This is an optimization exercise on Yosys and OpenROAD, whose aim is small area, a short achievable clock period and few clock cycles per item, not a production implementation.
Where RTL was checked, it was by simulation tests only, not by an equivalence proof against the original.
Some runs may be left out. An edit can pass the tests and still lose a function that they never use.
For run 7, only the layout was checked, not whether the RTL still works.

==> design.v <==
`timescale 1ns/1ps
module dut #(
    parameter int DATAW = 16
)(
    input  wire                 clk,
    input  wire                 rst_n,
    input  wire                 in_valid,
    output wire                 in_ready,
    input  wire signed [DATAW-1:0] in_data,
    output reg                  out_valid,
    input  wire                 out_ready,
    output reg signed [2*DATAW-1:0] out_data
);
    assign in_ready = rst_n && (!out_valid || out_ready);
    always @(posedge clk or negedge rst_n) begin
        if (!rst_n) begin
            out_valid <= 1'b0;
            out_data  <= '0;
        end else begin
            if (in_valid && in_ready) begin
                out_data  <= in_data * in_data;  
                out_valid <= 1'b1;
            end else if (out_valid && out_ready) begin
                out_valid <= 1'b0;
            end
        end
    end
endmodule
==> run.sh <==
#!/bin/bash
# synth_recipe.tcl (not shown) runs the flow's synth.tcl, then flattens the netlist and writes it again
# the make line also repeats each setting of config.mk as NAME=value (left out here)
make -C /OpenROAD-flow-scripts/flow DESIGN_CONFIG=/design/flow/config.mk WORK_HOME=/design/flow/orfs CLKGATE_MAP_FILE= SYNTH_SCRIPT=/design/flow/synth_recipe.tcl finish
==> config.mk <==
export PLATFORM = sky130hd
export DESIGN_NAME = dut
export DESIGN_NICKNAME = dut
export VERILOG_FILES = /design/flow/design.v
export SDC_FILE = /design/flow/constraint.sdc
export NUM_CORES = 4
export LEC_CHECK = 0
export CAP_MARGIN = 20
export CORE_MARGIN = 2
export CORE_UTILIZATION = 40
export PLACE_DENSITY = 0.6
export SLEW_MARGIN = 20
==> constraint.sdc <==
create_clock -name core_clock -period 7.5 [get_ports {clk}]
set_input_delay 1.5000 -clock core_clock [delete_from_list [all_inputs] [get_ports {clk}]]
set_output_delay 1.5000 -clock core_clock [all_outputs]
set_load 0.01 [all_outputs]
Fig. 1: run 1, cell density map
Bar = 50 um. The die is cut into 16 by 16 equal tiles; white is low, dark blue is high, 0 to 100% covered.
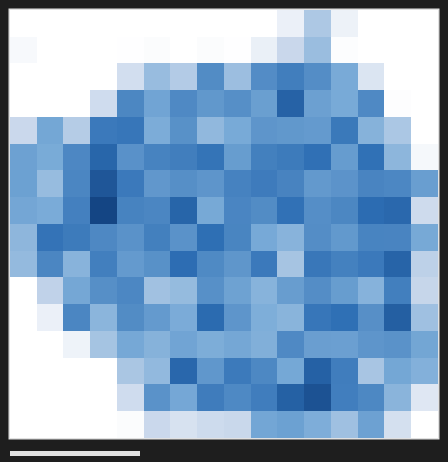
mean over tiles: 43%
fullest tile: 92%
tiles over 75% full: 5.9%
nearly empty tiles: 22%
Core Util, Final: 47.3%
core area: 25200 sq um
Initial Util: 40.9%

Fig. 2: run 1, pin map
Pins as bars across the die edge, other pins in gray.
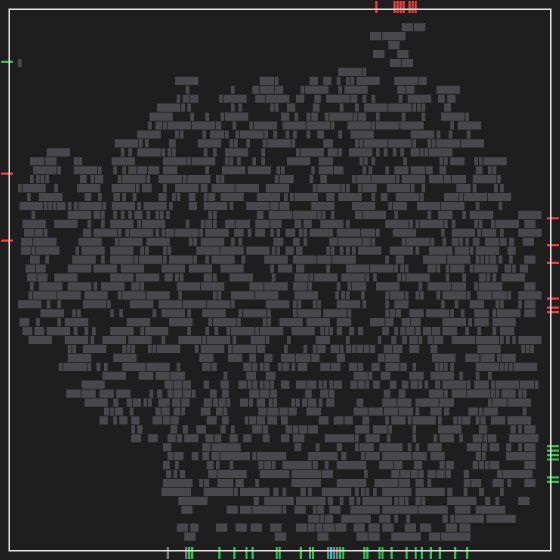
[in_ready] cyan | pins: 1 | direction: output | edge: south
[out_data] green | pins: 32 | direction: output | edge: 25 south, 6 east, 1 west
[in_data] red | pins: 16 | direction: input | edge: 8 north, 6 east, 2 west
all pins by edge: 31 south, 12 east, 8 north, 3 west
die height: 164 um
port bufs: 52
DIE WIDTH: 164 um

Fig. 3: run 1, selected gate families
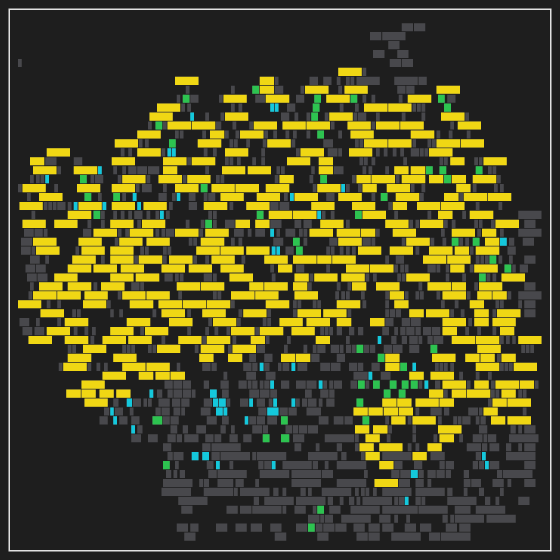
[NOR gates] cyan | cells: 51
[AND and OR gates] green | cells: 52
[adder and majority cells] yellow | cells: 322
post-route non-filler standard cell count: 1566
most common cell after layout, fill and taps aside: inv_1

==> qor.yml, run 1 <==
setup_path:
  cpMaxStageDelayCell: "clkdlybuf4s50_1"
  worstRegToRegCells: 6
  crit_family: "adder cells"
  cp.depth: 21
  r2r_slack_ns: 5.82
  endpoint: "out_data[23]$_DFFE_PN0P_"
  cp_max_fo: 5
global_route:
  grt_max_degree: 57
  use_met1_pct: 22.4
  grt_use_met3_pct: 1.51
  grt_usage_pct: 17.5
  gr-usage-met2_pct: 33.2
  top_usage_layer: "met2"
synthesis:
  synthArstFlopShare_pct: 100
  synthFlopType: "dfrtp_1"
  synthCells: 1138
  syn-cell-area_sq_um: 10300
  synth-edff-count: 0
  yosysSeqAreaShare_pct: 7.78
  synth.distinct_cells: 56
timing:
  clock_skew_ns: 0.00377
  fin_crit_sh_pct: 95.9
  hold_violations: 0
  finalHoldWorstSlack_ns: 0.474
layout:
  largest_reg_flops: 31
  syn_to_final_growth_pct: 15.8
  final_cell_area_sq_um: 11900
  nonClkBufAreaFrac_pct: 9.73
  dominant_cells: "multi-input gates"
  final_cell_mix: "inv_1 (329), fa_1 (233), nand2_1 (125), ha_1 (89), buf_4 (69)"
  clk_share_pct: 1.53
die:
  ios: 54
placed_design:
  placed_cell_area_sq_um: 11700
cts:
  h-tree-depth: 2
  cts_resized: 0
  cts-root-buf: "clkbuf_16"
  cts-buffers-inserted: 5
  post_cts_buffers: 0
  tritoncts: "yes"
routing:
  drt_pass1_iterations: 5
  highest_layer: "met4"
  drt.antenna.violating_nets: 0
status:
  status: "finished clean"
Testbench counts for the RTL of run 1, summed over its fixed seeds: cycles 16,008, items 16,000.
run 1: cells by family after synthesis:
kind of cell | after synthesis | share of synthesized area, %
other | 1 | 0.0365
DFF | 32 | 7.78
and+or+nand+nor | 249 | 11.0
buffers and inverters | 366 | 13.4
AOI/OAI and AO/OA | 126 | 7.97
xor gates and xnor gates | 41 | 3.49
muxes | 1 | 0.0973
adders and majority gates | 322 | 56.2
run 1: per-stage QoR:
step,instances
after detailed placement,1558
after CTS,1566
after global placement,1558
after global routing,1566
after floorplan,1138
final,1566
run 1: synth_stat cells, drive strengths merged (3+ instances only):
library cell  number  area, sq um
xor2              13          114
o31ai              4         30.0
a31o               3         26.3
or2                3         18.8
nor4               3         18.8
fa               233         4660
nor2b              3         18.8
a21o               8         60.1
a211oi            10         80.1
a21oi             23          119
ha                89         1110
a31oi              8         56.3
o21bai             6         45.0
nor2              42          160
buf                5         26.3
dfrtp             32          801
nor3               3         15.0
and2              43          269
nand2b             7         43.8
nand2            125          469
o211ai             3         32.5
o21ai             42          214
o21a               5         37.5
nand3              7         35.0
clkbuf            32          121
nand4              7         43.8
xnor2             28          245
inv              329         1230
Fig. 4: run 1, CTS result over the die
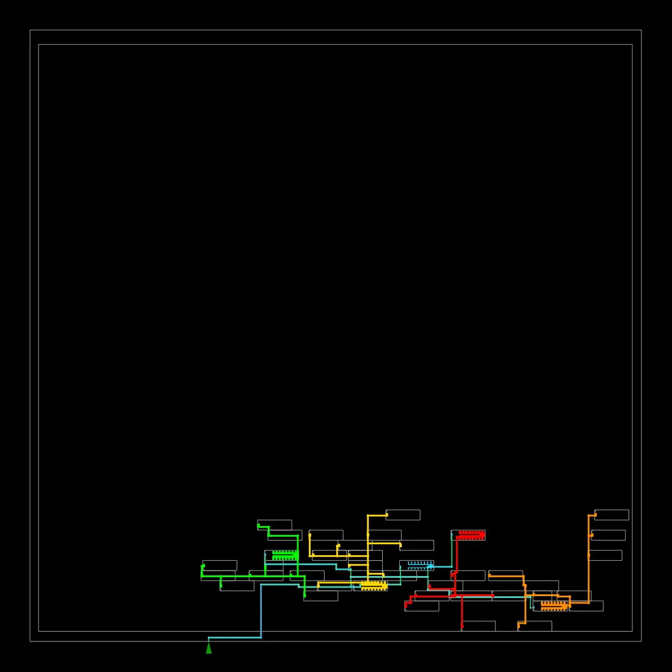

## Run 2: files that changed since run 1, shown whole
==> design.v <==
`timescale 1ns/1ps
module dut #(
    parameter int DATAW = 16
)(
    input  wire                 clk,
    input  wire                 rst_n,
    input  wire                 in_valid,
    output wire                 in_ready,
    input  wire signed [DATAW-1:0] in_data,
    output reg                  out_valid,
    input  wire                 out_ready,
    output wire signed [2*DATAW-1:0] out_data
);
    reg         v1;         
    reg  [15:0] a1;         
    wire        en2 = !out_valid || out_ready;    
    wire        en1 = !v1 || en2;                 
    assign in_ready = en1;
    wire        s    = in_data[15];
    wire [15:0] absx = ({16{s}} ^ in_data) + {15'd0, s};
    always @(posedge clk or negedge rst_n) begin
        if (!rst_n) begin
            v1        <= 1'b0;
            out_valid <= 1'b0;
        end else begin
            if (en1) v1 <= in_valid;
            if (en2) out_valid <= v1;
        end
    end
    always @(posedge clk) begin
        if (in_valid && en1) a1 <= absx;
    end
    wire [14:0] m = a1[14:0];
    wire pp_0_1 = m[0] & m[1];
    wire pp_0_2 = m[0] & m[2];
    wire pp_0_3 = m[0] & m[3];
    wire pp_0_4 = m[0] & m[4];
    wire pp_0_5 = m[0] & m[5];
    wire pp_0_6 = m[0] & m[6];
    wire pp_0_7 = m[0] & m[7];
    wire pp_0_8 = m[0] & m[8];
    wire pp_0_9 = m[0] & m[9];
    wire pp_0_10 = m[0] & m[10];
    wire pp_0_11 = m[0] & m[11];
    wire pp_0_12 = m[0] & m[12];
    wire pp_0_13 = m[0] & m[13];
    wire pp_0_14 = m[0] & m[14];
    wire pp_1_2 = m[1] & m[2];
    wire pp_1_3 = m[1] & m[3];
    wire pp_1_4 = m[1] & m[4];
    wire pp_1_5 = m[1] & m[5];
    wire pp_1_6 = m[1] & m[6];
    wire pp_1_7 = m[1] & m[7];
    wire pp_1_8 = m[1] & m[8];
    wire pp_1_9 = m[1] & m[9];
    wire pp_1_10 = m[1] & m[10];
    wire pp_1_11 = m[1] & m[11];
    wire pp_1_12 = m[1] & m[12];
    wire pp_1_13 = m[1] & m[13];
    wire pp_1_14 = m[1] & m[14];
    wire pp_2_3 = m[2] & m[3];
    wire pp_2_4 = m[2] & m[4];
    wire pp_2_5 = m[2] & m[5];
    wire pp_2_6 = m[2] & m[6];
    wire pp_2_7 = m[2] & m[7];
    wire pp_2_8 = m[2] & m[8];
    wire pp_2_9 = m[2] & m[9];
    wire pp_2_10 = m[2] & m[10];
    wire pp_2_11 = m[2] & m[11];
    wire pp_2_12 = m[2] & m[12];
    wire pp_2_13 = m[2] & m[13];
    wire pp_2_14 = m[2] & m[14];
    wire pp_3_4 = m[3] & m[4];
    wire pp_3_5 = m[3] & m[5];
    wire pp_3_6 = m[3] & m[6];
    wire pp_3_7 = m[3] & m[7];
    wire pp_3_8 = m[3] & m[8];
    wire pp_3_9 = m[3] & m[9];
    wire pp_3_10 = m[3] & m[10];
    wire pp_3_11 = m[3] & m[11];
    wire pp_3_12 = m[3] & m[12];
    wire pp_3_13 = m[3] & m[13];
    wire pp_3_14 = m[3] & m[14];
    wire pp_4_5 = m[4] & m[5];
    wire pp_4_6 = m[4] & m[6];
    wire pp_4_7 = m[4] & m[7];
    wire pp_4_8 = m[4] & m[8];
    wire pp_4_9 = m[4] & m[9];
    wire pp_4_10 = m[4] & m[10];
    wire pp_4_11 = m[4] & m[11];
    wire pp_4_12 = m[4] & m[12];
    wire pp_4_13 = m[4] & m[13];
    wire pp_4_14 = m[4] & m[14];
    wire pp_5_6 = m[5] & m[6];
    wire pp_5_7 = m[5] & m[7];
    wire pp_5_8 = m[5] & m[8];
    wire pp_5_9 = m[5] & m[9];
    wire pp_5_10 = m[5] & m[10];
    wire pp_5_11 = m[5] & m[11];
    wire pp_5_12 = m[5] & m[12];
    wire pp_5_13 = m[5] & m[13];
    wire pp_5_14 = m[5] & m[14];
    wire pp_6_7 = m[6] & m[7];
    wire pp_6_8 = m[6] & m[8];
    wire pp_6_9 = m[6] & m[9];
    wire pp_6_10 = m[6] & m[10];
    wire pp_6_11 = m[6] & m[11];
    wire pp_6_12 = m[6] & m[12];
    wire pp_6_13 = m[6] & m[13];
    wire pp_6_14 = m[6] & m[14];
    wire pp_7_8 = m[7] & m[8];
    wire pp_7_9 = m[7] & m[9];
    wire pp_7_10 = m[7] & m[10];
    wire pp_7_11 = m[7] & m[11];
    wire pp_7_12 = m[7] & m[12];
    wire pp_7_13 = m[7] & m[13];
    wire pp_7_14 = m[7] & m[14];
    wire pp_8_9 = m[8] & m[9];
    wire pp_8_10 = m[8] & m[10];
    wire pp_8_11 = m[8] & m[11];
    wire pp_8_12 = m[8] & m[12];
    wire pp_8_13 = m[8] & m[13];
    wire pp_8_14 = m[8] & m[14];
    wire pp_9_10 = m[9] & m[10];
    wire pp_9_11 = m[9] & m[11];
    wire pp_9_12 = m[9] & m[12];
    wire pp_9_13 = m[9] & m[13];
    wire pp_9_14 = m[9] & m[14];
    wire pp_10_11 = m[10] & m[11];
    wire pp_10_12 = m[10] & m[12];
    wire pp_10_13 = m[10] & m[13];
    wire pp_10_14 = m[10] & m[14];
    wire pp_11_12 = m[11] & m[12];
    wire pp_11_13 = m[11] & m[13];
    wire pp_11_14 = m[11] & m[14];
    wire pp_12_13 = m[12] & m[13];
    wire pp_12_14 = m[12] & m[14];
    wire pp_13_14 = m[13] & m[14];
    wire hs0 = pp_0_11 ^ pp_1_10;
    wire hc0 = pp_0_11 & pp_1_10;
    wire hs1 = pp_0_12 ^ pp_1_11;
    wire hc1 = pp_0_12 & pp_1_11;
    wire fs2 = pp_0_13 ^ pp_1_12 ^ pp_2_11;
    wire fc2 = (pp_0_13 & pp_1_12) | (pp_0_13 & pp_2_11) | (pp_1_12 & pp_2_11);
    wire hs3 = pp_3_10 ^ pp_4_9;
    wire hc3 = pp_3_10 & pp_4_9;
    wire fs4 = pp_0_14 ^ pp_1_13 ^ pp_2_12;
    wire fc4 = (pp_0_14 & pp_1_13) | (pp_0_14 & pp_2_12) | (pp_1_13 & pp_2_12);
    wire hs5 = pp_3_11 ^ pp_4_10;
    wire hc5 = pp_3_11 & pp_4_10;
    wire fs6 = pp_1_14 ^ pp_2_13 ^ pp_3_12;
    wire fc6 = (pp_1_14 & pp_2_13) | (pp_1_14 & pp_3_12) | (pp_2_13 & pp_3_12);
    wire fs7 = pp_4_11 ^ pp_5_10 ^ pp_6_9;
    wire fc7 = (pp_4_11 & pp_5_10) | (pp_4_11 & pp_6_9) | (pp_5_10 & pp_6_9);
    wire fs8 = pp_2_14 ^ pp_3_13 ^ pp_4_12;
    wire fc8 = (pp_2_14 & pp_3_13) | (pp_2_14 & pp_4_12) | (pp_3_13 & pp_4_12);
    wire fs9 = pp_3_14 ^ pp_4_13 ^ pp_5_12;
    wire fc9 = (pp_3_14 & pp_4_13) | (pp_3_14 & pp_5_12) | (pp_4_13 & pp_5_12);
    wire hs10 = pp_0_7 ^ pp_1_6;
    wire hc10 = pp_0_7 & pp_1_6;
    wire hs11 = pp_0_8 ^ pp_1_7;
    wire hc11 = pp_0_8 & pp_1_7;
    wire fs12 = pp_0_9 ^ pp_1_8 ^ pp_2_7;
    wire fc12 = (pp_0_9 & pp_1_8) | (pp_0_9 & pp_2_7) | (pp_1_8 & pp_2_7);
    wire hs13 = pp_3_6 ^ pp_4_5;
    wire hc13 = pp_3_6 & pp_4_5;
    wire fs14 = pp_0_10 ^ pp_1_9 ^ pp_2_8;
    wire fc14 = (pp_0_10 & pp_1_9) | (pp_0_10 & pp_2_8) | (pp_1_9 & pp_2_8);
    wire hs15 = pp_3_7 ^ pp_4_6;
    wire hc15 = pp_3_7 & pp_4_6;
    wire fs16 = hs0 ^ pp_2_9 ^ pp_3_8;
    wire fc16 = (hs0 & pp_2_9) | (hs0 & pp_3_8) | (pp_2_9 & pp_3_8);
    wire fs17 = pp_4_7 ^ pp_5_6 ^ m[6];
    wire fc17 = (pp_4_7 & pp_5_6) | (pp_4_7 & m[6]) | (pp_5_6 & m[6]);
    wire fs18 = hc0 ^ hs1 ^ pp_2_10;
    wire fc18 = (hc0 & hs1) | (hc0 & pp_2_10) | (hs1 & pp_2_10);
    wire fs19 = pp_3_9 ^ pp_4_8 ^ pp_5_7;
    wire fc19 = (pp_3_9 & pp_4_8) | (pp_3_9 & pp_5_7) | (pp_4_8 & pp_5_7);
    wire fs20 = hc1 ^ fs2 ^ hs3;
    wire fc20 = (hc1 & fs2) | (hc1 & hs3) | (fs2 & hs3);
    wire fs21 = pp_5_8 ^ pp_6_7 ^ m[7];
    wire fc21 = (pp_5_8 & pp_6_7) | (pp_5_8 & m[7]) | (pp_6_7 & m[7]);
    wire fs22 = fc2 ^ hc3 ^ fs4;
    wire fc22 = (fc2 & hc3) | (fc2 & fs4) | (hc3 & fs4);
    wire fs23 = hs5 ^ pp_5_9 ^ pp_6_8;
    wire fc23 = (hs5 & pp_5_9) | (hs5 & pp_6_8) | (pp_5_9 & pp_6_8);
    wire fs24 = fc4 ^ hc5 ^ fs6;
    wire fc24 = (fc4 & hc5) | (fc4 & fs6) | (hc5 & fs6);
    wire fs25 = fs7 ^ pp_7_8 ^ m[8];
    wire fc25 = (fs7 & pp_7_8) | (fs7 & m[8]) | (pp_7_8 & m[8]);
    wire fs26 = fc6 ^ fc7 ^ fs8;
    wire fc26 = (fc6 & fc7) | (fc6 & fs8) | (fc7 & fs8);
    wire fs27 = pp_5_11 ^ pp_6_10 ^ pp_7_9;
    wire fc27 = (pp_5_11 & pp_6_10) | (pp_5_11 & pp_7_9) | (pp_6_10 & pp_7_9);
    wire fs28 = fc8 ^ fs9 ^ pp_6_11;
    wire fc28 = (fc8 & fs9) | (fc8 & pp_6_11) | (fs9 & pp_6_11);
    wire fs29 = pp_7_10 ^ pp_8_9 ^ m[9];
    wire fc29 = (pp_7_10 & pp_8_9) | (pp_7_10 & m[9]) | (pp_8_9 & m[9]);
    wire fs30 = fc9 ^ pp_4_14 ^ pp_5_13;
    wire fc30 = (fc9 & pp_4_14) | (fc9 & pp_5_13) | (pp_4_14 & pp_5_13);
    wire fs31 = pp_6_12 ^ pp_7_11 ^ pp_8_10;
    wire fc31 = (pp_6_12 & pp_7_11) | (pp_6_12 & pp_8_10) | (pp_7_11 & pp_8_10);
    wire fs32 = pp_5_14 ^ pp_6_13 ^ pp_7_12;
    wire fc32 = (pp_5_14 & pp_6_13) | (pp_5_14 & pp_7_12) | (pp_6_13 & pp_7_12);
    wire fs33 = pp_8_11 ^ pp_9_10 ^ m[10];
    wire fc33 = (pp_8_11 & pp_9_10) | (pp_8_11 & m[10]) | (pp_9_10 & m[10]);
    wire fs34 = pp_6_14 ^ pp_7_13 ^ pp_8_12;
    wire fc34 = (pp_6_14 & pp_7_13) | (pp_6_14 & pp_8_12) | (pp_7_13 & pp_8_12);
    wire fs35 = pp_7_14 ^ pp_8_13 ^ pp_9_12;
    wire fc35 = (pp_7_14 & pp_8_13) | (pp_7_14 & pp_9_12) | (pp_8_13 & pp_9_12);
    wire hs36 = pp_0_5 ^ pp_1_4;
    wire hc36 = pp_0_5 & pp_1_4;
    wire hs37 = pp_0_6 ^ pp_1_5;
    wire hc37 = pp_0_6 & pp_1_5;
    wire fs38 = hs10 ^ pp_2_5 ^ pp_3_4;
    wire fc38 = (hs10 & pp_2_5) | (hs10 & pp_3_4) | (pp_2_5 & pp_3_4);
    wire fs39 = hc10 ^ hs11 ^ pp_2_6;
    wire fc39 = (hc10 & hs11) | (hc10 & pp_2_6) | (hs11 & pp_2_6);
    wire fs40 = hc11 ^ fs12 ^ hs13;
    wire fc40 = (hc11 & fs12) | (hc11 & hs13) | (fs12 & hs13);
    wire fs41 = fc12 ^ hc13 ^ fs14;
    wire fc41 = (fc12 & hc13) | (fc12 & fs14) | (hc13 & fs14);
    wire fs42 = fc14 ^ hc15 ^ fs16;
    wire fc42 = (fc14 & hc15) | (fc14 & fs16) | (hc15 & fs16);
    wire fs43 = fc16 ^ fc17 ^ fs18;
    wire fc43 = (fc16 & fc17) | (fc16 & fs18) | (fc17 & fs18);
    wire fs44 = fc18 ^ fc19 ^ fs20;
    wire fc44 = (fc18 & fc19) | (fc18 & fs20) | (fc19 & fs20);
    wire fs45 = fc20 ^ fc21 ^ fs22;
    wire fc45 = (fc20 & fc21) | (fc20 & fs22) | (fc21 & fs22);
    wire fs46 = fc22 ^ fc23 ^ fs24;
    wire fc46 = (fc22 & fc23) | (fc22 & fs24) | (fc23 & fs24);
    wire fs47 = fc24 ^ fc25 ^ fs26;
    wire fc47 = (fc24 & fc25) | (fc24 & fs26) | (fc25 & fs26);
    wire fs48 = fc26 ^ fc27 ^ fs28;
    wire fc48 = (fc26 & fc27) | (fc26 & fs28) | (fc27 & fs28);
    wire fs49 = fc28 ^ fc29 ^ fs30;
    wire fc49 = (fc28 & fc29) | (fc28 & fs30) | (fc29 & fs30);
    wire fs50 = fc30 ^ fc31 ^ fs32;
    wire fc50 = (fc30 & fc31) | (fc30 & fs32) | (fc31 & fs32);
    wire fs51 = fc32 ^ fc33 ^ fs34;
    wire fc51 = (fc32 & fc33) | (fc32 & fs34) | (fc33 & fs34);
    wire fs52 = fc34 ^ fs35 ^ pp_10_11;
    wire fc52 = (fc34 & fs35) | (fc34 & pp_10_11) | (fs35 & pp_10_11);
    wire fs53 = fc35 ^ pp_8_14 ^ pp_9_13;
    wire fc53 = (fc35 & pp_8_14) | (fc35 & pp_9_13) | (pp_8_14 & pp_9_13);
    wire fs54 = pp_9_14 ^ pp_10_13 ^ pp_11_12;
    wire fc54 = (pp_9_14 & pp_10_13) | (pp_9_14 & pp_11_12) | (pp_10_13 & pp_11_12);
    wire hs55 = pp_0_3 ^ pp_1_2;
    wire hc55 = pp_0_3 & pp_1_2;
    wire hs56 = pp_0_4 ^ pp_1_3;
    wire hc56 = pp_0_4 & pp_1_3;
    wire fs57 = hs36 ^ pp_2_3 ^ m[3];
    wire fc57 = (hs36 & pp_2_3) | (hs36 & m[3]) | (pp_2_3 & m[3]);
    wire fs58 = hc36 ^ hs37 ^ pp_2_4;
    wire fc58 = (hc36 & hs37) | (hc36 & pp_2_4) | (hs37 & pp_2_4);
    wire fs59 = hc37 ^ fs38 ^ m[4];
    wire fc59 = (hc37 & fs38) | (hc37 & m[4]) | (fs38 & m[4]);
    wire fs60 = fc38 ^ fs39 ^ pp_3_5;
    wire fc60 = (fc38 & fs39) | (fc38 & pp_3_5) | (fs39 & pp_3_5);
    wire fs61 = fc39 ^ fs40 ^ m[5];
    wire fc61 = (fc39 & fs40) | (fc39 & m[5]) | (fs40 & m[5]);
    wire fs62 = fc40 ^ fs41 ^ hs15;
    wire fc62 = (fc40 & fs41) | (fc40 & hs15) | (fs41 & hs15);
    wire fs63 = fc41 ^ fs42 ^ fs17;
    wire fc63 = (fc41 & fs42) | (fc41 & fs17) | (fs42 & fs17);
    wire fs64 = fc42 ^ fs43 ^ fs19;
    wire fc64 = (fc42 & fs43) | (fc42 & fs19) | (fs43 & fs19);
    wire fs65 = fc43 ^ fs44 ^ fs21;
    wire fc65 = (fc43 & fs44) | (fc43 & fs21) | (fs44 & fs21);
    wire fs66 = fc44 ^ fs45 ^ fs23;
    wire fc66 = (fc44 & fs45) | (fc44 & fs23) | (fs45 & fs23);
    wire fs67 = fc45 ^ fs46 ^ fs25;
    wire fc67 = (fc45 & fs46) | (fc45 & fs25) | (fs46 & fs25);
    wire fs68 = fc46 ^ fs47 ^ fs27;
    wire fc68 = (fc46 & fs47) | (fc46 & fs27) | (fs47 & fs27);
    wire fs69 = fc47 ^ fs48 ^ fs29;
    wire fc69 = (fc47 & fs48) | (fc47 & fs29) | (fs48 & fs29);
    wire fs70 = fc48 ^ fs49 ^ fs31;
    wire fc70 = (fc48 & fs49) | (fc48 & fs31) | (fs49 & fs31);
    wire fs71 = fc49 ^ fs50 ^ fs33;
    wire fc71 = (fc49 & fs50) | (fc49 & fs33) | (fs50 & fs33);
    wire fs72 = fc50 ^ fs51 ^ pp_9_11;
    wire fc72 = (fc50 & fs51) | (fc50 & pp_9_11) | (fs51 & pp_9_11);
    wire fs73 = fc51 ^ fs52 ^ m[11];
    wire fc73 = (fc51 & fs52) | (fc51 & m[11]) | (fs52 & m[11]);
    wire fs74 = fc52 ^ fs53 ^ pp_10_12;
    wire fc74 = (fc52 & fs53) | (fc52 & pp_10_12) | (fs53 & pp_10_12);
    wire fs75 = fc53 ^ fs54 ^ m[12];
    wire fc75 = (fc53 & fs54) | (fc53 & m[12]) | (fs54 & m[12]);
    wire fs76 = fc54 ^ pp_10_14 ^ pp_11_13;
    wire fc76 = (fc54 & pp_10_14) | (fc54 & pp_11_13) | (pp_10_14 & pp_11_13);
    wire fs77 = pp_11_14 ^ pp_12_13 ^ m[13];
    wire fc77 = (pp_11_14 & pp_12_13) | (pp_11_14 & m[13]) | (pp_12_13 & m[13]);
    wire [29:0] ra = {1'b0, pp_13_14, fc77, fc76, fc75, fc74, fc73, fc72, fc71, fc70, fc69, fc68, fc67, fc66, fc65, fc64, fc63, fc62, fc61, fc60, fc59, fc58, fc57, hc56, hc55, hs55, pp_0_2, pp_0_1, 1'b0, m[0]};
    wire [29:0] rb = {1'b0, m[14], pp_12_14, fs77, fs76, fs75, fs74, fs73, fs72, fs71, fs70, fs69, fs68, fs67, fs66, fs65, fs64, fs63, fs62, fs61, fs60, fs59, fs58, fs57, hs56, m[2], 1'b0, m[1], 1'b0, 1'b0};
    wire [29:0] sq = ra + rb;
    reg [29:0] r2;    
    always @(posedge clk) begin
        if (v1 && en2) r2 <= {a1[15], sq[29:2], sq[0]};
    end
    assign out_data = {1'b0, r2[29], r2[28:1], 1'b0, r2[0]};
endmodule
==> config.mk <==
export PLATFORM = sky130hd
export DESIGN_NAME = dut
export DESIGN_NICKNAME = dut
export VERILOG_FILES = /design/flow/design.v
export SDC_FILE = /design/flow/constraint.sdc
export NUM_CORES = 4
export LEC_CHECK = 0
export CAP_MARGIN = 20
export CORE_MARGIN = 2
export CORE_UTILIZATION = 40
export PLACE_DENSITY = 0.6
export SETUP_SLACK_MARGIN = 3.0
export SLEW_MARGIN = 20
Fig. 5: run 2, CTS result over the die
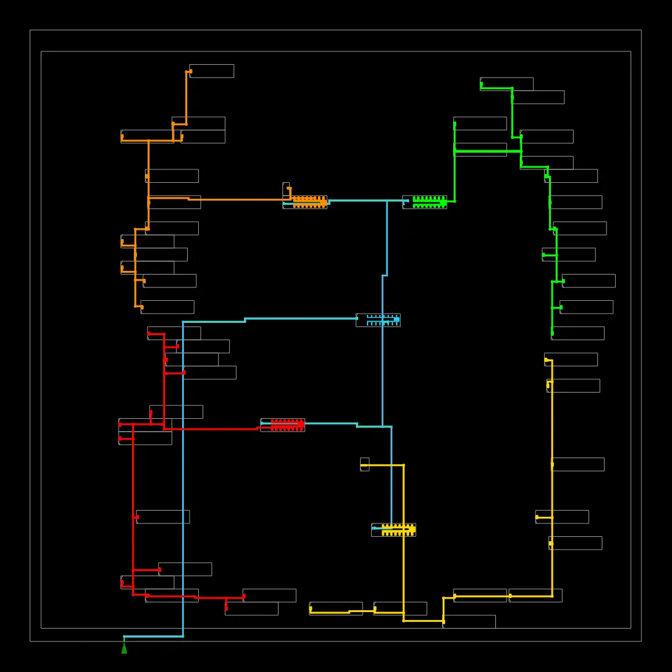
H-tree levels: 2
Seq cells: 48
# clock sinks: 48
CTS root buffer: clkbuf_16

Fig. 6: run 2, path with the least slack
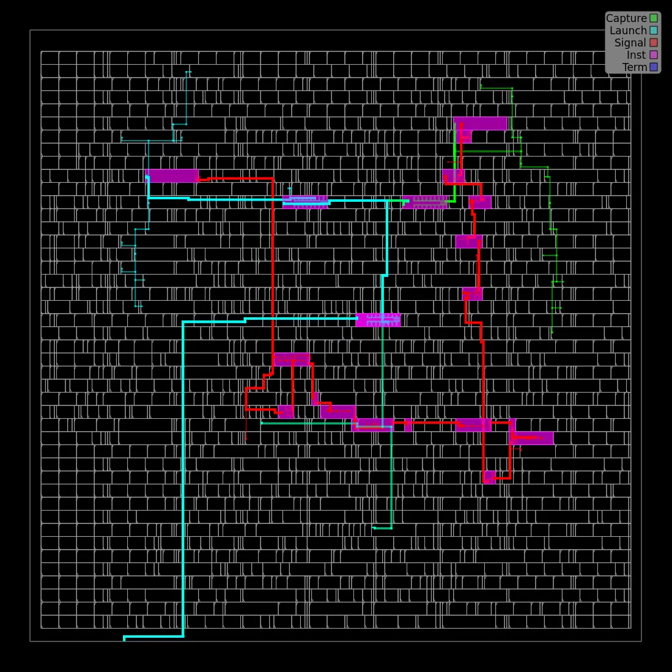
post-route non-filler standard cell count: 927
Core Util, Final: 51.6%
Final min period: 4.67 ns
Fin Setup TNS: 0 ns

Fig. 7: run 2, signal wires on met3
Bar = 50 um.
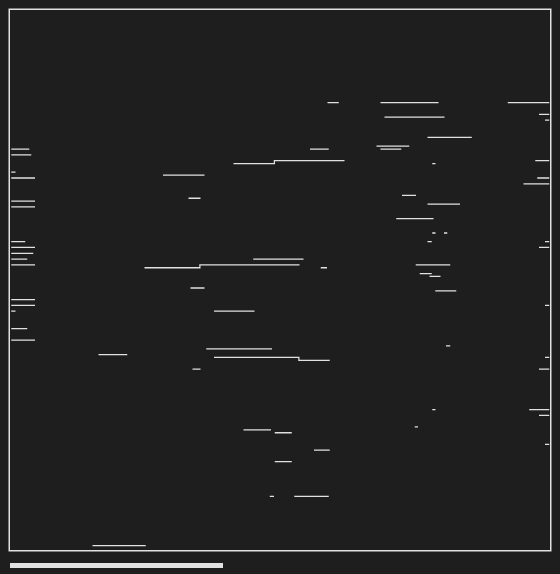
share of all routed wire: 2.9%
wire length on this layer: 386 um
met3 usage: 2.19%
Via Count: 4633
final wirelength: 13.3 mm

==> run 2 against run 1 <==
  * Still clean on timing, DRC and antenna
  * Synthesized area down 41%
  * Design area fell by 37%
  * Via count down 38%
==> qor.yml, run 2 <==
layout:
  nets: 868
  syn_to_final_growth_pct: 25.1
  layout_commonest_cell: "inv_1"
  final_cell_area_sq_um: 7550
  final_cell_mix: "inv_1 (95), and2_1 (68), fa_1 (59), nand2_1 (57), buf_4 (56)"
  largest_reg_flops: 30
  top_register: "r2"
synthesis:
  synthArstFlopShare_pct: 4.17
  syn-cell-area_sq_um: 6040
  synth-edff-count: 46
  synth_common_cells: "inv_1 (105), and2_1 (76), fa_1 (59), nand2_1 (59)"
  synthCells: 653
  synth-adder-area-share_pct: 29.1
  yosysSeqAreaShare_pct: 23.7
  yosys.area.top_type: "edfxtp_1"
  synth_simple_gate_area_share_pct: 18.1
  synthMostInstantiatedCell: "inv_1"
  synth_top_area_share_pct: 22.9
  synth_top_family_by_area: "adder cells"
  synth.distinct_cells: 70
  synthXorXnorAreaFrac_pct: 6.82
  synth.area.mux_share_pct: 0.850
  synth_area_per_cell_sq_um: 9.24
  synthTopCellsByArea: "edfxtp_1 (23%), fa_1 (20%), ha_1 (9.5%)"
  synthFlopType: "edfxtp_1"
timing:
  clock.fmax_mhz: 214
  fin_crit_sh_pct: 62.3
  finalHoldWorstSlack_ns: 0.422
  hold_violations: 0
  clock_skew_ns: 0.00523
routing:
  drt.antenna.violating_nets: 0
  drt_pass1_iterations: 4
  drtIter0Drc: 250
  wl_met2_mm: 6.21
  viasPerCell: 5.00
placed_design:
  placed_cell_area_sq_um: 6690
  numPortBuffers: 51
  dp.cells: 860
die:
  dieWidth_um: 127
  ios: 54
  coreArea_sq_um: 14600
  initial_core_util_pct: 41.2
  die_height_um: 127
  die_area_sq_um: 16100
global_route:
  grt_max_degree: 32
  gr-usage-met2_pct: 27.8
  use_met1_pct: 22.4
  grt_usage_pct: 16.8
  top_usage_layer: "met2"
setup_path:
  cp_max_fo: 6
  endpoint: "r2[26]$_DFFE_PP_"
  worstRegToRegCells: 16
  r2r_slack_ns: 2.83
cts:
  tritoncts: "yes"
  cts-buffers-inserted: 5
worst_hold_path:
  min_from: "a1[15]$_DFFE_PP_"
status:
  status: "finished clean"
Testbench counts for the RTL of run 2, summed over its fixed seeds: cycles 16,016, items 16,000.
==> run 2: layout make-up <==
cell class | instances | area, sq um
clock buffers | 6 | 129
fillers | 1353 | 7090
inverters | 105 | 394
well taps | 184 | 230
multi-input cells | 471 | 4370
flip-flops and latches | 48 | 1430
repair buffers | 112 | 998
clock inverters | 1 | 5.00
==> run 2: worst max-delay path, cell delays in order, from the launching register on <==
cell and delay (ns):
edfxtp_1 0.51, and2_4 0.22, fa_1 0.55, inv_2 0.04
fa_1 0.49, inv_1 0.05, fa_1 0.49, inv_2 0.04
fa_1 0.51, inv_2 0.05, ha_4 0.27, nand4_1 0.16
or4_4 0.46, a2bb2oi_2 0.16, o211ai_2 0.09, a31oi_2 0.13
o311ai_1 0.28
==> run 2: logic make-up (layout without fill, tap and decap cells) <==
family | after synthesis | count (layout)
simple gates | 204 | 204
buf+inv | 135 | 224
other cells | 1 | 2
xor+xnor | 47 | 47
compound gates | 108 | 108
fa+ha+maj | 105 | 105
flops | 48 | 48
mux | 5 | 5
==> run 2: repair_timing <==
action                     in CTS  in global routing
gates resized for setup        17                 53
pin swaps                      10                 25
setup endpoints to repair      14                 15
buffers inserted               40                 20
Fig. 8: run 2, selected gate families
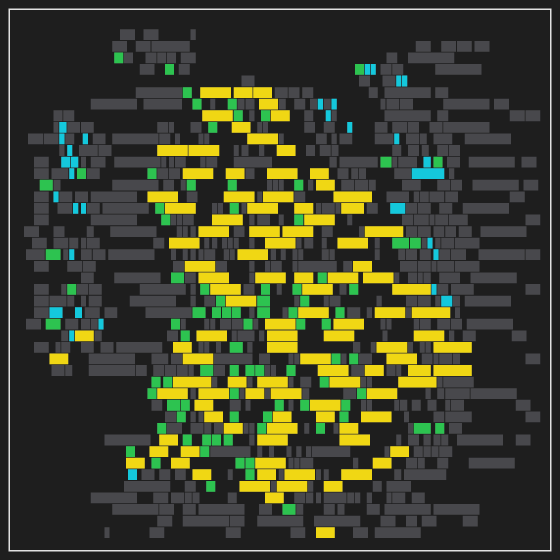

## Run 3: what changed since run 2
--- a/config.mk
+++ b/config.mk
@@ -10,4 +10,3 @@
 export CORE_UTILIZATION = 40
 export PLACE_DENSITY = 0.6
-export SETUP_SLACK_MARGIN = 3.0
 export SLEW_MARGIN = 20
Fig. 9: run 3, selected gate families
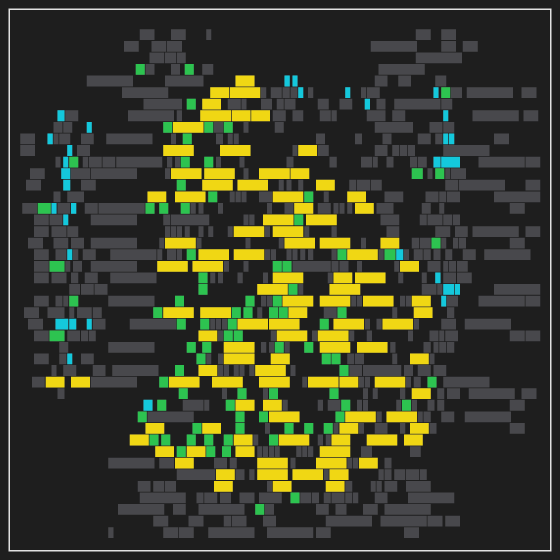
[NOR gates] cyan | cells: 32
[AND and OR gates] green | cells: 87
[adder and majority cells] yellow | cells: 105
fraction of area in multi-input gates: 59.9%
post-route non-filler standard cell count: 868

Fig. 10: run 3, register map, names as in the netlist
Other sequential cells in the stronger gray, the rest of the logic in the fainter gray.
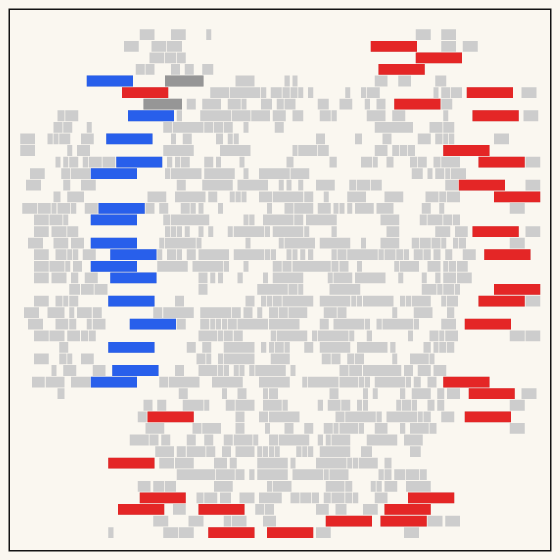
[r2] red | sequential cells: 30 | where: spread over the die
[a1] blue | sequential cells: 16
not colored: 2
Seq/total area: 21.1%
FF+latch area: 1430 sq um
Core Util, Final: 46.4%

==> run 3 against run 2 <==
  * First-iteration DRC count rose by 17%
  * Design area fell by 10%
  * Wire length fell by 8.0%
  * Critical path depth fell by 2
  * Fmax fell by 8.4%
  * Die area did not move
  * Worst hold slack got worse by 0.0011 ns
  * Clock-buffer cell count rose by 1
  * Clock skew barely moved
  * Final cell count fell by 6.4%
==> qor.yml, run 3 <==
timing:
  hold_violations: 0
  period_minus_slack_ns: 5.10
  fin_crit_sh_pct: 68.0
  finalSetupTns_ns: 0
  clock.fmax_mhz: 196
  clock_skew_ns: 0.00522
  finalHoldWorstSlack_ns: 0.421
synthesis:
  synth.distinct_cells: 70
  synthArstFlopShare_pct: 4.17
  yosysSeqAreaShare_pct: 23.7
  synthCells: 653
  synth_area_per_cell_sq_um: 9.24
cts:
  clock-sinks: 48
  post_cts_buffers: 0
  cts_resized: 0
  cts-root-buf: "clkbuf_16"
  tritoncts: "yes"
  h-tree-depth: 2
setup_path:
  cpMaxStageDelayCell: "edfxtp_1"
  slowest_delay_ns: 0.62
  critPathMostFrequentCell: "fa_1"
  r2r_slack_ns: 2.40
  cp_max_fo: 15
  critPathBufInv: 2
layout:
  largest_reg_flops: 30
  nets: 808
  final_cell_mix: "inv_1 (105), and2_1 (76), nand2_1 (59), fa_1 (59), clkdlybuf4s50_1 (51)"
  top_register: "r2"
  final_cell_area_sq_um: 6800
  num-fill-cells: 1399
  syn_to_final_growth_pct: 12.6
die:
  dieWidth_um: 127
  ios: 54
  die_height_um: 127
global_route:
  grt_usage_pct: 16.2
routing:
  drtIter0Drc: 293
  drt_pass1_iterations: 4
  viasPerCell: 5.00
worst_hold_path:
  min_from: "a1[15]$_DFFE_PP_"
placed_design:
  dp.cells: 860
status:
  status: "finished clean"
Fig. 11: run 3, signal wires on met3
Bar = 50 um.
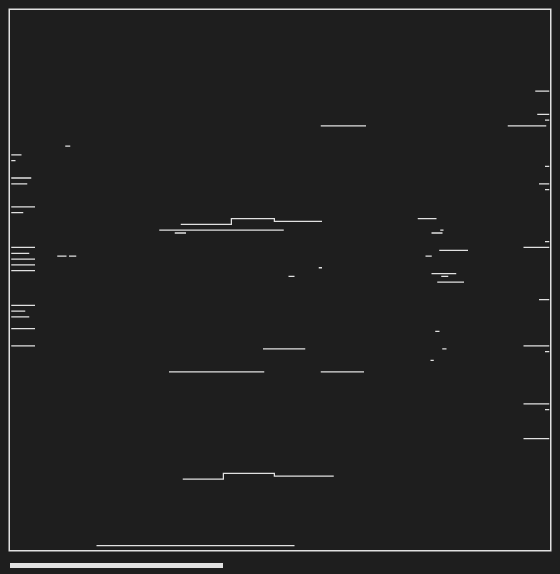
share of all routed wire: 2.8%
longest straight run: 46.2 um
main direction: horizontal
wire length on this layer: 348 um
met3 usage: 2.70%
Via Count: 4339
final wirelength: 12.3 mm

run 3: cell counts after synthesis:
No cell type changed its count.
run 3: final cells by class:
| type | count | area, sq um | area share, % |
|---|---|---|---|
| Clock buffer | 7 | 143 | 2.10 |
| Clock inverter | 1 | 7.51 | 0.110 |
| Inverter | 105 | 394 | 5.80 |
| Multi-Input combinational cell | 471 | 4080 | 59.9 |
| Sequential cell | 48 | 1430 | 21.1 |
| Tap cell | 184 | 230 | 3.39 |
| Timing Repair Buffer | 52 | 518 | 7.62 |
run 3: logic make-up (layout without fill, tap and decap cells):
logic type | after synthesis | after routing | share of synthesized area, %
AO/OA/AOI/OAI | 108 | 108 | 12.5
XOR/XNOR | 47 | 47 | 6.82
buffers and inverters | 135 | 165 | 8.83
other | 1 | 2 | 0.0621
AND/OR/NAND/NOR | 204 | 204 | 18.1
flip-flops | 48 | 48 | 23.7
multiplexers | 5 | 5 | 0.850
adder cells (fa/ha/maj) | 105 | 105 | 29.1
run 3: metal layers:
metal,vias to the layer above,GRT usage (%),wire length (um)
met3,14,2.70,347
li1,2191,-,-
met5,-,0,0
met4,0,5.62,221
met1,2060,22.1,6170
met2,74,26.1,5550
Fig. 12: run 3, path with the least slack
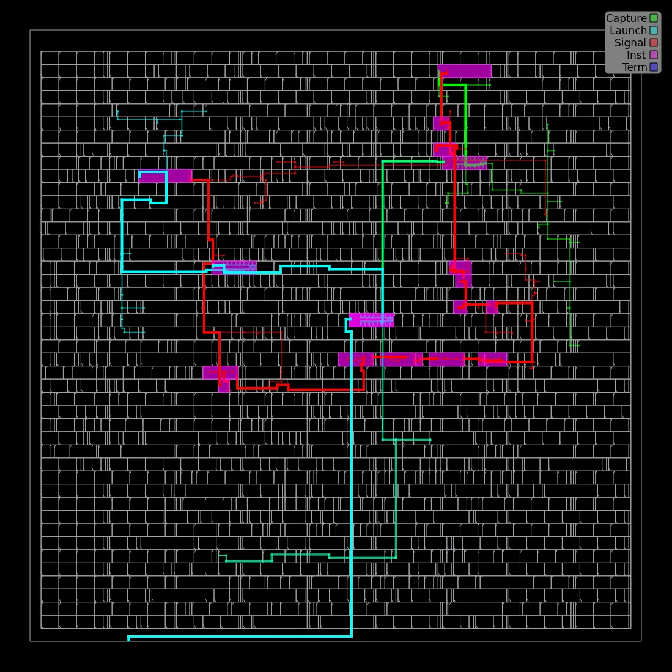

## Run 4: what changed since run 3
--- a/config.mk
+++ b/config.mk
@@ -6,7 +6,9 @@
 export NUM_CORES = 4
 export LEC_CHECK = 0
+export ABC_CLOCK_PERIOD_IN_PS = 3500
 export CAP_MARGIN = 20
 export CORE_MARGIN = 2
 export CORE_UTILIZATION = 40
 export PLACE_DENSITY = 0.6
+export SETUP_SLACK_MARGIN = 3.5
 export SLEW_MARGIN = 20
Fig. 13: run 4, path with the least slack
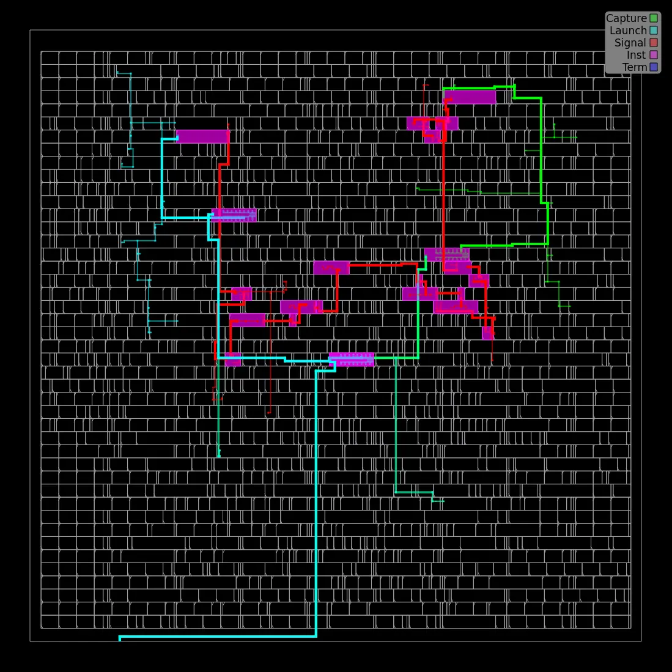
post-route non-filler standard cell count: 933
Setup WS post-layout: 2.81 ns
Core Util, Final: 53.7%
Final min period: 4.69 ns

Fig. 14: run 4, CTS result over the die
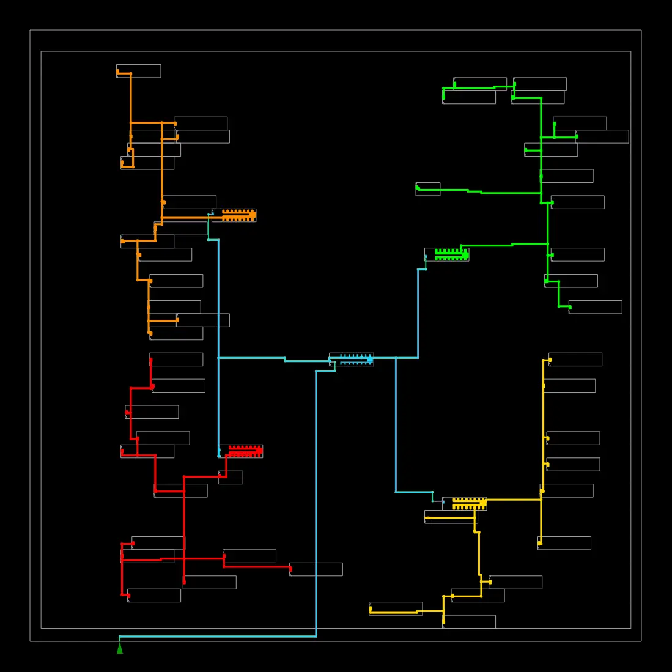
Num CTS Buffers: 5

Fig. 15: run 4, cell density map
Bar = 50 um. The die is cut into 13 by 13 equal tiles; white is low, dark blue is high, 0 to 100% covered.
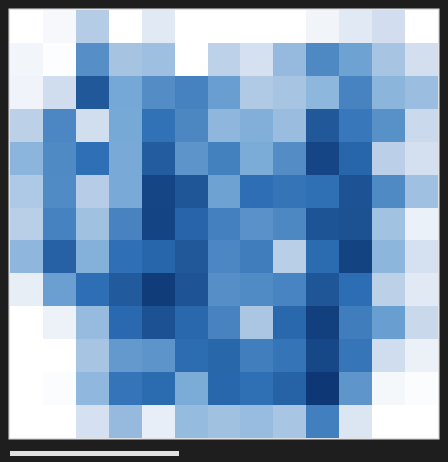
mean over tiles: 48%
nearly empty tiles: 11%
tiles over 75% full: 21%
Initial Util: 41.2%
core area: 14600 sq um

==> run 4 against run 3 <==
  * Critical endpoint unchanged
  * Fmax grew 8.8%
  * Synthesized area is the same
  * Setup slack gained 0.41 ns
  * Critical path type unchanged
  * Via count grew 9.4%
  * Wire length grew 18%
  * Global-route usage grew 2.2 points
  * Sequential cell count is the same
==> qor.yml, run 4 <==
die:
  dieWidth_um: 127
  die_area_sq_um: 16100
  num_tap_cells: 184
  ios: 54
  die_height_um: 127
global_route:
  grt_use_met3_pct: 1.86
  grt_usage_pct: 18.3
  antenna_found_initial: 0
  gr-usage-met2_pct: 31.8
  use_met1_pct: 24.2
  grt_max_degree: 32
layout:
  clk_share_pct: 2.32
  nets: 873
  multi_input_gates: 471
  layout_commonest_cell: "inv_1"
  nonClkBufAreaFrac_pct: 13.5
  regArea_sq_um: 1430
  clkbuf_count: 7
  largest_reg_flops: 30
  top_register: "r2"
  sh_seq_area_pct: 18.2
  num-fill-cells: 1287
  multi_input_area_share_pct: 58.0
  top_regs: "r2 (30), a1 (16)"
  multi_input_area_sq_um: 4560
  final_cell_area_sq_um: 7870
  inv_count: 105
  dominant_cells: "multi-input gates"
  nNonClkBuffers: 117
  n_sequential_cell: 48
routing:
  viasPerCell: 5.09
  drt_pass1_iterations: 4
  route.met3.wl_um: 454
  wl_met2_mm: 7.06
  drtIter0Drc: 246
  drt.antenna.violating_nets: 0
  totalWireLength_mm: 14.5
  highest_layer: "met4"
cts:
  cts_resized: 42
  tritoncts: "yes"
  clock-sinks: 48
  cts-root-buf: "clkbuf_16"
  h-tree-depth: 2
  post_cts_buffers: 55
  clk_pin_slew_worst_paths_ns: 0.07
synthesis:
  yosysSeqAreaShare_pct: 23.7
  synth_compound_area_share_pct: 12.5
  yosys.area.top_type: "edfxtp_1"
  synthTopCellsByArea: "edfxtp_1 (23%), fa_1 (20%), ha_1 (9.5%)"
  synth.area.mux_share_pct: 0.850
  synthXorXnorAreaFrac_pct: 6.82
  synth.distinct_cells: 70
  synth_top_family_by_area: "adder cells"
  synth-edff-count: 46
  synthCells: 653
  syn-cell-area_sq_um: 6040
  synth_area_per_cell_sq_um: 9.24
  synth_common_cells: "inv_1 (105), and2_1 (76), fa_1 (59), nand2_1 (59)"
  synth-adder-area-share_pct: 29.1
  synthMostInstantiatedCell: "inv_1"
  synthFlopType: "edfxtp_1"
timing:
  clock.fmax_mhz: 213
  finalHoldWorstSlack_ns: 0.423
  finalSetupTns_ns: 0
  hold_violations: 0
  fin_crit_sh_pct: 62.5
  clock_skew_ns: 0.00612
setup_path:
  cp_max_fo: 5
  crit_family: "adder cells"
  worstRegToRegCells: 17
  cp.depth: 17
  crit_chain: "buf_6 -> and2_4 -> fa_1 -> inv_2 -> fa_1 -> inv_2 -> fa_1 -> inv_1 -> fa_1 -> inv_2 -> ha_4 -> nand4_1 -> or4_4 -> a2bb2oi_2 -> o211ai_2 -> a31oi_2 -> o311ai_1"
  r2r_slack_ns: 2.81
  critPathBufInv: 5
  slowest_delay_ns: 0.52
  critPathMostFrequentCell: "fa_1"
  cpMaxStageDelayCell: "fa_1"
placed_design:
  placed_cell_area_sq_um: 6760
  place_ws_ns: 2.41
  dp.cells: 860
status:
  status: "finished clean"
worst_hold_path:
  min_from: "a1[15]$_DFFE_PP_"
[run 4: worst max path at each step]
| stage | startpoint | to | slack [ns] |
|---|---|---|---|
| after floorplan | a1[0]$_DFFE_PP_ | r2[26]$_DFFE_PP_ | 2.94 |
| after global placement | a1[12]$_DFFE_PP_ | r2[26]$_DFFE_PP_ | 2.59 |
| final | a1[12]$_DFFE_PP_ | r2[26]$_DFFE_PP_ | 2.81 |
| after global routing | a1[12]$_DFFE_PP_ | r2[26]$_DFFE_PP_ | 2.66 |
| after CTS | a1[12]$_DFFE_PP_ | r2[26]$_DFFE_PP_ | 2.78 |
| after detailed placement | a1[13]$_DFFE_PP_ | r2[26]$_DFFE_PP_ | 2.41 |
[run 4: worst register-to-register path, stage by stage, from the launching register on]
cell and delay, ns:
edfxtp_1 0.50, buf_6 0.17, and2_4 0.13, fa_1 0.52, inv_2 0.04, fa_1 0.48
inv_2 0.04, fa_1 0.49, inv_1 0.06, fa_1 0.51, inv_2 0.05, ha_4 0.27
nand4_1 0.11, or4_4 0.50, a2bb2oi_2 0.16, o211ai_2 0.09, a31oi_2 0.13, o311ai_1 0.27
Fig. 16: run 4, register map, names as in the netlist
Other sequential cells in the stronger gray, the rest of the logic in the fainter gray.
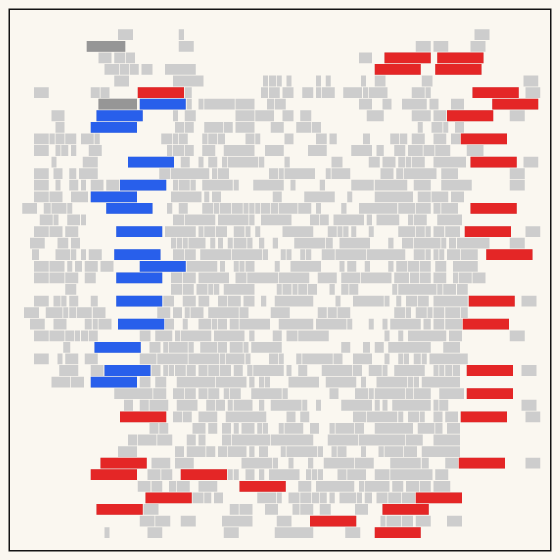

## Run 5: what changed since run 4
--- a/design.v
+++ b/design.v
@@ -295,9 +295,61 @@
     wire [29:0] ra = {1'b0, pp_13_14, fc77, fc76, fc75, fc74, fc73, fc72, fc71, fc70, fc69, fc68, fc67, fc66, fc65, fc64, fc63, fc62, fc61, fc60, fc59, fc58, fc57, hc56, hc55, hs55, pp_0_2, pp_0_1, 1'b0, m[0]};
     wire [29:0] rb = {1'b0, m[14], pp_12_14, fs77, fs76, fs75, fs74, fs73, fs72, fs71, fs70, fs69, fs68, fs67, fs66, fs65, fs64, fs63, fs62, fs61, fs60, fs59, fs58, fs57, hs56, m[2], 1'b0, m[1], 1'b0, 1'b0};
-    wire [29:0] sq = ra + rb;
-    reg [29:0] r2;    
+    reg f_r;    
+    reg [29:0] s_r;    
+    reg [6:0] g_r;    
+    reg [6:1] p_r;    
+    wire [8:0] bs0 = {1'b0, ra[7:0]} + {1'b0, rb[7:0]};
+    wire [4:0] bs1 = {1'b0, ra[11:8]} + {1'b0, rb[11:8]};
+    wire bp1 = &(ra[11:8] ^ rb[11:8]);
+    wire [4:0] bs2 = {1'b0, ra[15:12]} + {1'b0, rb[15:12]};
+    wire bp2 = &(ra[15:12] ^ rb[15:12]);
+    wire [4:0] bs3 = {1'b0, ra[19:16]} + {1'b0, rb[19:16]};
+    wire bp3 = &(ra[19:16] ^ rb[19:16]);
+    wire [4:0] bs4 = {1'b0, ra[23:20]} + {1'b0, rb[23:20]};
+    wire bp4 = &(ra[23:20] ^ rb[23:20]);
+    wire [4:0] bs5 = {1'b0, ra[27:24]} + {1'b0, rb[27:24]};
+    wire bp5 = &(ra[27:24] ^ rb[27:24]);
+    wire [2:0] bs6 = {1'b0, ra[29:28]} + {1'b0, rb[29:28]};
+    wire bp6 = &(ra[29:28] ^ rb[29:28]);
     always @(posedge clk) begin
-        if (v1 && en2) r2 <= {a1[15], sq[29:2], sq[0]};
+        if (v1 && en2) begin
+            f_r <= a1[15];
+            s_r[7:0] <= bs0[7:0];
+            g_r[0] <= bs0[8];
+            s_r[11:8] <= bs1[3:0];
+            g_r[1] <= bs1[4];
+            p_r[1] <= bp1;
+            s_r[15:12] <= bs2[3:0];
+            g_r[2] <= bs2[4];
+            p_r[2] <= bp2;
+            s_r[19:16] <= bs3[3:0];
+            g_r[3] <= bs3[4];
+            p_r[3] <= bp3;
+            s_r[23:20] <= bs4[3:0];
+            g_r[4] <= bs4[4];
+            p_r[4] <= bp4;
+            s_r[27:24] <= bs5[3:0];
+            g_r[5] <= bs5[4];
+            p_r[5] <= bp5;
+            s_r[29:28] <= bs6[1:0];
+            g_r[6] <= bs6[2];
+            p_r[6] <= bp6;
+        end
     end
-    assign out_data = {1'b0, r2[29], r2[28:1], 1'b0, r2[0]};
+    wire [6:1] cin;
+    assign cin[1] = g_r[0];
+    assign cin[2] = g_r[1] | (p_r[1] & cin[1]);
+    assign cin[3] = g_r[2] | (p_r[2] & cin[2]);
+    assign cin[4] = g_r[3] | (p_r[3] & cin[3]);
+    assign cin[5] = g_r[4] | (p_r[4] & cin[4]);
+    assign cin[6] = g_r[5] | (p_r[5] & cin[5]);
+    wire [29:0] sq;
+    assign sq[7:0] = s_r[7:0];
+    assign sq[11:8] = s_r[11:8] + {3'd0, cin[1]};
+    assign sq[15:12] = s_r[15:12] + {3'd0, cin[2]};
+    assign sq[19:16] = s_r[19:16] + {3'd0, cin[3]};
+    assign sq[23:20] = s_r[23:20] + {3'd0, cin[4]};
+    assign sq[27:24] = s_r[27:24] + {3'd0, cin[5]};
+    assign sq[29:28] = s_r[29:28] + {1'd0, cin[6]};
+    assign out_data = {1'b0, f_r, sq[29:2], 1'b0, sq[0]};
 endmodule
--- a/config.mk
+++ b/config.mk
@@ -6,9 +6,7 @@
 export NUM_CORES = 4
 export LEC_CHECK = 0
-export ABC_CLOCK_PERIOD_IN_PS = 3500
 export CAP_MARGIN = 20
 export CORE_MARGIN = 2
 export CORE_UTILIZATION = 40
 export PLACE_DENSITY = 0.6
-export SETUP_SLACK_MARGIN = 3.5
 export SLEW_MARGIN = 20
Fig. 17: run 5, register map, names as in the netlist
Other sequential cells in the stronger gray, the rest of the logic in the fainter gray.
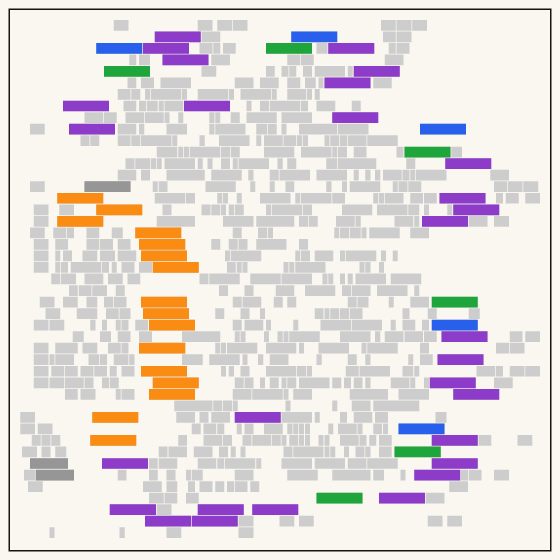
[a1] orange | sequential cells: 16
[p_r] blue | sequential cells: 5
[g_r] green | sequential cells: 6
[s_r] purple | sequential cells: 29 | where: spread over the die
Seq/total area: 25.2%
Core Util, Final: 46.5%
FF+latch area: 1760 sq um

Fig. 18: run 5, cell density map
Bar = 50 um. The die is cut into 13 by 13 equal tiles; white is low, dark blue is high, 0 to 100% covered.
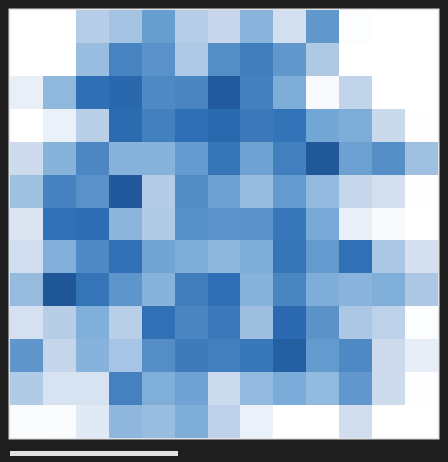
tiles over 75% full: 6.5%
fullest tile: 85%
mean over tiles: 42%
nearly empty tiles: 14%
emptiest ninth of the die: north-east
core area: 15000 sq um
Initial Util: 40.5%

==> run 5 against run 4 <==
  * Still clean on timing, DRC and antenna
  * Design area shrank 11%
  * Worst hold slack lost 0.0035 ns
  * Via count shrank 20%
==> qor.yml, run 5 <==
status:
  status: "finished clean"
worst_hold_path:
  min_from: "a1[15]$_DFFE_PP_"
layout:
  final_cell_mix: "inv_1 (98), and2_1 (70), fa_1 (64), ha_1 (57), edfxtp_1 (57)"
  final_cell_area_sq_um: 6990
  top_regs: "s_r (29), a1 (16), g_r (6)"
  layout_commonest_cell: "inv_1"
  top_register: "s_r"
  largest_reg_flops: 29
  nets: 752
  antenna_cells: 0
cts:
  tritoncts: "yes"
  clk_pin_slew_worst_paths_ns: 0.05
  cts_resized: 0
  cts_hold_buffers: 0
  cts-buffers-inserted: 9
  h-tree-depth: 3
  post_cts_buffers: 0
  cts-root-buf: "clkbuf_16"
synthesis:
  synth.distinct_cells: 49
  synthFlopType: "edfxtp_1"
  synthTopCellsByArea: "edfxtp_1 (28%), fa_1 (21%), ha_1 (12%)"
  synth_compound_area_share_pct: 5.88
  synth-edff-count: 57
  syn-cell-area_sq_um: 6090
  synthMostInstantiatedCell: "inv_1"
  synth_common_cells: "inv_1 (98), and2_1 (71), fa_1 (64)"
  yosysSeqAreaShare_pct: 28.9
  synth_top_area_share_pct: 28.1
  yosys.area.top_type: "edfxtp_1"
  synthXorXnorAreaFrac_pct: 7.34
  synthArstFlopShare_pct: 3.39
  synth_simple_gate_area_share_pct: 15.8
  synthCells: 577
  synth-adder-area-share_pct: 32.8
  synth_area_per_cell_sq_um: 10.5
  synth.area.mux_share_pct: 0.493
  synth_top_family_by_area: "adder cells"
setup_path:
  cp_max_fo: 2
  r2r_slack_ns: 3.56
  critPathBufInv: 1
  crit_family: "compound AO/OA/AOI/OAI gates"
  crit_chain: "a21o_1 -> a21o_1 -> a21o_1 -> a21o_1 -> a21o_1 -> ha_1 -> xor2_1 -> clkdlybuf4s50_1"
  slowest_delay_ns: 0.56
global_route:
  use_met1_pct: 18.5
  grt_use_met3_pct: 2.47
  grt_max_degree: 42
  grt_pass1_vias: 4007
  antenna_found_initial: 0
  gr-usage-met2_pct: 23.4
  grt_pass1_wl_mm: 18.4
timing:
  hold_violations: 0
  period_minus_slack_ns: 4.24
  clock_skew_ns: 0.0105
  finalSetupTns_ns: 0
  clock.fmax_mhz: 236
placed_design:
  numPortBuffers: 51
routing:
  drtIter0Drc: 155
  highest_layer: "met4"
  met1Wirelength_mm: 4.95
  drt.antenna.violating_nets: 0
  drt_pass1_iterations: 4
  num_vias: 3817
  route.met3.wl_um: 319
  totalWireLength_mm: 10.3
die:
  ios: 54
  die_height_um: 127
  die_area_sq_um: 16200
  dieWidth_um: 127
Testbench counts for the RTL of run 5, summed over its fixed seeds: cycles 16,016, items 16,000.
Fig. 19: run 5, selected gate families
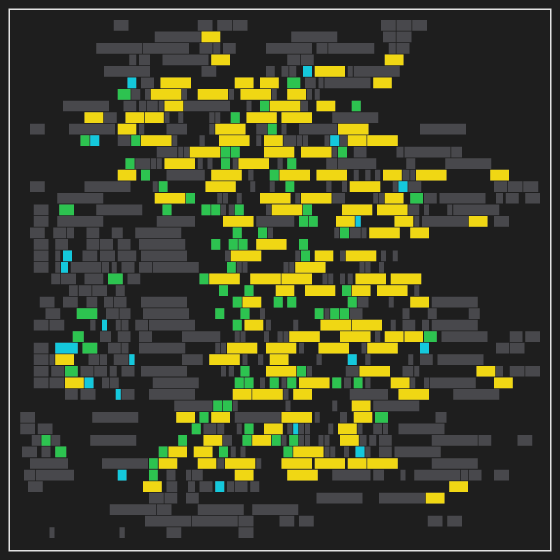
[adder and majority cells] yellow | cells: 121
[NOR gates] cyan | cells: 19
[AND and OR gates] green | cells: 82
post-route non-filler standard cell count: 804
fraction of area in multi-input gates: 54.4%

## run 5: per-stage QoR
step	cells	hold WS, ns	util, %	worst slack [ns]
6_report	804	0.420	46.5	3.26
5_1_grt	804	0.450	46.5	3.12
4_1_cts	804	0.422	46.5	3.18
3_5_place_dp	788	0.415	44.4	3.16
3_3_place_gp	788	0.410	44.4	3.32
2_1_floorplan	578	0.400	-	3.74
## run 5: cell type report
| type | instances | area [sq um] |
|---|---|---|
| tap | 188 | 235 |
| timing repair buffer | 51 | 510 |
| multi-input combinational | 392 | 3800 |
| clock buffer | 12 | 267 |
| fill | 1383 | 8050 |
| sequential | 59 | 1760 |
| clock inverter | 4 | 47.5 |
| inverter | 98 | 368 |
## run 5: worst max-delay path by stage
stage,startpoint,to,cells after the start
after floorplan,a1[2]$_DFFE_PP_,s_r[18]$_DFFE_PP_,12
after global placement,in_data[15],a1[8]$_DFFE_PP_,7
after detailed placement,in_data[15],a1[8]$_DFFE_PP_,7
after CTS,g_r[0]$_DFFE_PP_,out_data[29],8
after global routing,g_r[0]$_DFFE_PP_,out_data[29],8
final,g_r[0]$_DFFE_PP_,out_data[29],8
Fig. 20: run 5, CTS result over the die
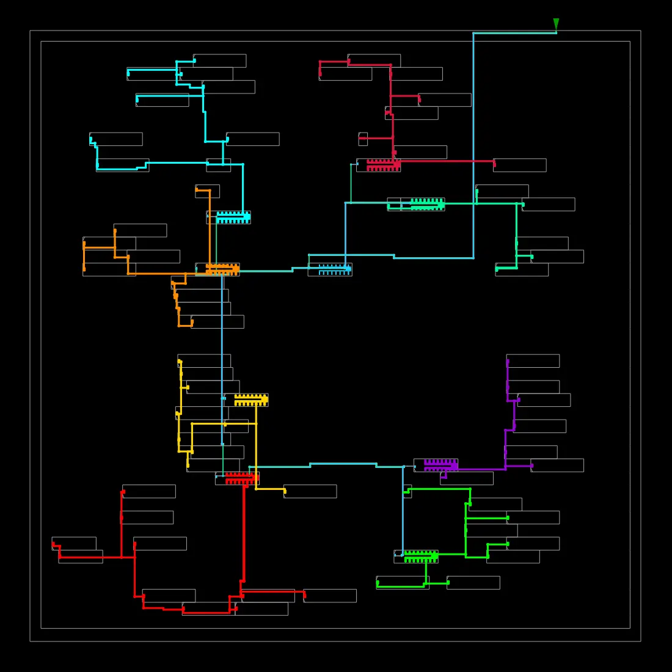

## Run 6: what changed since run 5
==> flow/run.sh (new file) <==
#!/bin/bash
# Own layout flow: the standard ORFS flow, with the port buffers that
# buffer_ports inserts made sky130_fd_sc_hd__buf_2 instead of its default
# (a slow clkdlybuf4s50_1 delay buffer).  Each step logs to a file here.
set -euo pipefail
export BUFFER_PORTS_ARGS="-buffer_cell sky130_fd_sc_hd__buf_2"
bash standard.sh finish > standard_finish.log 2>&1
==> standard.sh (new file) <==
#!/bin/bash
# synth_recipe.tcl (not shown) runs the flow's synth.tcl, then flattens the netlist and writes it again
# the make line also repeats each setting of config.mk as NAME=value (left out here)
make -C /OpenROAD-flow-scripts/flow DESIGN_CONFIG=/design/flow/config.mk WORK_HOME=/design/flow/orfs CLKGATE_MAP_FILE= SYNTH_SCRIPT=/design/flow/synth_recipe.tcl "${@:-finish}"
removed: run.sh
Fig. 21: run 6, CTS result over the die
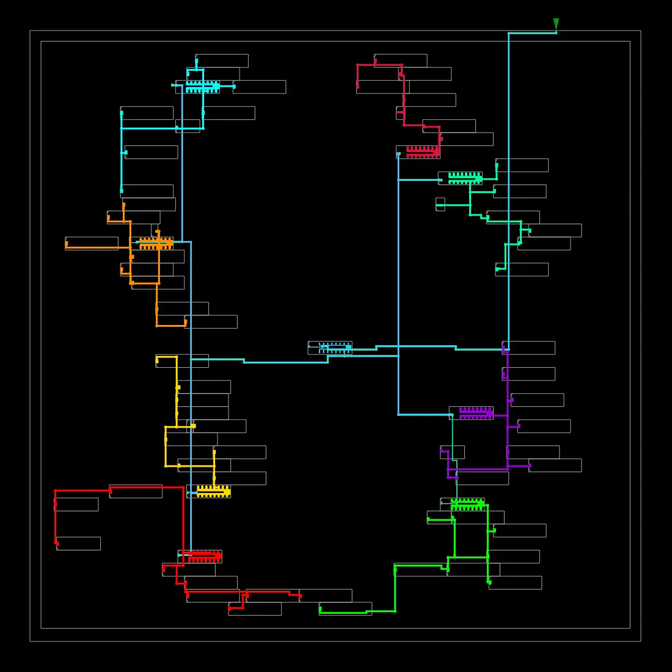
Num CTS Buffers: 9
Seq cells: 59
H-tree levels: 3
# clock sinks: 59

Fig. 22: run 6, signal wires on met3
Bar = 50 um.
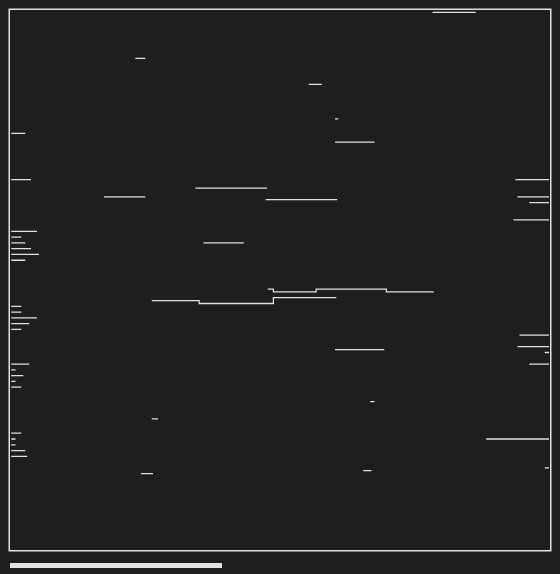
nets with wire on the layer: 39
longest straight run: 17.5 um
main direction: horizontal
wire length on this layer: 308 um
Via Count: 3769
met3 usage: 2.22%
final wirelength: 10.0 mm

Fig. 23: run 6, register map, names as in the netlist
Other sequential cells in the stronger gray, the rest of the logic in the fainter gray.
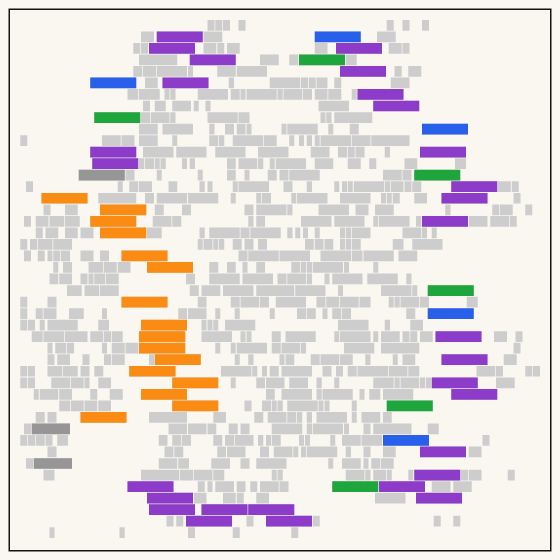
[a1] orange | sequential cells: 16
[p_r] blue | sequential cells: 5
[g_r] green | sequential cells: 6
[s_r] purple | sequential cells: 29
Seq/total area: 26.3%
Core Util, Final: 44.6%

==> run 6 against run 5 <==
  * Critical path depth increased by 3
  * Utilization down 1.9 points
  * Design area shrank 4.1%
  * Final cell count is the same
  * Sequential cell count stayed put
  * Register-to-register slack improved by 0.03 ns
  * Fmax grew 8.4%
  * Synthesized area did not move
==> qor.yml, run 6 <==
status:
  status: "finished clean"
layout:
  multi_input_gates: 392
  nets: 752
  final_cell_mix: "inv_1 (98), and2_1 (70), fa_1 (64), ha_1 (57), edfxtp_1 (57)"
  largest_reg_flops: 29
  antenna_cells: 0
  regArea_sq_um: 1760
  num-fill-cells: 1405
  layout_commonest_cell: "inv_1"
  nonClkBufAreaFrac_pct: 3.81
  top_register: "s_r"
  syn_to_final_growth_pct: 10.1
  inv_count: 98
  top_regs: "s_r (29), a1 (16), g_r (6)"
timing:
  period_minus_slack_ns: 3.91
  clock_skew_ns: 0.00954
setup_path:
  r2r_slack_ns: 3.59
  cp.depth: 11
  worstRegToRegCells: 11
  critPathBufInv: 3
  critPathMostFrequentCell: "fa_1"
  cp_max_fo: 16
  endpoint: "s_r[18]$_DFFE_PP_"
routing:
  viasPerCell: 4.69
  drt_pass1_iterations: 4
  route.met3.wl_um: 307
  met1Wirelength_mm: 4.76
  drt.antenna.violating_nets: 0
cts:
  cts_resized: 0
  clk_pin_slew_worst_paths_ns: 0.05
  tritoncts: "yes"
  post_cts_buffers: 0
  cts-root-buf: "clkbuf_16"
synthesis:
  synth-edff-count: 57
  synthMostInstantiatedCell: "inv_1"
  synthFlopType: "edfxtp_1"
  synthArstFlopShare_pct: 3.39
  synth_top_area_share_pct: 28.1
  synth.distinct_cells: 49
  synth_common_cells: "inv_1 (98), and2_1 (71), fa_1 (64)"
  synthTopCellsByArea: "edfxtp_1 (28%), fa_1 (21%), ha_1 (12%)"
global_route:
  grt_pass1_wl_mm: 17.8
  antenna_found_initial: 0
  top_usage_layer: "met2"
  grt_pass1_vias: 3894
  grt_max_degree: 42
worst_hold_path:
  min_from: "a1[15]$_DFFE_PP_"
die:
  dieWidth_um: 127
  die_area_sq_um: 16200
  die_height_um: 127
  ios: 54
  initial_core_util_pct: 40.5
placed_design:
  numPortBuffers: 51
-- run 6: cell counts after synthesis --
No cell type changed its count.
-- run 6: per-stage QoR --
step / setup slack [ns] / hold slack [ns] / instance area (sq um) / std cells
after global routing: 3.33 / 0.433 / 6700 / 804
after detailed placement: 3.57 / 0.421 / 6420 / 788
after floorplan: 3.74 / 0.400 / 6090 / 578
after CTS: 3.56 / 0.423 / 6700 / 804
final: 3.59 / 0.419 / 6700 / 804
after global placement: 3.62 / 0.410 / 6420 / 788
-- run 6: kinds of logic after synthesis --
family | share of synthesized area [%]
compound gates | 5.88
xor+xnor | 7.34
fa+ha+maj | 32.8
buf+inv | 8.76
flops | 28.9
mux | 0.493
other cells | 0.0616
simple gates | 15.8
Fig. 24: run 6, path with the least slack
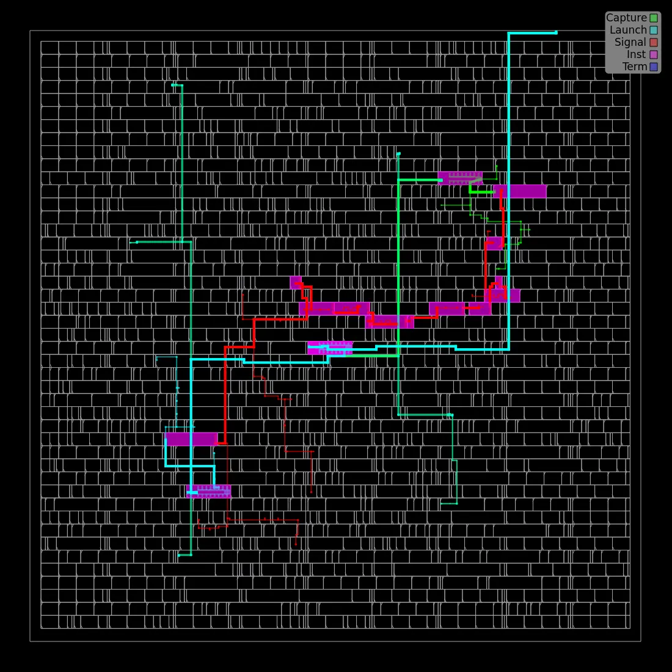

## Run 7: what changed since run 6
--- a/design.v
+++ b/design.v
@@ -295,61 +295,61 @@
     wire [29:0] ra = {1'b0, pp_13_14, fc77, fc76, fc75, fc74, fc73, fc72, fc71, fc70, fc69, fc68, fc67, fc66, fc65, fc64, fc63, fc62, fc61, fc60, fc59, fc58, fc57, hc56, hc55, hs55, pp_0_2, pp_0_1, 1'b0, m[0]};
     wire [29:0] rb = {1'b0, m[14], pp_12_14, fs77, fs76, fs75, fs74, fs73, fs72, fs71, fs70, fs69, fs68, fs67, fs66, fs65, fs64, fs63, fs62, fs61, fs60, fs59, fs58, fs57, hs56, m[2], 1'b0, m[1], 1'b0, 1'b0};
-    reg f_r;    
-    reg [29:0] s_r;    
-    reg [6:0] g_r;    
-    reg [6:1] p_r;    
-    wire [8:0] bs0 = {1'b0, ra[7:0]} + {1'b0, rb[7:0]};
-    wire [4:0] bs1 = {1'b0, ra[11:8]} + {1'b0, rb[11:8]};
-    wire bp1 = &(ra[11:8] ^ rb[11:8]);
-    wire [4:0] bs2 = {1'b0, ra[15:12]} + {1'b0, rb[15:12]};
-    wire bp2 = &(ra[15:12] ^ rb[15:12]);
-    wire [4:0] bs3 = {1'b0, ra[19:16]} + {1'b0, rb[19:16]};
-    wire bp3 = &(ra[19:16] ^ rb[19:16]);
-    wire [4:0] bs4 = {1'b0, ra[23:20]} + {1'b0, rb[23:20]};
-    wire bp4 = &(ra[23:20] ^ rb[23:20]);
-    wire [4:0] bs5 = {1'b0, ra[27:24]} + {1'b0, rb[27:24]};
-    wire bp5 = &(ra[27:24] ^ rb[27:24]);
-    wire [2:0] bs6 = {1'b0, ra[29:28]} + {1'b0, rb[29:28]};
-    wire bp6 = &(ra[29:28] ^ rb[29:28]);
+    wire [12:0] lo = {1'b0, ra[11:0]} + {1'b0, rb[11:0]};
+    reg [11:0] lo_r;    
+    reg       c_r;     
+    reg       f_r;     
+    reg [29:12] ha_r, hb_r;   
     always @(posedge clk) begin
         if (v1 && en2) begin
             f_r <= a1[15];
-            s_r[7:0] <= bs0[7:0];
-            g_r[0] <= bs0[8];
-            s_r[11:8] <= bs1[3:0];
-            g_r[1] <= bs1[4];
-            p_r[1] <= bp1;
-            s_r[15:12] <= bs2[3:0];
-            g_r[2] <= bs2[4];
-            p_r[2] <= bp2;
-            s_r[19:16] <= bs3[3:0];
-            g_r[3] <= bs3[4];
-            p_r[3] <= bp3;
-            s_r[23:20] <= bs4[3:0];
-            g_r[4] <= bs4[4];
-            p_r[4] <= bp4;
-            s_r[27:24] <= bs5[3:0];
-            g_r[5] <= bs5[4];
-            p_r[5] <= bp5;
-            s_r[29:28] <= bs6[1:0];
-            g_r[6] <= bs6[2];
-            p_r[6] <= bp6;
+            c_r <= lo[12];
+            lo_r[0] <= lo[0];
+            lo_r[2] <= lo[2];
+            lo_r[3] <= lo[3];
+            lo_r[4] <= lo[4];
+            lo_r[5] <= lo[5];
+            lo_r[6] <= lo[6];
+            lo_r[7] <= lo[7];
+            lo_r[8] <= lo[8];
+            lo_r[9] <= lo[9];
+            lo_r[10] <= lo[10];
+            lo_r[11] <= lo[11];
+            ha_r[12] <= fc62;
+            ha_r[13] <= fc63;
+            ha_r[14] <= fc64;
+            ha_r[15] <= fc65;
+            ha_r[16] <= fc66;
+            ha_r[17] <= fc67;
+            ha_r[18] <= fc68;
+            ha_r[19] <= fc69;
+            ha_r[20] <= fc70;
+            ha_r[21] <= fc71;
+            ha_r[22] <= fc72;
+            ha_r[23] <= fc73;
+            ha_r[24] <= fc74;
+            ha_r[25] <= fc75;
+            ha_r[26] <= fc76;
+            ha_r[27] <= fc77;
+            ha_r[28] <= pp_13_14;
+            hb_r[12] <= fs63;
+            hb_r[13] <= fs64;
+            hb_r[14] <= fs65;
+            hb_r[15] <= fs66;
+            hb_r[16] <= fs67;
+            hb_r[17] <= fs68;
+            hb_r[18] <= fs69;
+            hb_r[19] <= fs70;
+            hb_r[20] <= fs71;
+            hb_r[21] <= fs72;
+            hb_r[22] <= fs73;
+            hb_r[23] <= fs74;
+            hb_r[24] <= fs75;
+            hb_r[25] <= fs76;
+            hb_r[26] <= fs77;
+            hb_r[27] <= pp_12_14;
+            hb_r[28] <= m[14];
         end
     end
-    wire [6:1] cin;
-    assign cin[1] = g_r[0];
-    assign cin[2] = g_r[1] | (p_r[1] & cin[1]);
-    assign cin[3] = g_r[2] | (p_r[2] & cin[2]);
-    assign cin[4] = g_r[3] | (p_r[3] & cin[3]);
-    assign cin[5] = g_r[4] | (p_r[4] & cin[4]);
-    assign cin[6] = g_r[5] | (p_r[5] & cin[5]);
-    wire [29:0] sq;
-    assign sq[7:0] = s_r[7:0];
-    assign sq[11:8] = s_r[11:8] + {3'd0, cin[1]};
-    assign sq[15:12] = s_r[15:12] + {3'd0, cin[2]};
-    assign sq[19:16] = s_r[19:16] + {3'd0, cin[3]};
-    assign sq[23:20] = s_r[23:20] + {3'd0, cin[4]};
-    assign sq[27:24] = s_r[27:24] + {3'd0, cin[5]};
-    assign sq[29:28] = s_r[29:28] + {1'd0, cin[6]};
-    assign out_data = {1'b0, f_r, sq[29:2], 1'b0, sq[0]};
+    wire [29:12] hsum = {1'b0, ha_r[28], ha_r[27], ha_r[26], ha_r[25], ha_r[24], ha_r[23], ha_r[22], ha_r[21], ha_r[20], ha_r[19], ha_r[18], ha_r[17], ha_r[16], ha_r[15], ha_r[14], ha_r[13], ha_r[12]} + {1'b0, hb_r[28], hb_r[27], hb_r[26], hb_r[25], hb_r[24], hb_r[23], hb_r[22], hb_r[21], hb_r[20], hb_r[19], hb_r[18], hb_r[17], hb_r[16], hb_r[15], hb_r[14], hb_r[13], hb_r[12]} + {17'd0, c_r};
+    assign out_data = {1'b0, f_r, hsum[29:12], lo_r[11], lo_r[10], lo_r[9], lo_r[8], lo_r[7], lo_r[6], lo_r[5], lo_r[4], lo_r[3], lo_r[2], 1'b0, lo_r[0]};
 endmodule
==> run.sh (new file) <==
#!/bin/bash
# synth_recipe.tcl (not shown) runs the flow's synth.tcl, then flattens the netlist and writes it again
# the make line also repeats each setting of config.mk as NAME=value (left out here)
make -C /OpenROAD-flow-scripts/flow DESIGN_CONFIG=/design/flow/config.mk WORK_HOME=/design/flow/orfs CLKGATE_MAP_FILE= SYNTH_SCRIPT=/design/flow/synth_recipe.tcl finish
removed: flow/run.sh
removed: standard.sh
Fig. 25: run 7, path with the least slack
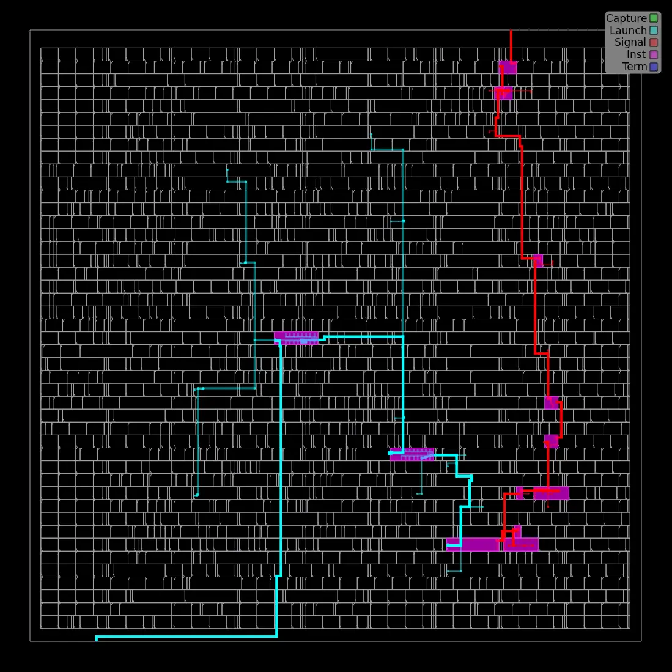
Final min period: 4.59 ns
Core Util, Final: 47.5%
Setup WS post-layout: 2.91 ns
post-route non-filler standard cell count: 827

Fig. 26: run 7, CTS result over the die
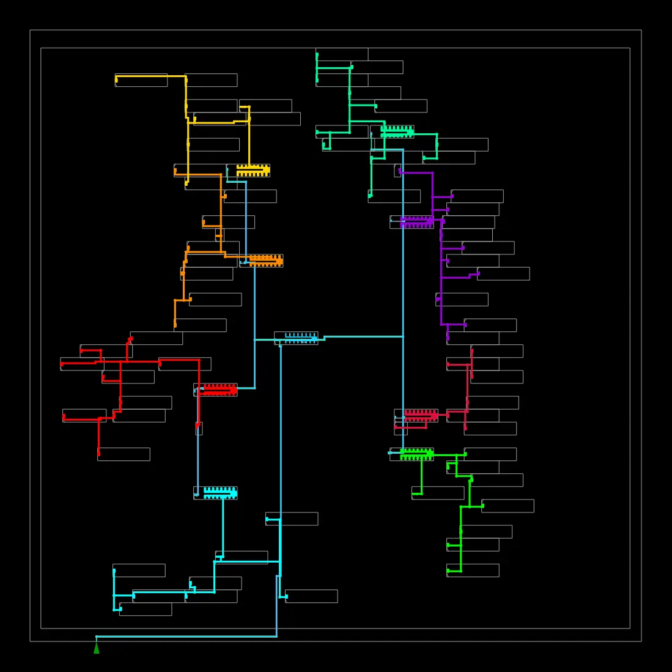
Seq cells: 65
# clock sinks: 65

Fig. 27: run 7, selected gate families
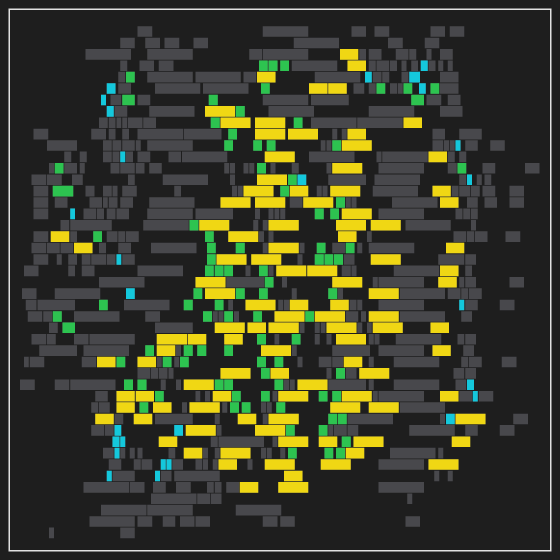
[AND and OR gates] green | cells: 92
[NOR gates] cyan | cells: 27 | where: spread over the die
[adder and majority cells] yellow | cells: 107
fraction of area in multi-input gates: 54.3%
most common cell after layout, fill and taps aside: and2_1

==> run 7 against run 6 <==
  * Design area grew 7.7%
  * Utilization grew 2.9 points
  * Non-clock buffer count is the same
  * Highest routed layer unchanged
==> qor.yml, run 7 <==
layout:
  final_cell_mix: "and2_1 (82), inv_1 (73), edfxtp_1 (63), fa_1 (61), clkdlybuf4s50_1 (51)"
  clk_share_pct: 4.64
  multi_input_gates: 434
  antenna_cells: 0
  nonClkBufAreaFrac_pct: 7.07
  inv_count: 73
  nets: 761
  num-fill-cells: 1406
  clkbuf_count: 10
  dominant_cells: "multi-input gates"
  final_cell_area_sq_um: 7220
  sh_seq_area_pct: 26.9
  syn_to_final_growth_pct: 15.7
  nNonClkBuffers: 51
cts:
  cts-buffers-inserted: 9
  tritoncts: "yes"
  clk_pin_slew_worst_paths_ns: 0.05
setup_path:
  slowest_delay_ns: 0.56
  crit_chain: "inv_1 -> fa_1 -> inv_1 -> fa_1 -> a211oi_1 -> o21bai_1 -> o21ai_1 -> a21oi_1 -> nor3_1 -> clkdlybuf4s50_1"
  critPathBufInv: 3
  worstRegToRegCells: 11
timing:
  clock.fmax_mhz: 218
  hold_violations: 0
synthesis:
  synthMostInstantiatedCell: "and2_1"
  synth-edff-count: 63
  synth_area_per_cell_sq_um: 10.5
  synthArstFlopShare_pct: 3.08
  synth_simple_gate_area_share_pct: 16.0
  synthFlopType: "edfxtp_1"
  syn-cell-area_sq_um: 6240
  synthCells: 596
  yosysSeqAreaShare_pct: 31.1
  synth.area.mux_share_pct: 0.160
  synthXorXnorAreaFrac_pct: 6.17
  synth-adder-area-share_pct: 28.8
  synth_top_area_share_pct: 30.3
die:
  initial_core_util_pct: 41.1
  ios: 54
  dieWidth_um: 129
  coreArea_sq_um: 15200
routing:
  drtIter0Drc: 172
  viasPerCell: 5.03
  drt_pass1_iterations: 4
global_route:
  gr-usage-met2_pct: 25.1
  grt_max_degree: 48
  antenna_found_initial: 0
placed_design:
  numPortBuffers: 51
  placed_cell_area_sq_um: 6880
worst_hold_path:
  min_from: "a1[15]$_DFFE_PP_"
status:
  status: "finished clean"
==> run 7: stage by stage <==
step / worst slack, ns / std cells / hold slack (ns)
4_1_cts: 2.87 / 827 / 0.424
2_1_floorplan: 3.98 / 597 / 0.400
3_5_place_dp: 3.10 / 811 / 0.412
6_report: 2.91 / 827 / 0.425
3_3_place_gp: 3.20 / 811 / 0.406
5_1_grt: 2.73 / 827 / 0.449
==> run 7: how the worst max path moves through the flow <==
| stage | startpoint | to | slack (ns) | depth (start not counted) |
|---|---|---|---|---|
| 2_1_floorplan | c_r$_DFFE_PP_ | out_data[26] | 3.98 | 9 |
| 3_3_place_gp | in_data[15] | a1[8]$_DFFE_PP_ | 3.20 | 8 |
| 3_5_place_dp | in_data[15] | a1[8]$_DFFE_PP_ | 3.10 | 8 |
| 4_1_cts | ha_r[0]$_DFFE_PP_ | out_data[26] | 2.87 | 10 |
| 5_1_grt | c_r$_DFFE_PP_ | out_data[26] | 2.73 | 10 |
| 6_report | c_r$_DFFE_PP_ | out_data[26] | 2.91 | 10 |
==> run 7: per-layer routing <==
layer | share of wire, % | wire length, um
met3 | 3.1 | 357
met2 | 47 | 5460
met4 | 1.7 | 193
met5 | 0 | 0
met1 | 48 | 5490
Fig. 28: run 7, register map, names as in the netlist
Other sequential cells in the stronger gray, the rest of the logic in the fainter gray.
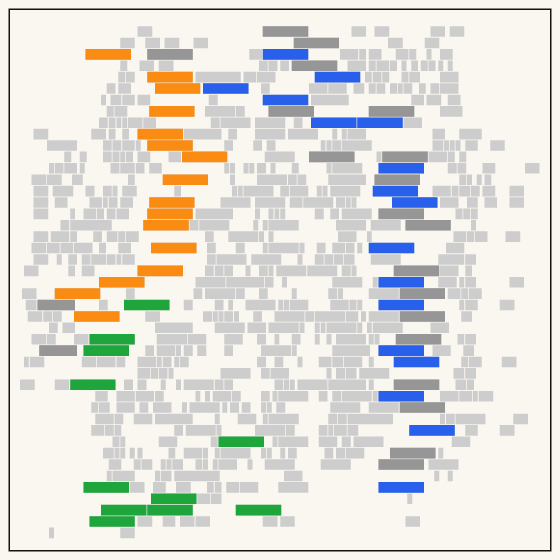

## Run 8: what changed since run 7
--- a/design.v
+++ b/design.v
@@ -295,61 +295,61 @@
     wire [29:0] ra = {1'b0, pp_13_14, fc77, fc76, fc75, fc74, fc73, fc72, fc71, fc70, fc69, fc68, fc67, fc66, fc65, fc64, fc63, fc62, fc61, fc60, fc59, fc58, fc57, hc56, hc55, hs55, pp_0_2, pp_0_1, 1'b0, m[0]};
     wire [29:0] rb = {1'b0, m[14], pp_12_14, fs77, fs76, fs75, fs74, fs73, fs72, fs71, fs70, fs69, fs68, fs67, fs66, fs65, fs64, fs63, fs62, fs61, fs60, fs59, fs58, fs57, hs56, m[2], 1'b0, m[1], 1'b0, 1'b0};
-    wire [12:0] lo = {1'b0, ra[11:0]} + {1'b0, rb[11:0]};
-    reg [11:0] lo_r;    
-    reg       c_r;     
-    reg       f_r;     
-    reg [29:12] ha_r, hb_r;   
+    reg f_r;    
+    reg [29:0] s_r;    
+    reg [6:0] g_r;    
+    reg [6:1] p_r;    
+    wire [8:0] bs0 = {1'b0, ra[7:0]} + {1'b0, rb[7:0]};
+    wire [4:0] bs1 = {1'b0, ra[11:8]} + {1'b0, rb[11:8]};
+    wire bp1 = &(ra[11:8] ^ rb[11:8]);
+    wire [4:0] bs2 = {1'b0, ra[15:12]} + {1'b0, rb[15:12]};
+    wire bp2 = &(ra[15:12] ^ rb[15:12]);
+    wire [4:0] bs3 = {1'b0, ra[19:16]} + {1'b0, rb[19:16]};
+    wire bp3 = &(ra[19:16] ^ rb[19:16]);
+    wire [4:0] bs4 = {1'b0, ra[23:20]} + {1'b0, rb[23:20]};
+    wire bp4 = &(ra[23:20] ^ rb[23:20]);
+    wire [4:0] bs5 = {1'b0, ra[27:24]} + {1'b0, rb[27:24]};
+    wire bp5 = &(ra[27:24] ^ rb[27:24]);
+    wire [2:0] bs6 = {1'b0, ra[29:28]} + {1'b0, rb[29:28]};
+    wire bp6 = &(ra[29:28] ^ rb[29:28]);
     always @(posedge clk) begin
         if (v1 && en2) begin
             f_r <= a1[15];
-            c_r <= lo[12];
-            lo_r[0] <= lo[0];
-            lo_r[2] <= lo[2];
-            lo_r[3] <= lo[3];
-            lo_r[4] <= lo[4];
-            lo_r[5] <= lo[5];
-            lo_r[6] <= lo[6];
-            lo_r[7] <= lo[7];
-            lo_r[8] <= lo[8];
-            lo_r[9] <= lo[9];
-            lo_r[10] <= lo[10];
-            lo_r[11] <= lo[11];
-            ha_r[12] <= fc62;
-            ha_r[13] <= fc63;
-            ha_r[14] <= fc64;
-            ha_r[15] <= fc65;
-            ha_r[16] <= fc66;
-            ha_r[17] <= fc67;
-            ha_r[18] <= fc68;
-            ha_r[19] <= fc69;
-            ha_r[20] <= fc70;
-            ha_r[21] <= fc71;
-            ha_r[22] <= fc72;
-            ha_r[23] <= fc73;
-            ha_r[24] <= fc74;
-            ha_r[25] <= fc75;
-            ha_r[26] <= fc76;
-            ha_r[27] <= fc77;
-            ha_r[28] <= pp_13_14;
-            hb_r[12] <= fs63;
-            hb_r[13] <= fs64;
-            hb_r[14] <= fs65;
-            hb_r[15] <= fs66;
-            hb_r[16] <= fs67;
-            hb_r[17] <= fs68;
-            hb_r[18] <= fs69;
-            hb_r[19] <= fs70;
-            hb_r[20] <= fs71;
-            hb_r[21] <= fs72;
-            hb_r[22] <= fs73;
-            hb_r[23] <= fs74;
-            hb_r[24] <= fs75;
-            hb_r[25] <= fs76;
-            hb_r[26] <= fs77;
-            hb_r[27] <= pp_12_14;
-            hb_r[28] <= m[14];
+            s_r[7:0] <= bs0[7:0];
+            g_r[0] <= bs0[8];
+            s_r[11:8] <= bs1[3:0];
+            g_r[1] <= bs1[4];
+            p_r[1] <= bp1;
+            s_r[15:12] <= bs2[3:0];
+            g_r[2] <= bs2[4];
+            p_r[2] <= bp2;
+            s_r[19:16] <= bs3[3:0];
+            g_r[3] <= bs3[4];
+            p_r[3] <= bp3;
+            s_r[23:20] <= bs4[3:0];
+            g_r[4] <= bs4[4];
+            p_r[4] <= bp4;
+            s_r[27:24] <= bs5[3:0];
+            g_r[5] <= bs5[4];
+            p_r[5] <= bp5;
+            s_r[29:28] <= bs6[1:0];
+            g_r[6] <= bs6[2];
+            p_r[6] <= bp6;
         end
     end
-    wire [29:12] hsum = {1'b0, ha_r[28], ha_r[27], ha_r[26], ha_r[25], ha_r[24], ha_r[23], ha_r[22], ha_r[21], ha_r[20], ha_r[19], ha_r[18], ha_r[17], ha_r[16], ha_r[15], ha_r[14], ha_r[13], ha_r[12]} + {1'b0, hb_r[28], hb_r[27], hb_r[26], hb_r[25], hb_r[24], hb_r[23], hb_r[22], hb_r[21], hb_r[20], hb_r[19], hb_r[18], hb_r[17], hb_r[16], hb_r[15], hb_r[14], hb_r[13], hb_r[12]} + {17'd0, c_r};
-    assign out_data = {1'b0, f_r, hsum[29:12], lo_r[11], lo_r[10], lo_r[9], lo_r[8], lo_r[7], lo_r[6], lo_r[5], lo_r[4], lo_r[3], lo_r[2], 1'b0, lo_r[0]};
+    wire [6:1] cin;
+    assign cin[1] = g_r[0];
+    assign cin[2] = g_r[1] | (p_r[1] & cin[1]);
+    assign cin[3] = g_r[2] | (p_r[2] & cin[2]);
+    assign cin[4] = g_r[3] | (p_r[3] & cin[3]);
+    assign cin[5] = g_r[4] | (p_r[4] & cin[4]);
+    assign cin[6] = g_r[5] | (p_r[5] & cin[5]);
+    wire [29:0] sq;
+    assign sq[7:0] = s_r[7:0];
+    assign sq[11:8] = s_r[11:8] + {3'd0, cin[1]};
+    assign sq[15:12] = s_r[15:12] + {3'd0, cin[2]};
+    assign sq[19:16] = s_r[19:16] + {3'd0, cin[3]};
+    assign sq[23:20] = s_r[23:20] + {3'd0, cin[4]};
+    assign sq[27:24] = s_r[27:24] + {3'd0, cin[5]};
+    assign sq[29:28] = s_r[29:28] + {1'd0, cin[6]};
+    assign out_data = {1'b0, f_r, sq[29:2], 1'b0, sq[0]};
 endmodule
==> flow/run.sh (new file) <==
#!/bin/bash
# Own layout flow: the standard ORFS flow with two changes.
#  1. After the standard synthesis, flow/polarity.py picks the polarity of
#     each full adder (self-dual) and simple gate so that the inverters Yosys's
#     extract_fa leaves around full adders go away.  Registers, ports and the
#     function are unchanged.
#  2. The port buffers that buffer_ports inserts are sky130_fd_sc_hd__buf_2
#     instead of its default (the slow clkdlybuf4s50_1 delay buffer).
# Each step writes its full output to a log file in this folder.
set -euo pipefail
RES=$PWD/orfs/results/${FLOW_PLATFORM}/dut/base
bash standard.sh synth > standard_synth.log 2>&1
cp $RES/1_2_yosys.v synth_standard.v
python3 flow/polarity.py $FLOW_HOME/platforms/sky130hd/lib/sky130_fd_sc_hd__tt_025C_1v80.lib \
    synth_standard.v $RES/1_2_yosys.v > polarity.log 2>&1
rm -f $RES/1_synth.odb $RES/1_synth.sdc
export BUFFER_PORTS_ARGS="-buffer_cell sky130_fd_sc_hd__buf_2"
bash standard.sh finish > standard_finish.log 2>&1
==> flow/polarity.py (new file) <==
#!/usr/bin/env python3
"""Polarity clean-up of a flat Yosys gate netlist (sky130hd).

Yosys's extract_fa often wraps full adders in inverters on every input and
output (a full adder is self-dual: FA(~a,~b,~c) = ~FA(a,b,c)).  This script
chooses, for every full adder / majority cell, whether to use it in true or
complemented form, and for every simple gate whether to use it or its
complement (and2 <-> nand2, o21a <-> o21ai, ...), so that the inverters the
netlist needs, and the cell area, are smallest.  Every signal keeps its
function; registers, ports and their nets are untouched.

usage: polarity.py LIBERTY IN.v OUT.v
"""
import re, sys, random

lib, src, dst = sys.argv[1:4]

# ---- cell areas from the liberty
areas = {}
for m in re.finditer(r'cell\s*\(\s*"?(sky130_fd_sc_hd__\w+)"?\s*\)\s*\{', open(lib).read()):
    pass
libtxt = open(lib).read()
for m in re.finditer(r'cell\s*\(\s*"?(sky130_fd_sc_hd__\w+)"?\s*\)\s*\{(.*?)\barea\s*:\s*([\d.]+)', libtxt, re.S):
    areas[m.group(1)] = float(m.group(3))

P = 'sky130_fd_sc_hd__'
OUTPINS = {'X', 'Y', 'Q', 'Q_N', 'SUM', 'COUT', 'HI', 'LO'}
SELFDUAL = {'fa': ['A', 'B', 'CIN'], 'maj3': ['A', 'B', 'C']}
PAIRS = [('and2', 'nand2'), ('and3', 'nand3'), ('and4', 'nand4'), ('or2', 'nor2'),
         ('or3', 'nor3'), ('or4', 'nor4'), ('xor2', 'xnor2'), ('xor3', 'xnor3'),
         ('and2b', 'nand2b'), ('or2b', 'nor2b'), ('and3b', 'nand3b'), ('or3b', 'nor3b'),
         ('and4b', 'nand4b'), ('or4b', 'nor4b'), ('and4bb', 'nand4bb'), ('or4bb', 'nor4bb'),
         ('a21o', 'a21oi'), ('o21a', 'o21ai'), ('a211o', 'a211oi'), ('o211a', 'o211ai'),
         ('a22o', 'a22oi'), ('o22a', 'o22ai'), ('a31o', 'a31oi'), ('o31a', 'o31ai'),
         ('a32o', 'a32oi'), ('o32a', 'o32ai'), ('a41o', 'a41oi'), ('o41a', 'o41ai'),
         ('a221o', 'a221oi'), ('o221a', 'o221ai'), ('a311o', 'a311oi'), ('o311a', 'o311ai'),
         ('a2111o', 'a2111oi'), ('o2111a', 'o2111ai'), ('a21bo', 'a21boi'), ('o21ba', 'o21bai'),
         ('a2bb2o', 'a2bb2oi'), ('o2bb2a', 'o2bb2ai'), ('mux2', 'mux2i')]
COMP = {}
for a, b in PAIRS:
    COMP[a] = b; COMP[b] = a

def base_drive(t):
    m = re.fullmatch(P + r'(\w+?)_(\d+)', t)
    return (m.group(1), m.group(2)) if m else (None, None)

def complement(t):
    b, d = base_drive(t)
    if b not in COMP:
        return None
    c = COMP[b]
    if P + c + '_' + d in areas:
        return P + c + '_' + d
    # nearest available drive
    opts = sorted((int(re.search(r'_(\d+)$', n).group(1)), n) for n in areas
                  if re.fullmatch(P + c + r'_\d+', n))
    for dd, n in opts:
        if dd >= max(1, int(d)):
            return n
    return opts[-1][1] if opts else None

text = open(src).read()
mod = re.search(r'module\s+(\w+)\s*\((.*?)\);(.*)endmodule', text, re.S)
body = mod.group(3)
outports = set()
for m in re.finditer(r'^\s*output\s+(\[(\d+):(\d+)\]\s*)?(\S+?);', body, re.M):
    if m.group(1):
        hi, lo = int(m.group(2)), int(m.group(3))
        for i in range(min(hi, lo), max(hi, lo) + 1):
            outports.add(f'{m.group(4)}[{i}]')
    else:
        outports.add(m.group(4))

cellre = re.compile(r'^\s*(sky130_fd_sc_hd__\w+)\s+(\S+)\s*\((.*?)\);', re.S | re.M)
cells = []
for m in cellre.finditer(body):
    pins = [(p, n.strip()) for p, n in re.findall(r'\.(\w+)\(([^()]*)\)', m.group(3))]
    cells.append({'type': m.group(1), 'name': m.group(2), 'pins': pins, 'span': m.span()})
assert 'assign' not in body, 'netlist has assign statements'

def is_inv(c):
    b, _ = base_drive(c['type'])
    return b in ('inv', 'clkinv')

driver = {}
for i, c in enumerate(cells):
    for p, n in c['pins']:
        if p in OUTPINS:
            driver[n] = (i, p)

# inverters treated as inverters: those whose output is not a port net
invcell = set()
for i, c in enumerate(cells):
    if is_inv(c):
        out = dict(c['pins'])['Y']
        if out not in outports:
            invcell.add(i)

def root(n):
    q = 0
    seen = 0
    while n in driver and driver[n][0] in invcell:
        n = dict(cells[driver[n][0]]['pins'])['A']
        q ^= 1
        seen += 1
        assert seen < 100
    return n, q

# flippable cells
kind = {}
for i, c in enumerate(cells):
    if i in invcell:
        continue
    b, _ = base_drive(c['type'])
    outs = [n for p, n in c['pins'] if p in OUTPINS]
    if any(o in outports for o in outs):
        continue
    if b in SELFDUAL:
        kind[i] = 'sd'
    elif complement(c['type']):
        kind[i] = 'gate'

# loads: (cell index, pin, root, parity)
loads = []
for i, c in enumerate(cells):
    if i in invcell:
        continue
    for p, n in c['pins']:
        if p in OUTPINS:
            continue
        r, q = root(n)
        loads.append([i, p, r, q])
# output ports as loads (only if their net is driven through a removable inverter)
for o in outports:
    r, q = root(o)
    if r != o:
        loads.append([-1, o, r, q])

roots_loads = {}
for k, l in enumerate(loads):
    roots_loads.setdefault(l[2], []).append(k)
cell_inroots = {}
for k, l in enumerate(loads):
    if l[0] >= 0:
        cell_inroots.setdefault(l[0], set()).add(l[2])
cell_outroots = {}
for r in roots_loads:
    if r in driver and driver[r][0] not in invcell:
        cell_outroots.setdefault(driver[r][0], set()).add(r)

flip = {i: 0 for i in kind}
INV = areas[P + 'inv_1']

def eff(k):
    i, p, r, q = loads[k]
    e = q
    if i >= 0 and kind.get(i) == 'sd' and p in SELFDUAL[base_drive(cells[i]['type'])[0]]:
        e ^= flip[i]
    if r in driver:
        d = driver[r][0]
        if d in flip:
            e ^= flip[d]
    return e

def root_cost(r):
    return INV if any(eff(k) for k in roots_loads.get(r, [])) else 0.0

def cell_area(i):
    t = cells[i]['type']
    if kind.get(i) == 'gate' and flip[i]:
        t = complement(t)
    return areas[t]

def affected(i):
    s = set(cell_outroots.get(i, ()))
    if kind[i] == 'sd':
        s |= cell_inroots.get(i, set())
    return s

def total():
    return sum(root_cost(r) for r in roots_loads) + sum(cell_area(i) for i in kind)

before = total()
rng = random.Random(1)
order = list(kind)
improved = True
passes = 0
while improved and passes < 50:
    improved = False
    passes += 1
    rng.shuffle(order)
    for i in order:
        rs = affected(i)
        c0 = sum(root_cost(r) for r in rs) + cell_area(i)
        flip[i] ^= 1
        c1 = sum(root_cost(r) for r in rs) + cell_area(i)
        if c1 < c0 - 1e-9:
            improved = True
        else:
            flip[i] ^= 1
after = total()

# ---- rebuild
def fmt(n):
    return n + ' ' if n.startswith('\\') else n

newwires = []
neg_net = {}
newcells = []
ninv = 0
for r in roots_loads:
    if any(eff(k) for k in roots_loads[r]):
        nm = f'pol_n{ninv}'
        ninv += 1
        neg_net[r] = nm
        newwires.append(nm)
        newcells.append(f'  {P}inv_1 pol_inv{ninv} (\n    .A({fmt(r)}),\n    .Y({nm})\n  );\n')
conn = {}
portfix = []
for k, l in enumerate(loads):
    i, p, r, q = l
    net = neg_net[r] if eff(k) else r
    if i >= 0:
        conn[(i, p)] = net
    else:
        # output port net: drive it with a buffer from the right polarity
        portfix.append((p, net))
for p, net in portfix:
    newcells.append(f'  {P}buf_1 pol_obuf_{len(newcells)} (\n    .A({fmt(net)}),\n    .X({fmt(p)})\n  );\n')

def render(i, c):
    t = c['type']
    if kind.get(i) == 'gate' and flip[i]:
        t = complement(t)
    parts = []
    for p, n in c['pins']:
        if p in OUTPINS:
            if kind.get(i) == 'gate' and flip[i]:
                p = 'Y' if p == 'X' else 'X'
            parts.append(f'    .{p}({fmt(n)})')
        else:
            parts.append(f'    .{p}({fmt(conn[(i, p)])})')
    return f'  {t} {c["name"]} (\n' + ',\n'.join(parts) + '\n  );\n'

out = []
pos = 0
for i, c in enumerate(cells):
    s, e = c['span']
    out.append(body[pos:s])
    if i not in invcell:
        out.append(render(i, c).rstrip('\n').lstrip('\n'))
    pos = e
out.append(body[pos:])
newbody = ''.join(out)
decl = ''.join(f'  wire {w};\n' for w in newwires)
newbody = decl + newbody.rstrip() + '\n' + ''.join(newcells)
res = text[:mod.start(3)] + newbody + '\nendmodule' + text[mod.end():]
open(dst, 'w').write(res)
nflip = sum(flip.values())
print(f'polarity: {len(invcell)} inverters before, {ninv} after; {nflip} cells flipped '
      f'({sum(1 for i in flip if flip[i] and kind[i]=="sd")} self-dual); '
      f'{len(portfix)} port buffers; area of inverters+flippable {before:.1f} -> {after:.1f}')
==> standard.sh (new file) <==
#!/bin/bash
# synth_recipe.tcl (not shown) runs the flow's synth.tcl, then flattens the netlist and writes it again
# the make line also repeats each setting of config.mk as NAME=value (left out here)
make -C /OpenROAD-flow-scripts/flow DESIGN_CONFIG=/design/flow/config.mk WORK_HOME=/design/flow/orfs CLKGATE_MAP_FILE= SYNTH_SCRIPT=/design/flow/synth_recipe.tcl "${@:-finish}"
removed: run.sh
Fig. 29: run 8, register map, names as in the netlist
Other sequential cells in the stronger gray, the rest of the logic in the fainter gray.
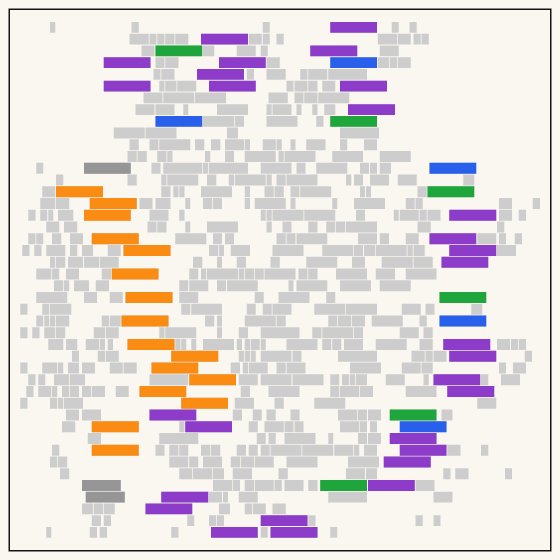
[a1] orange | sequential cells: 16
[s_r] purple | sequential cells: 29
[p_r] blue | sequential cells: 5
[g_r] green | sequential cells: 6
not colored: 3
Seq/total area: 27.3%
Core Util, Final: 44.7%

Fig. 30: run 8, path with the least slack
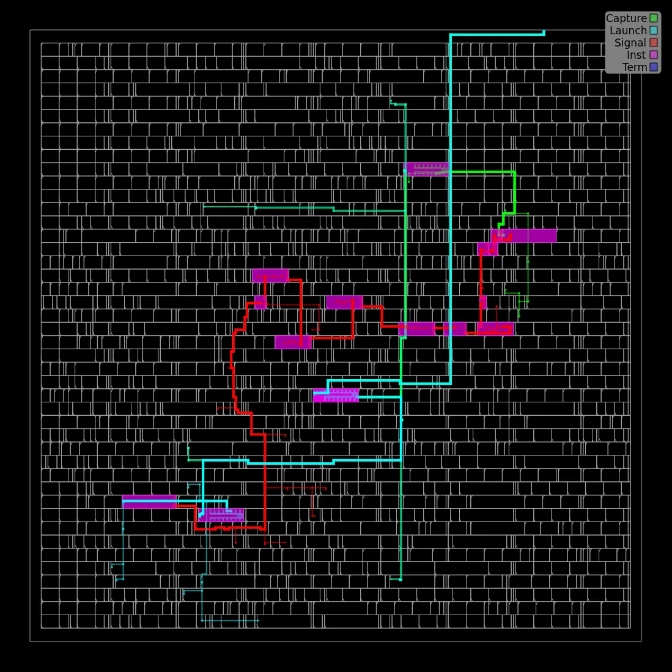
Final min period: 3.99 ns
Setup WS post-layout: 3.51 ns
post-route non-filler standard cell count: 732

Fig. 31: run 8, CTS result over the die
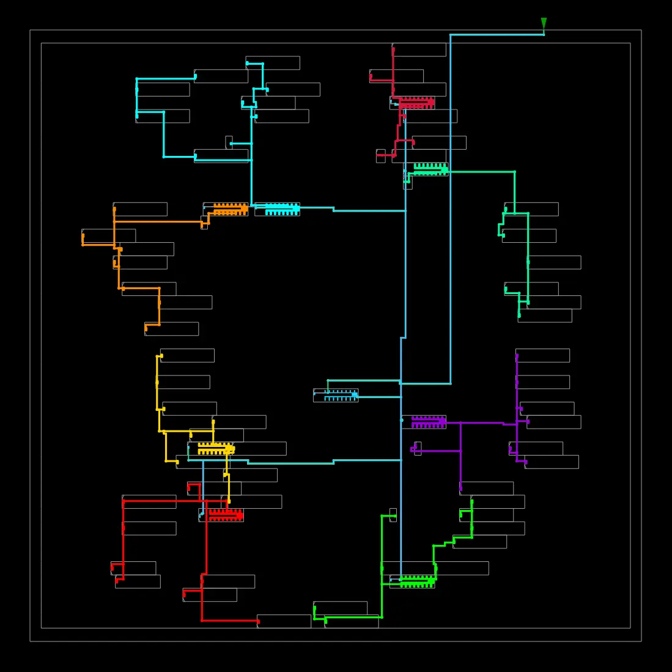
Seq cells: 59
# clock sinks: 59

==> run 8 against run 7 <==
  * Still clean on timing, DRC and antenna
  * Worst hold slack better by 0.0028 ns
  * Synthesized cell count fell by 15%
  * Sequential cell count decreased by 6
==> qor.yml, run 8 <==
layout:
  multi_input_area_sq_um: 3830
  top_regs: "s_r (29), a1 (16), g_r (6)"
  nets: 684
  syn_to_final_growth_pct: 9.88
  antenna_cells: 0
  final_cell_mix: "and2_1 (82), fa_1 (64), ha_1 (57), edfxtp_1 (57), buf_2 (51)"
  layout_commonest_cell: "and2_1"
  regArea_sq_um: 1760
  num-fill-cells: 1369
  largest_reg_flops: 29
  top_register: "s_r"
synthesis:
  synthCells: 509
  syn-cell-area_sq_um: 5860
  synth_area_per_cell_sq_um: 11.5
setup_path:
  crit_chain: "and2_1 -> fa_1 -> fa_1 -> fa_1 -> fa_1 -> ha_1 -> fa_1 -> inv_1 -> nor2b_1 -> o21ai_0 -> nand2b_1"
  cp_max_fo: 16
  critPathMostFrequentCell: "fa_1"
  critPathBufInv: 1
  cpMaxStageDelayCell: "edfxtp_1"
  endpoint: "g_r[3]$_DFFE_PP_"
  critical_path_required_ns: 7.58
  cp.depth: 11
  rr_endpoint: "g_r[3]$_DFFE_PP_"
  crit_family: "adder cells"
  crit-reg2reg-launch: "a1[1]$_DFFE_PP_"
  crit_start: "a1[1]$_DFFE_PP_"
  slowest_delay_ns: 0.58
  worstRegToRegCells: 11
  r2r_slack_ns: 3.51
die:
  ios: 54
  die_height_um: 125
  initial_core_util_pct: 40.6
  die_area_sq_um: 15600
  coreArea_sq_um: 14400
  dieWidth_um: 125
global_route:
  antenna_found_initial: 0
  grt_max_degree: 42
  grt_usage_pct: 13.9
  grt_pass1_wl_mm: 17.4
  grt_pass1_vias: 3745
  overflow: 0
routing:
  met1Wirelength_mm: 4.82
  wl_met2_mm: 4.74
  num_vias: 3573
  totalWireLength_mm: 10.0
  route.met3.wl_um: 295
  highest_layer: "met4"
  viasPerCell: 4.88
  drt.antenna.violating_nets: 0
  drc: 0
  drt_pass1_iterations: 4
  drtIter0Drc: 83
cts:
  clk_pin_slew_worst_paths_ns: 0.05
  post_cts_buffers: 0
  cts-root-buf: "clkbuf_16"
  tritoncts: "yes"
  cts-buffers-inserted: 9
  h-tree-depth: 3
  cts_hold_buffers: 0
  cts_resized: 0
timing:
  finalSetupTns_ns: 0
  fin_crit_sh_pct: 53.2
  slew-limit-headroom_pct: 34.5
  finalHoldWorstSlack_ns: 0.428
  tightestPinTransition_ns: 0.983
  clock_skew_ns: 0.00725
  clock.fmax_mhz: 250
  hold_violations: 0
worst_hold_path:
  min_from: "a1[15]$_DFFE_PP_"
status:
  status: "finished clean"
Testbench counts for the RTL of run 8, summed over its fixed seeds: cycles 16,016, items 16,000.
[run 8: metrics by stage]
step | cell area (sq um) | setup slack [ns] | std cells
floorplan | 5870 | 3.71 | 510
finish | 6440 | 3.51 | 732
global placement | 6190 | 3.56 | 716
detailed placement | 6190 | 3.48 | 716
CTS | 6440 | 3.48 | 732
global route | 6440 | 3.24 | 732
[run 8: worst register-to-register path, stage by stage, from the launching register on]
cell	delay (ns)
edfxtp_1	0.58
and2_1	0.28
fa_1	0.56
fa_1	0.44
fa_1	0.53
fa_1	0.43
ha_1	0.22
fa_1	0.36
inv_1	0.09
nor2b_1	0.05
o21ai_0	0.13
nand2b_1	0.07
[run 8: layout make-up]
type                            instances  share of cell area [%]
Inverter                               30                    1.75
Tap cell                              184                    3.57
Sequential cell                        59                    27.3
Timing Repair Buffer                   51                    3.96
Clock inverter                          4                   0.272
Clock buffer                           12                    3.67
Multi-Input combinational cell        392                    59.4
[run 8: per-layer routing]
metal	track usage [%]	vias up
li1	-	1765
met1	17.9	1752
met2	23.0	45
met3	3.12	11
met4	5.23	0
met5	0	-
Fig. 32: run 8, cell density map
Bar = 50 um. The die is cut into 13 by 13 equal tiles; white is low, dark blue is high, 0 to 100% covered.
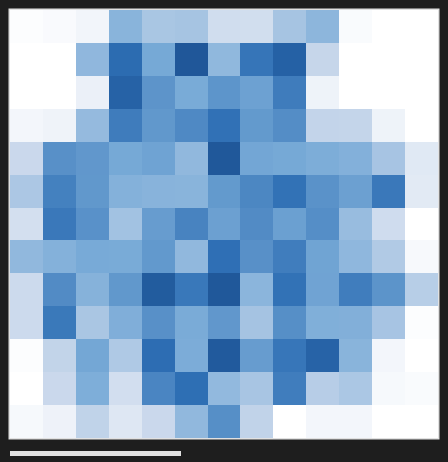

## Run 9: what changed since run 8
--- a/config.mk
+++ b/config.mk
@@ -10,3 +10,4 @@
 export CORE_UTILIZATION = 40
 export PLACE_DENSITY = 0.6
+export SETUP_SLACK_MARGIN = 4.0
 export SLEW_MARGIN = 20
Fig. 33: run 9, cell density map
Bar = 50 um. The die is cut into 13 by 13 equal tiles; white is low, dark blue is high, 0 to 100% covered.
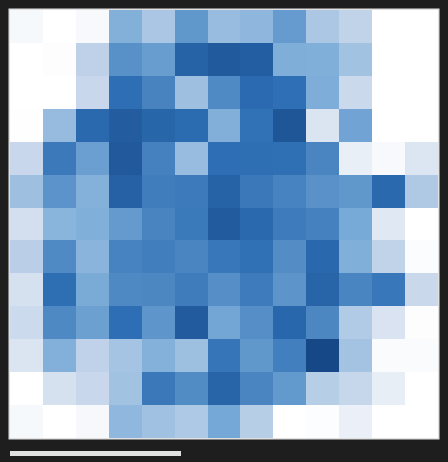
densest ninth of the die: center
tiles over 75% full: 14%
emptiest ninth of the die: north-east
mean over tiles: 44%
core area: 14400 sq um
Core Util, Final: 49.7%
Initial Util: 40.6%

Fig. 34: run 9, signal wires on met3
Bar = 50 um.
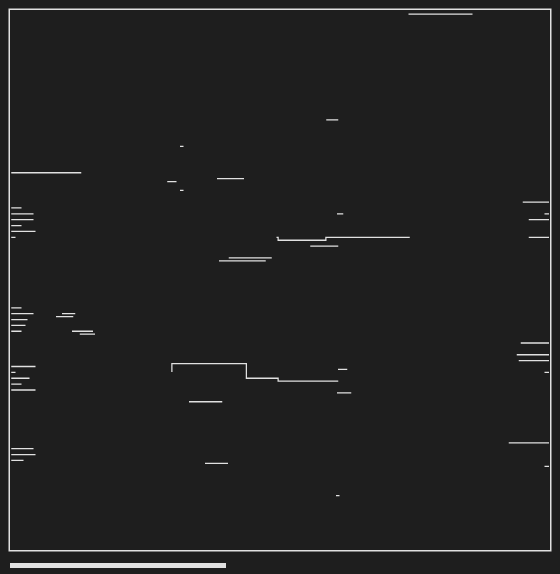
wire length on this layer: 287 um
nets with wire on the layer: 43
share of all routed wire: 2.6%
longest straight run: 19.3 um
met3 usage: 1.80%
final wirelength: 11.0 mm
Via Count: 3822

==> run 9 against run 8 <==
  * Highest routed layer unchanged
  * Global-route usage up 0.66 points
  * First-iteration DRC count is 6.0% higher
  * Wire length up 9.9%
  * Clock skew shrank 0.0030 ns
  * Largest cell class unchanged
  * Still clean
  * Clock-buffer cell count rose by 1
  * Register-to-register slack gained 0.24 ns
  * Fmax is 6.5% higher
  * Setup slack improved by 0.24 ns
==> qor.yml, run 9 <==
cts:
  h-tree-depth: 3
  clk_path_buf_depth: 2
  clock-sinks: 59
  clk_pin_slew_worst_paths_ns: 0.05
  cts-buffers-inserted: 9
  tritoncts: "yes"
  cts-root-buf: "clkbuf_16"
  clock_latency_ns: 0.33
layout:
  post_route_cells_drive_above_1_share_pct: 30.9
  syn_to_final_growth_pct: 22.2
  multi_input_area_sq_um: 4120
  antenna_cells: 0
  nets: 731
  regArea_sq_um: 1760
  top_register: "s_r"
  largest_reg_flops: 29
  layout_commonest_cell: "and2_1"
  top_regs: "s_r (29), a1 (16), g_r (6)"
  final_cell_mix: "and2_1 (70), edfxtp_1 (57), buf_2 (47), fa_1 (46), ha_1 (40)"
  final_cell_area_sq_um: 7160
  num-fill-cells: 1325
timing:
  hold_violations: 0
  clock.fmax_mhz: 267
  clock_skew_ns: 0.00424
  slew-limit-headroom_pct: 35.7
  finalSetupTns_ns: 0
  rsz0062_at_grt: "true"
  fin_crit_sh_pct: 50.0
  timing.final.ws_setup_ns: 3.75
  tightestPinTransition_ns: 0.965
  setup_viol: 0
  slew_violations: 0
  finalHoldWorstSlack_ns: 0.424
routing:
  viasPerCell: 4.91
  drt_pass1_iterations: 4
  drc: 0
  wl_per_cell_um: 14.2
  drt.antenna.violating_nets: 0
  drtIter0Drc: 88
global_route:
  grt_max_degree: 42
  grt_pass1_wl_mm: 18.5
  antenna_found_initial: 0
  overflow: 0
  grt_usage_pct: 14.6
  grt_pass1_vias: 3919
placed_design:
  hpwl_mm: 7.73
  routabilityCongestion: 0.793
  numPortBuffers: 51
  place_ws_ns: 3.53
  placed_cell_area_sq_um: 6260
  dp.cells: 716
worst_hold_path:
  hold_depth: 0
  min_path_type: "flip-flop to flip-flop"
  min_from: "a1[15]$_DFFE_PP_"
  whs_endpoint: "f_r$_DFFE_PP_"
setup_path:
  slowest_delay_ns: 0.56
  crit-reg2reg-launch: "a1[14]$_DFFE_PP_"
  critPathBufInv: 1
  crit_family: "adder cells"
  rr_endpoint: "g_r[3]$_DFFE_PP_"
  critPathKind: "flip-flop to flip-flop"
  r2r_slack_ns: 3.75
  crit_chain: "and2_4 -> fa_1 -> fa_1 -> fa_1 -> fa_1 -> ha_2 -> fa_2 -> inv_2 -> nor2b_1 -> o21ai_0 -> nand2b_1"
  crit_start: "a1[14]$_DFFE_PP_"
  critPathMostFrequentCell: "fa_1"
  cp_max_fo: 5
  critical_path_required_ns: 7.58
  endpoint: "g_r[3]$_DFFE_PP_"
  cpMaxStageDelayCell: "fa_1"
  cp.depth: 11
  worstRegToRegCells: 11
  critPathCaptureType: "flip-flop"
  worstPathArrival_ns: 3.83
  startpoint_type: "flip-flop"
die:
  die_height_um: 125
  fp-row-count: 44
  dieWidth_um: 125
  ios: 54
  die_area_sq_um: 15600
synthesis:
  synthCells: 509
  synth_area_per_cell_sq_um: 11.5
  syn-cell-area_sq_um: 5860
  yosysWarnings: 1
status:
  status: "finished clean"
job:
  maxCapViolations: 0
Fig. 35: run 9, path with the least slack
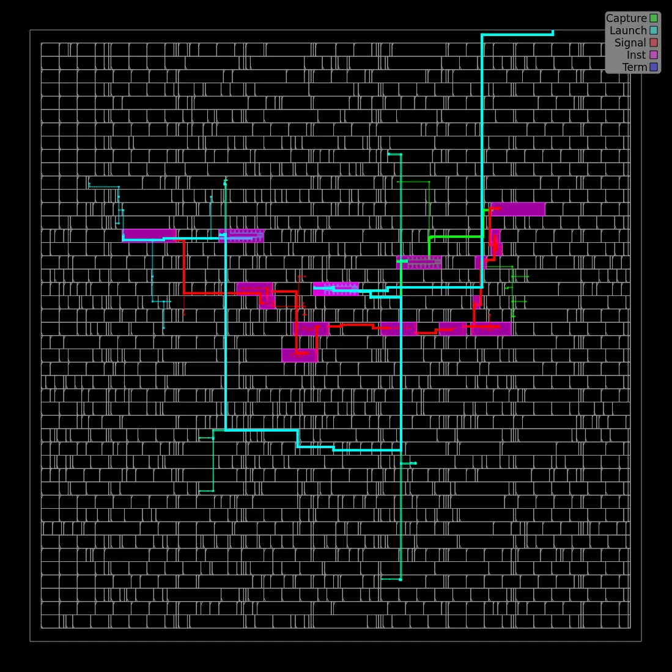
post-route non-filler standard cell count: 779
Final min period: 3.75 ns

## run 9: timing repair
item                                    CTS  global route
endpoints found under the setup margin   24            27
hold endpoints to repair                  0             0
gates resized for setup                  29            29
hold buffers                              0             0
setup buffers                            41             6
pin swaps                                31            23
## run 9: layout make-up
class | count | share of cell area (%)
Sequential cell | 59 | 24.6
Tap cell | 184 | 3.21
Multi-Input combinational cell | 392 | 57.5
Timing Repair Buffer | 98 | 9.26
Inverter | 30 | 1.57
Clock inverter | 3 | 0.542
Clock buffer | 13 | 3.35
## run 9: routing by layer
metal | part of all wire [%] | track usage [%] | vias to the layer above
met3 | 2.6 | 1.80 | 11
met4 | 1.7 | 5.82 | 0
met2 | 50 | 24.3 | 65
met5 | 0 | 0 | -
li1 | - | - | 1857
met1 | 46 | 19.4 | 1889
Fig. 36: run 9, register map, names as in the netlist
Other sequential cells in the stronger gray, the rest of the logic in the fainter gray.
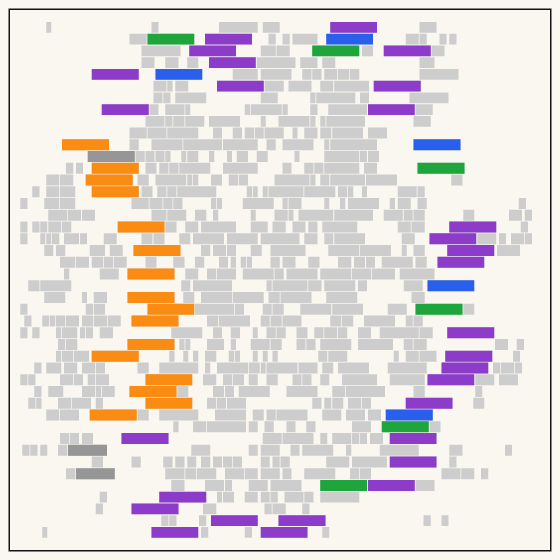

## Run 10: what changed since run 9
--- a/flow/polarity.py
+++ b/flow/polarity.py
@@ -184,19 +184,37 @@
 rng = random.Random(1)
 order = list(kind)
+
+def move_delta(i):
+    rs = affected(i)
+    c0 = sum(root_cost(r) for r in rs) + cell_area(i)
+    flip[i] ^= 1
+    c1 = sum(root_cost(r) for r in rs) + cell_area(i)
+    flip[i] ^= 1
+    return c1 - c0
+
+# simulated annealing over single flips, then greedy descent; keep the best
+cur = before
+best = cur
+best_flip = dict(flip)
+steps = 200 * len(order) if order else 0
+T0, T1 = 3.0, 0.02
+for k in range(steps):
+    T = T0 * (T1 / T0) ** (k / max(1, steps - 1))
+    i = order[rng.randrange(len(order))]
+    d = move_delta(i)
+    if d <= 0 or rng.random() < pow(2.718281828, -d / T):
+        flip[i] ^= 1
+        cur += d
+        if cur < best - 1e-9:
+            best = cur
+            best_flip = dict(flip)
+flip.update(best_flip)
 improved = True
-passes = 0
-while improved and passes < 50:
+while improved:
     improved = False
-    passes += 1
-    rng.shuffle(order)
     for i in order:
-        rs = affected(i)
-        c0 = sum(root_cost(r) for r in rs) + cell_area(i)
-        flip[i] ^= 1
-        c1 = sum(root_cost(r) for r in rs) + cell_area(i)
-        if c1 < c0 - 1e-9:
+        if move_delta(i) < -1e-9:
+            flip[i] ^= 1
             improved = True
-        else:
-            flip[i] ^= 1
 after = total()
 
--- a/config.mk
+++ b/config.mk
@@ -8,6 +8,6 @@
 export CAP_MARGIN = 20
 export CORE_MARGIN = 2
-export CORE_UTILIZATION = 40
-export PLACE_DENSITY = 0.6
-export SETUP_SLACK_MARGIN = 4.0
+export CORE_UTILIZATION = 65
+export CTS_BUF_LIST = sky130_fd_sc_hd__clkbuf_4
+export PLACE_DENSITY = 0.75
 export SLEW_MARGIN = 20
Fig. 37: run 10, register map, names as in the netlist
Other sequential cells in the stronger gray, the rest of the logic in the fainter gray.
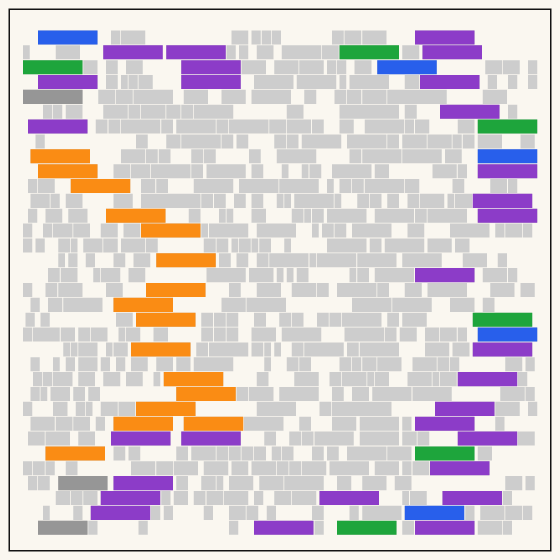
[a1] orange | sequential cells: 16
[g_r] green | sequential cells: 6
[p_r] blue | sequential cells: 5
[s_r] purple | sequential cells: 29 | where: spread over the die
not colored: 3
Seq/total area: 28.0%
Core Util, Final: 72.0%

Fig. 38: run 10, cell density map
Bar = 20 um. The die is cut into 10 by 10 equal tiles; white is low, dark blue is high, 0 to 100% covered.
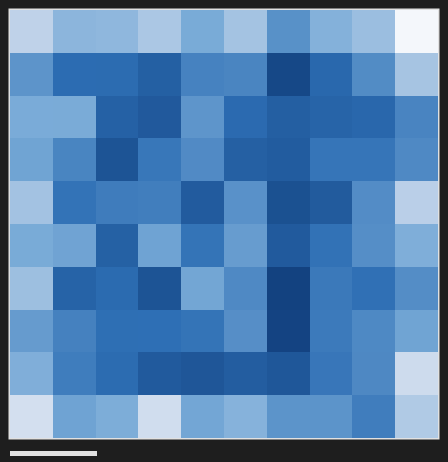
mean over tiles: 63%
tiles over 75% full: 29%
fullest tile: 93%
Initial Util: 67.1%
core area: 8720 sq um

Fig. 39: run 10, signal wires on met3
Bar = 20 um.
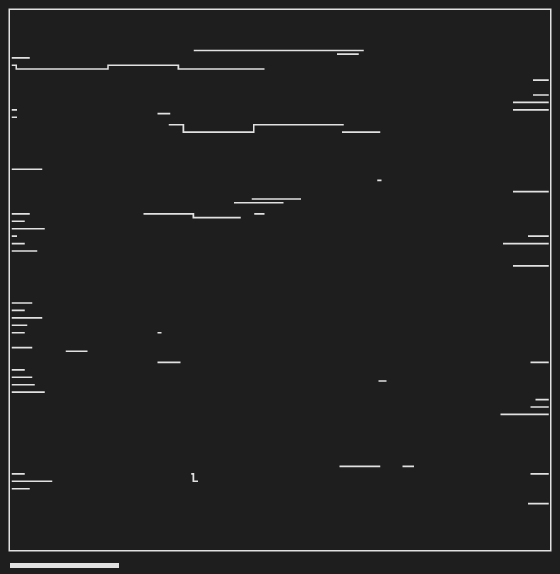
share of all routed wire: 3.4%
main direction: horizontal
met3 usage: 3.69%
Via Count: 3537

==> run 10 against run 9 <==
  * First-iteration DRC count increased by 20%
  * Fmax shrank 6.6%
  * Critical path depth is the same
  * Clock-buffer cell count is 3 lower
  * Design area decreased by 12%
  * Non-clock buffer count down 47
  * Wire length is 14% lower
  * Critical path type unchanged
  * Highest routed layer unchanged
==> qor.yml, run 10 <==
setup_path:
  critPathMostFrequentCell: "fa_1"
  worstRegToRegCells: 11
  critPathKind: "flip-flop to flip-flop"
  crit_family: "adder cells"
  rr_endpoint: "g_r[3]$_DFFE_PP_"
  cp.depth: 11
cts:
  post_cts_buffers: 0
  clk_path_buf_depth: 2
  tritoncts: "yes"
  clock-sinks: 59
routing:
  route.met3.wl_um: 322
  drc: 0
timing:
  finalSetupTns_ns: 0
  fin_crit_sh_pct: 53.5
  clock_skew_ns: 0.0216
  setup_viol: 0
  tightestPinTransition_ns: 0.948
  hold_violations: 0
die:
  die_height_um: 98.9
  die_area_sq_um: 9770
  dieWidth_um: 98.9
  fp-row-count: 34
status:
  status: "finished clean"
global_route:
  antenna_found_initial: 0
  grt_max_degree: 42
  top_usage_layer: "met2"
layout:
  antenna_cells: 0
  regArea_sq_um: 1760
  top_register: "s_r"
  post_route_cells_drive_above_1_share_pct: 14.7
  final_cell_area_sq_um: 6280
placed_design:
  hpwl_mm: 7.21
  placed_cell_area_sq_um: 6080
worst_hold_path:
  min_from: "a1[15]$_DFFE_PP_"
  whs_endpoint: "f_r$_DFFE_PP_"
synthesis:
  synthCells: 497
## run 10: changes by cell type in the layout (fill, tap and decap cells not counted), moves of 9 or more
cell,delta
nand2_1,-11
and2_1,+24
fa_2,-18
and2_4,-12
ha_4,-13
buf_4,-39
clkbuf_16,-9
clkbuf_4,+10
ha_1,+17
buf_6,-12
fa_1,+18
## run 10: worst max-delay path by stage
stage	to	startpoint	slack, ns
after floorplan	g_r[3]$_DFFE_PP_	a1[0]$_DFFE_PP_	3.72
after global placement	g_r[3]$_DFFE_PP_	a1[0]$_DFFE_PP_	3.57
after detailed placement	g_r[3]$_DFFE_PP_	a1[0]$_DFFE_PP_	3.52
after CTS	g_r[4]$_DFFE_PP_	a1[13]$_DFFE_PP_	3.46
after global routing	g_r[3]$_DFFE_PP_	a1[13]$_DFFE_PP_	3.25
final	g_r[3]$_DFFE_PP_	a1[0]$_DFFE_PP_	3.49
## run 10: cell type report
| type | count | area share, % |
|---|---|---|
| multi-input cells | 392 | 61.4 |
| flip-flops and latches | 59 | 28.0 |
| repair buffers | 51 | 4.06 |
| well taps | 108 | 2.15 |
| clock inverters | 6 | 2.03 |
| clock buffers | 10 | 1.19 |
| inverters | 18 | 1.08 |

-- static timing again, ports no longer ideal --
How much do the figures lean on ideal ports? The routed layouts below were timed once more, with nothing changed but the port constraints. Step 1 (the two cells are an assumption about what drives the block):
set clk [get_ports {clk}]
set_driving_cell -lib_cell sky130_fd_sc_hd__clkbuf_16 $clk
set_driving_cell -lib_cell sky130_fd_sc_hd__buf_2 [delete_from_list [all_inputs] $clk]
Step 2, shift: input delay + t, output delay - t, t = (earliest + latest rising clock arrival at the registers) / 2. This alone moves slack from input paths to output paths. a / b / c = ideal / step 1 / step 2; a / b = the first two.
| run | shift t [ns] | setup WS [ns] | hold slack, ns |
|---|---|---|---|
| run 1 | 0.307 | 0.305 / 0.308 / 0.001 | 0.474 / 0.474 / 0.474 |
| run 2 | 0.334 | 2.826 / 2.826 / 2.826 | 0.422 / 0.422 / 0.422 |
| run 3 | 0.340 | 2.399 / 2.399 / 2.399 | 0.421 / 0.421 / 0.421 |
| run 4 | 0.336 | 2.812 / 2.812 / 2.812 | 0.423 / 0.423 / 0.423 |
| run 5 | 0.361 | 3.257 / 3.218 / 3.126 | 0.420 / 0.420 / 0.420 |
| run 6 | 0.378 | 3.585 / 3.585 / 3.585 | 0.419 / 0.419 / 0.419 |
| run 7 | 0.364 | 2.913 / 2.877 / 3.066 | 0.425 / 0.425 / 0.425 |
| run 8 | 0.369 | 3.507 / 3.507 / 3.507 | 0.428 / 0.428 / 0.428 |
| run 9 | 0.370 | 3.750 / 3.750 / 3.750 | 0.424 / 0.424 / 0.424 |
| run 10 | 0.444 | 3.485 / 3.485 / 3.485 | 0.437 / 0.437 / 0.437 |
After both steps every run listed still meets setup and hold. For run 1, which loses most, drivers alone change the setup slack by +0.003 ns; drivers and shift together by -0.304 ns.
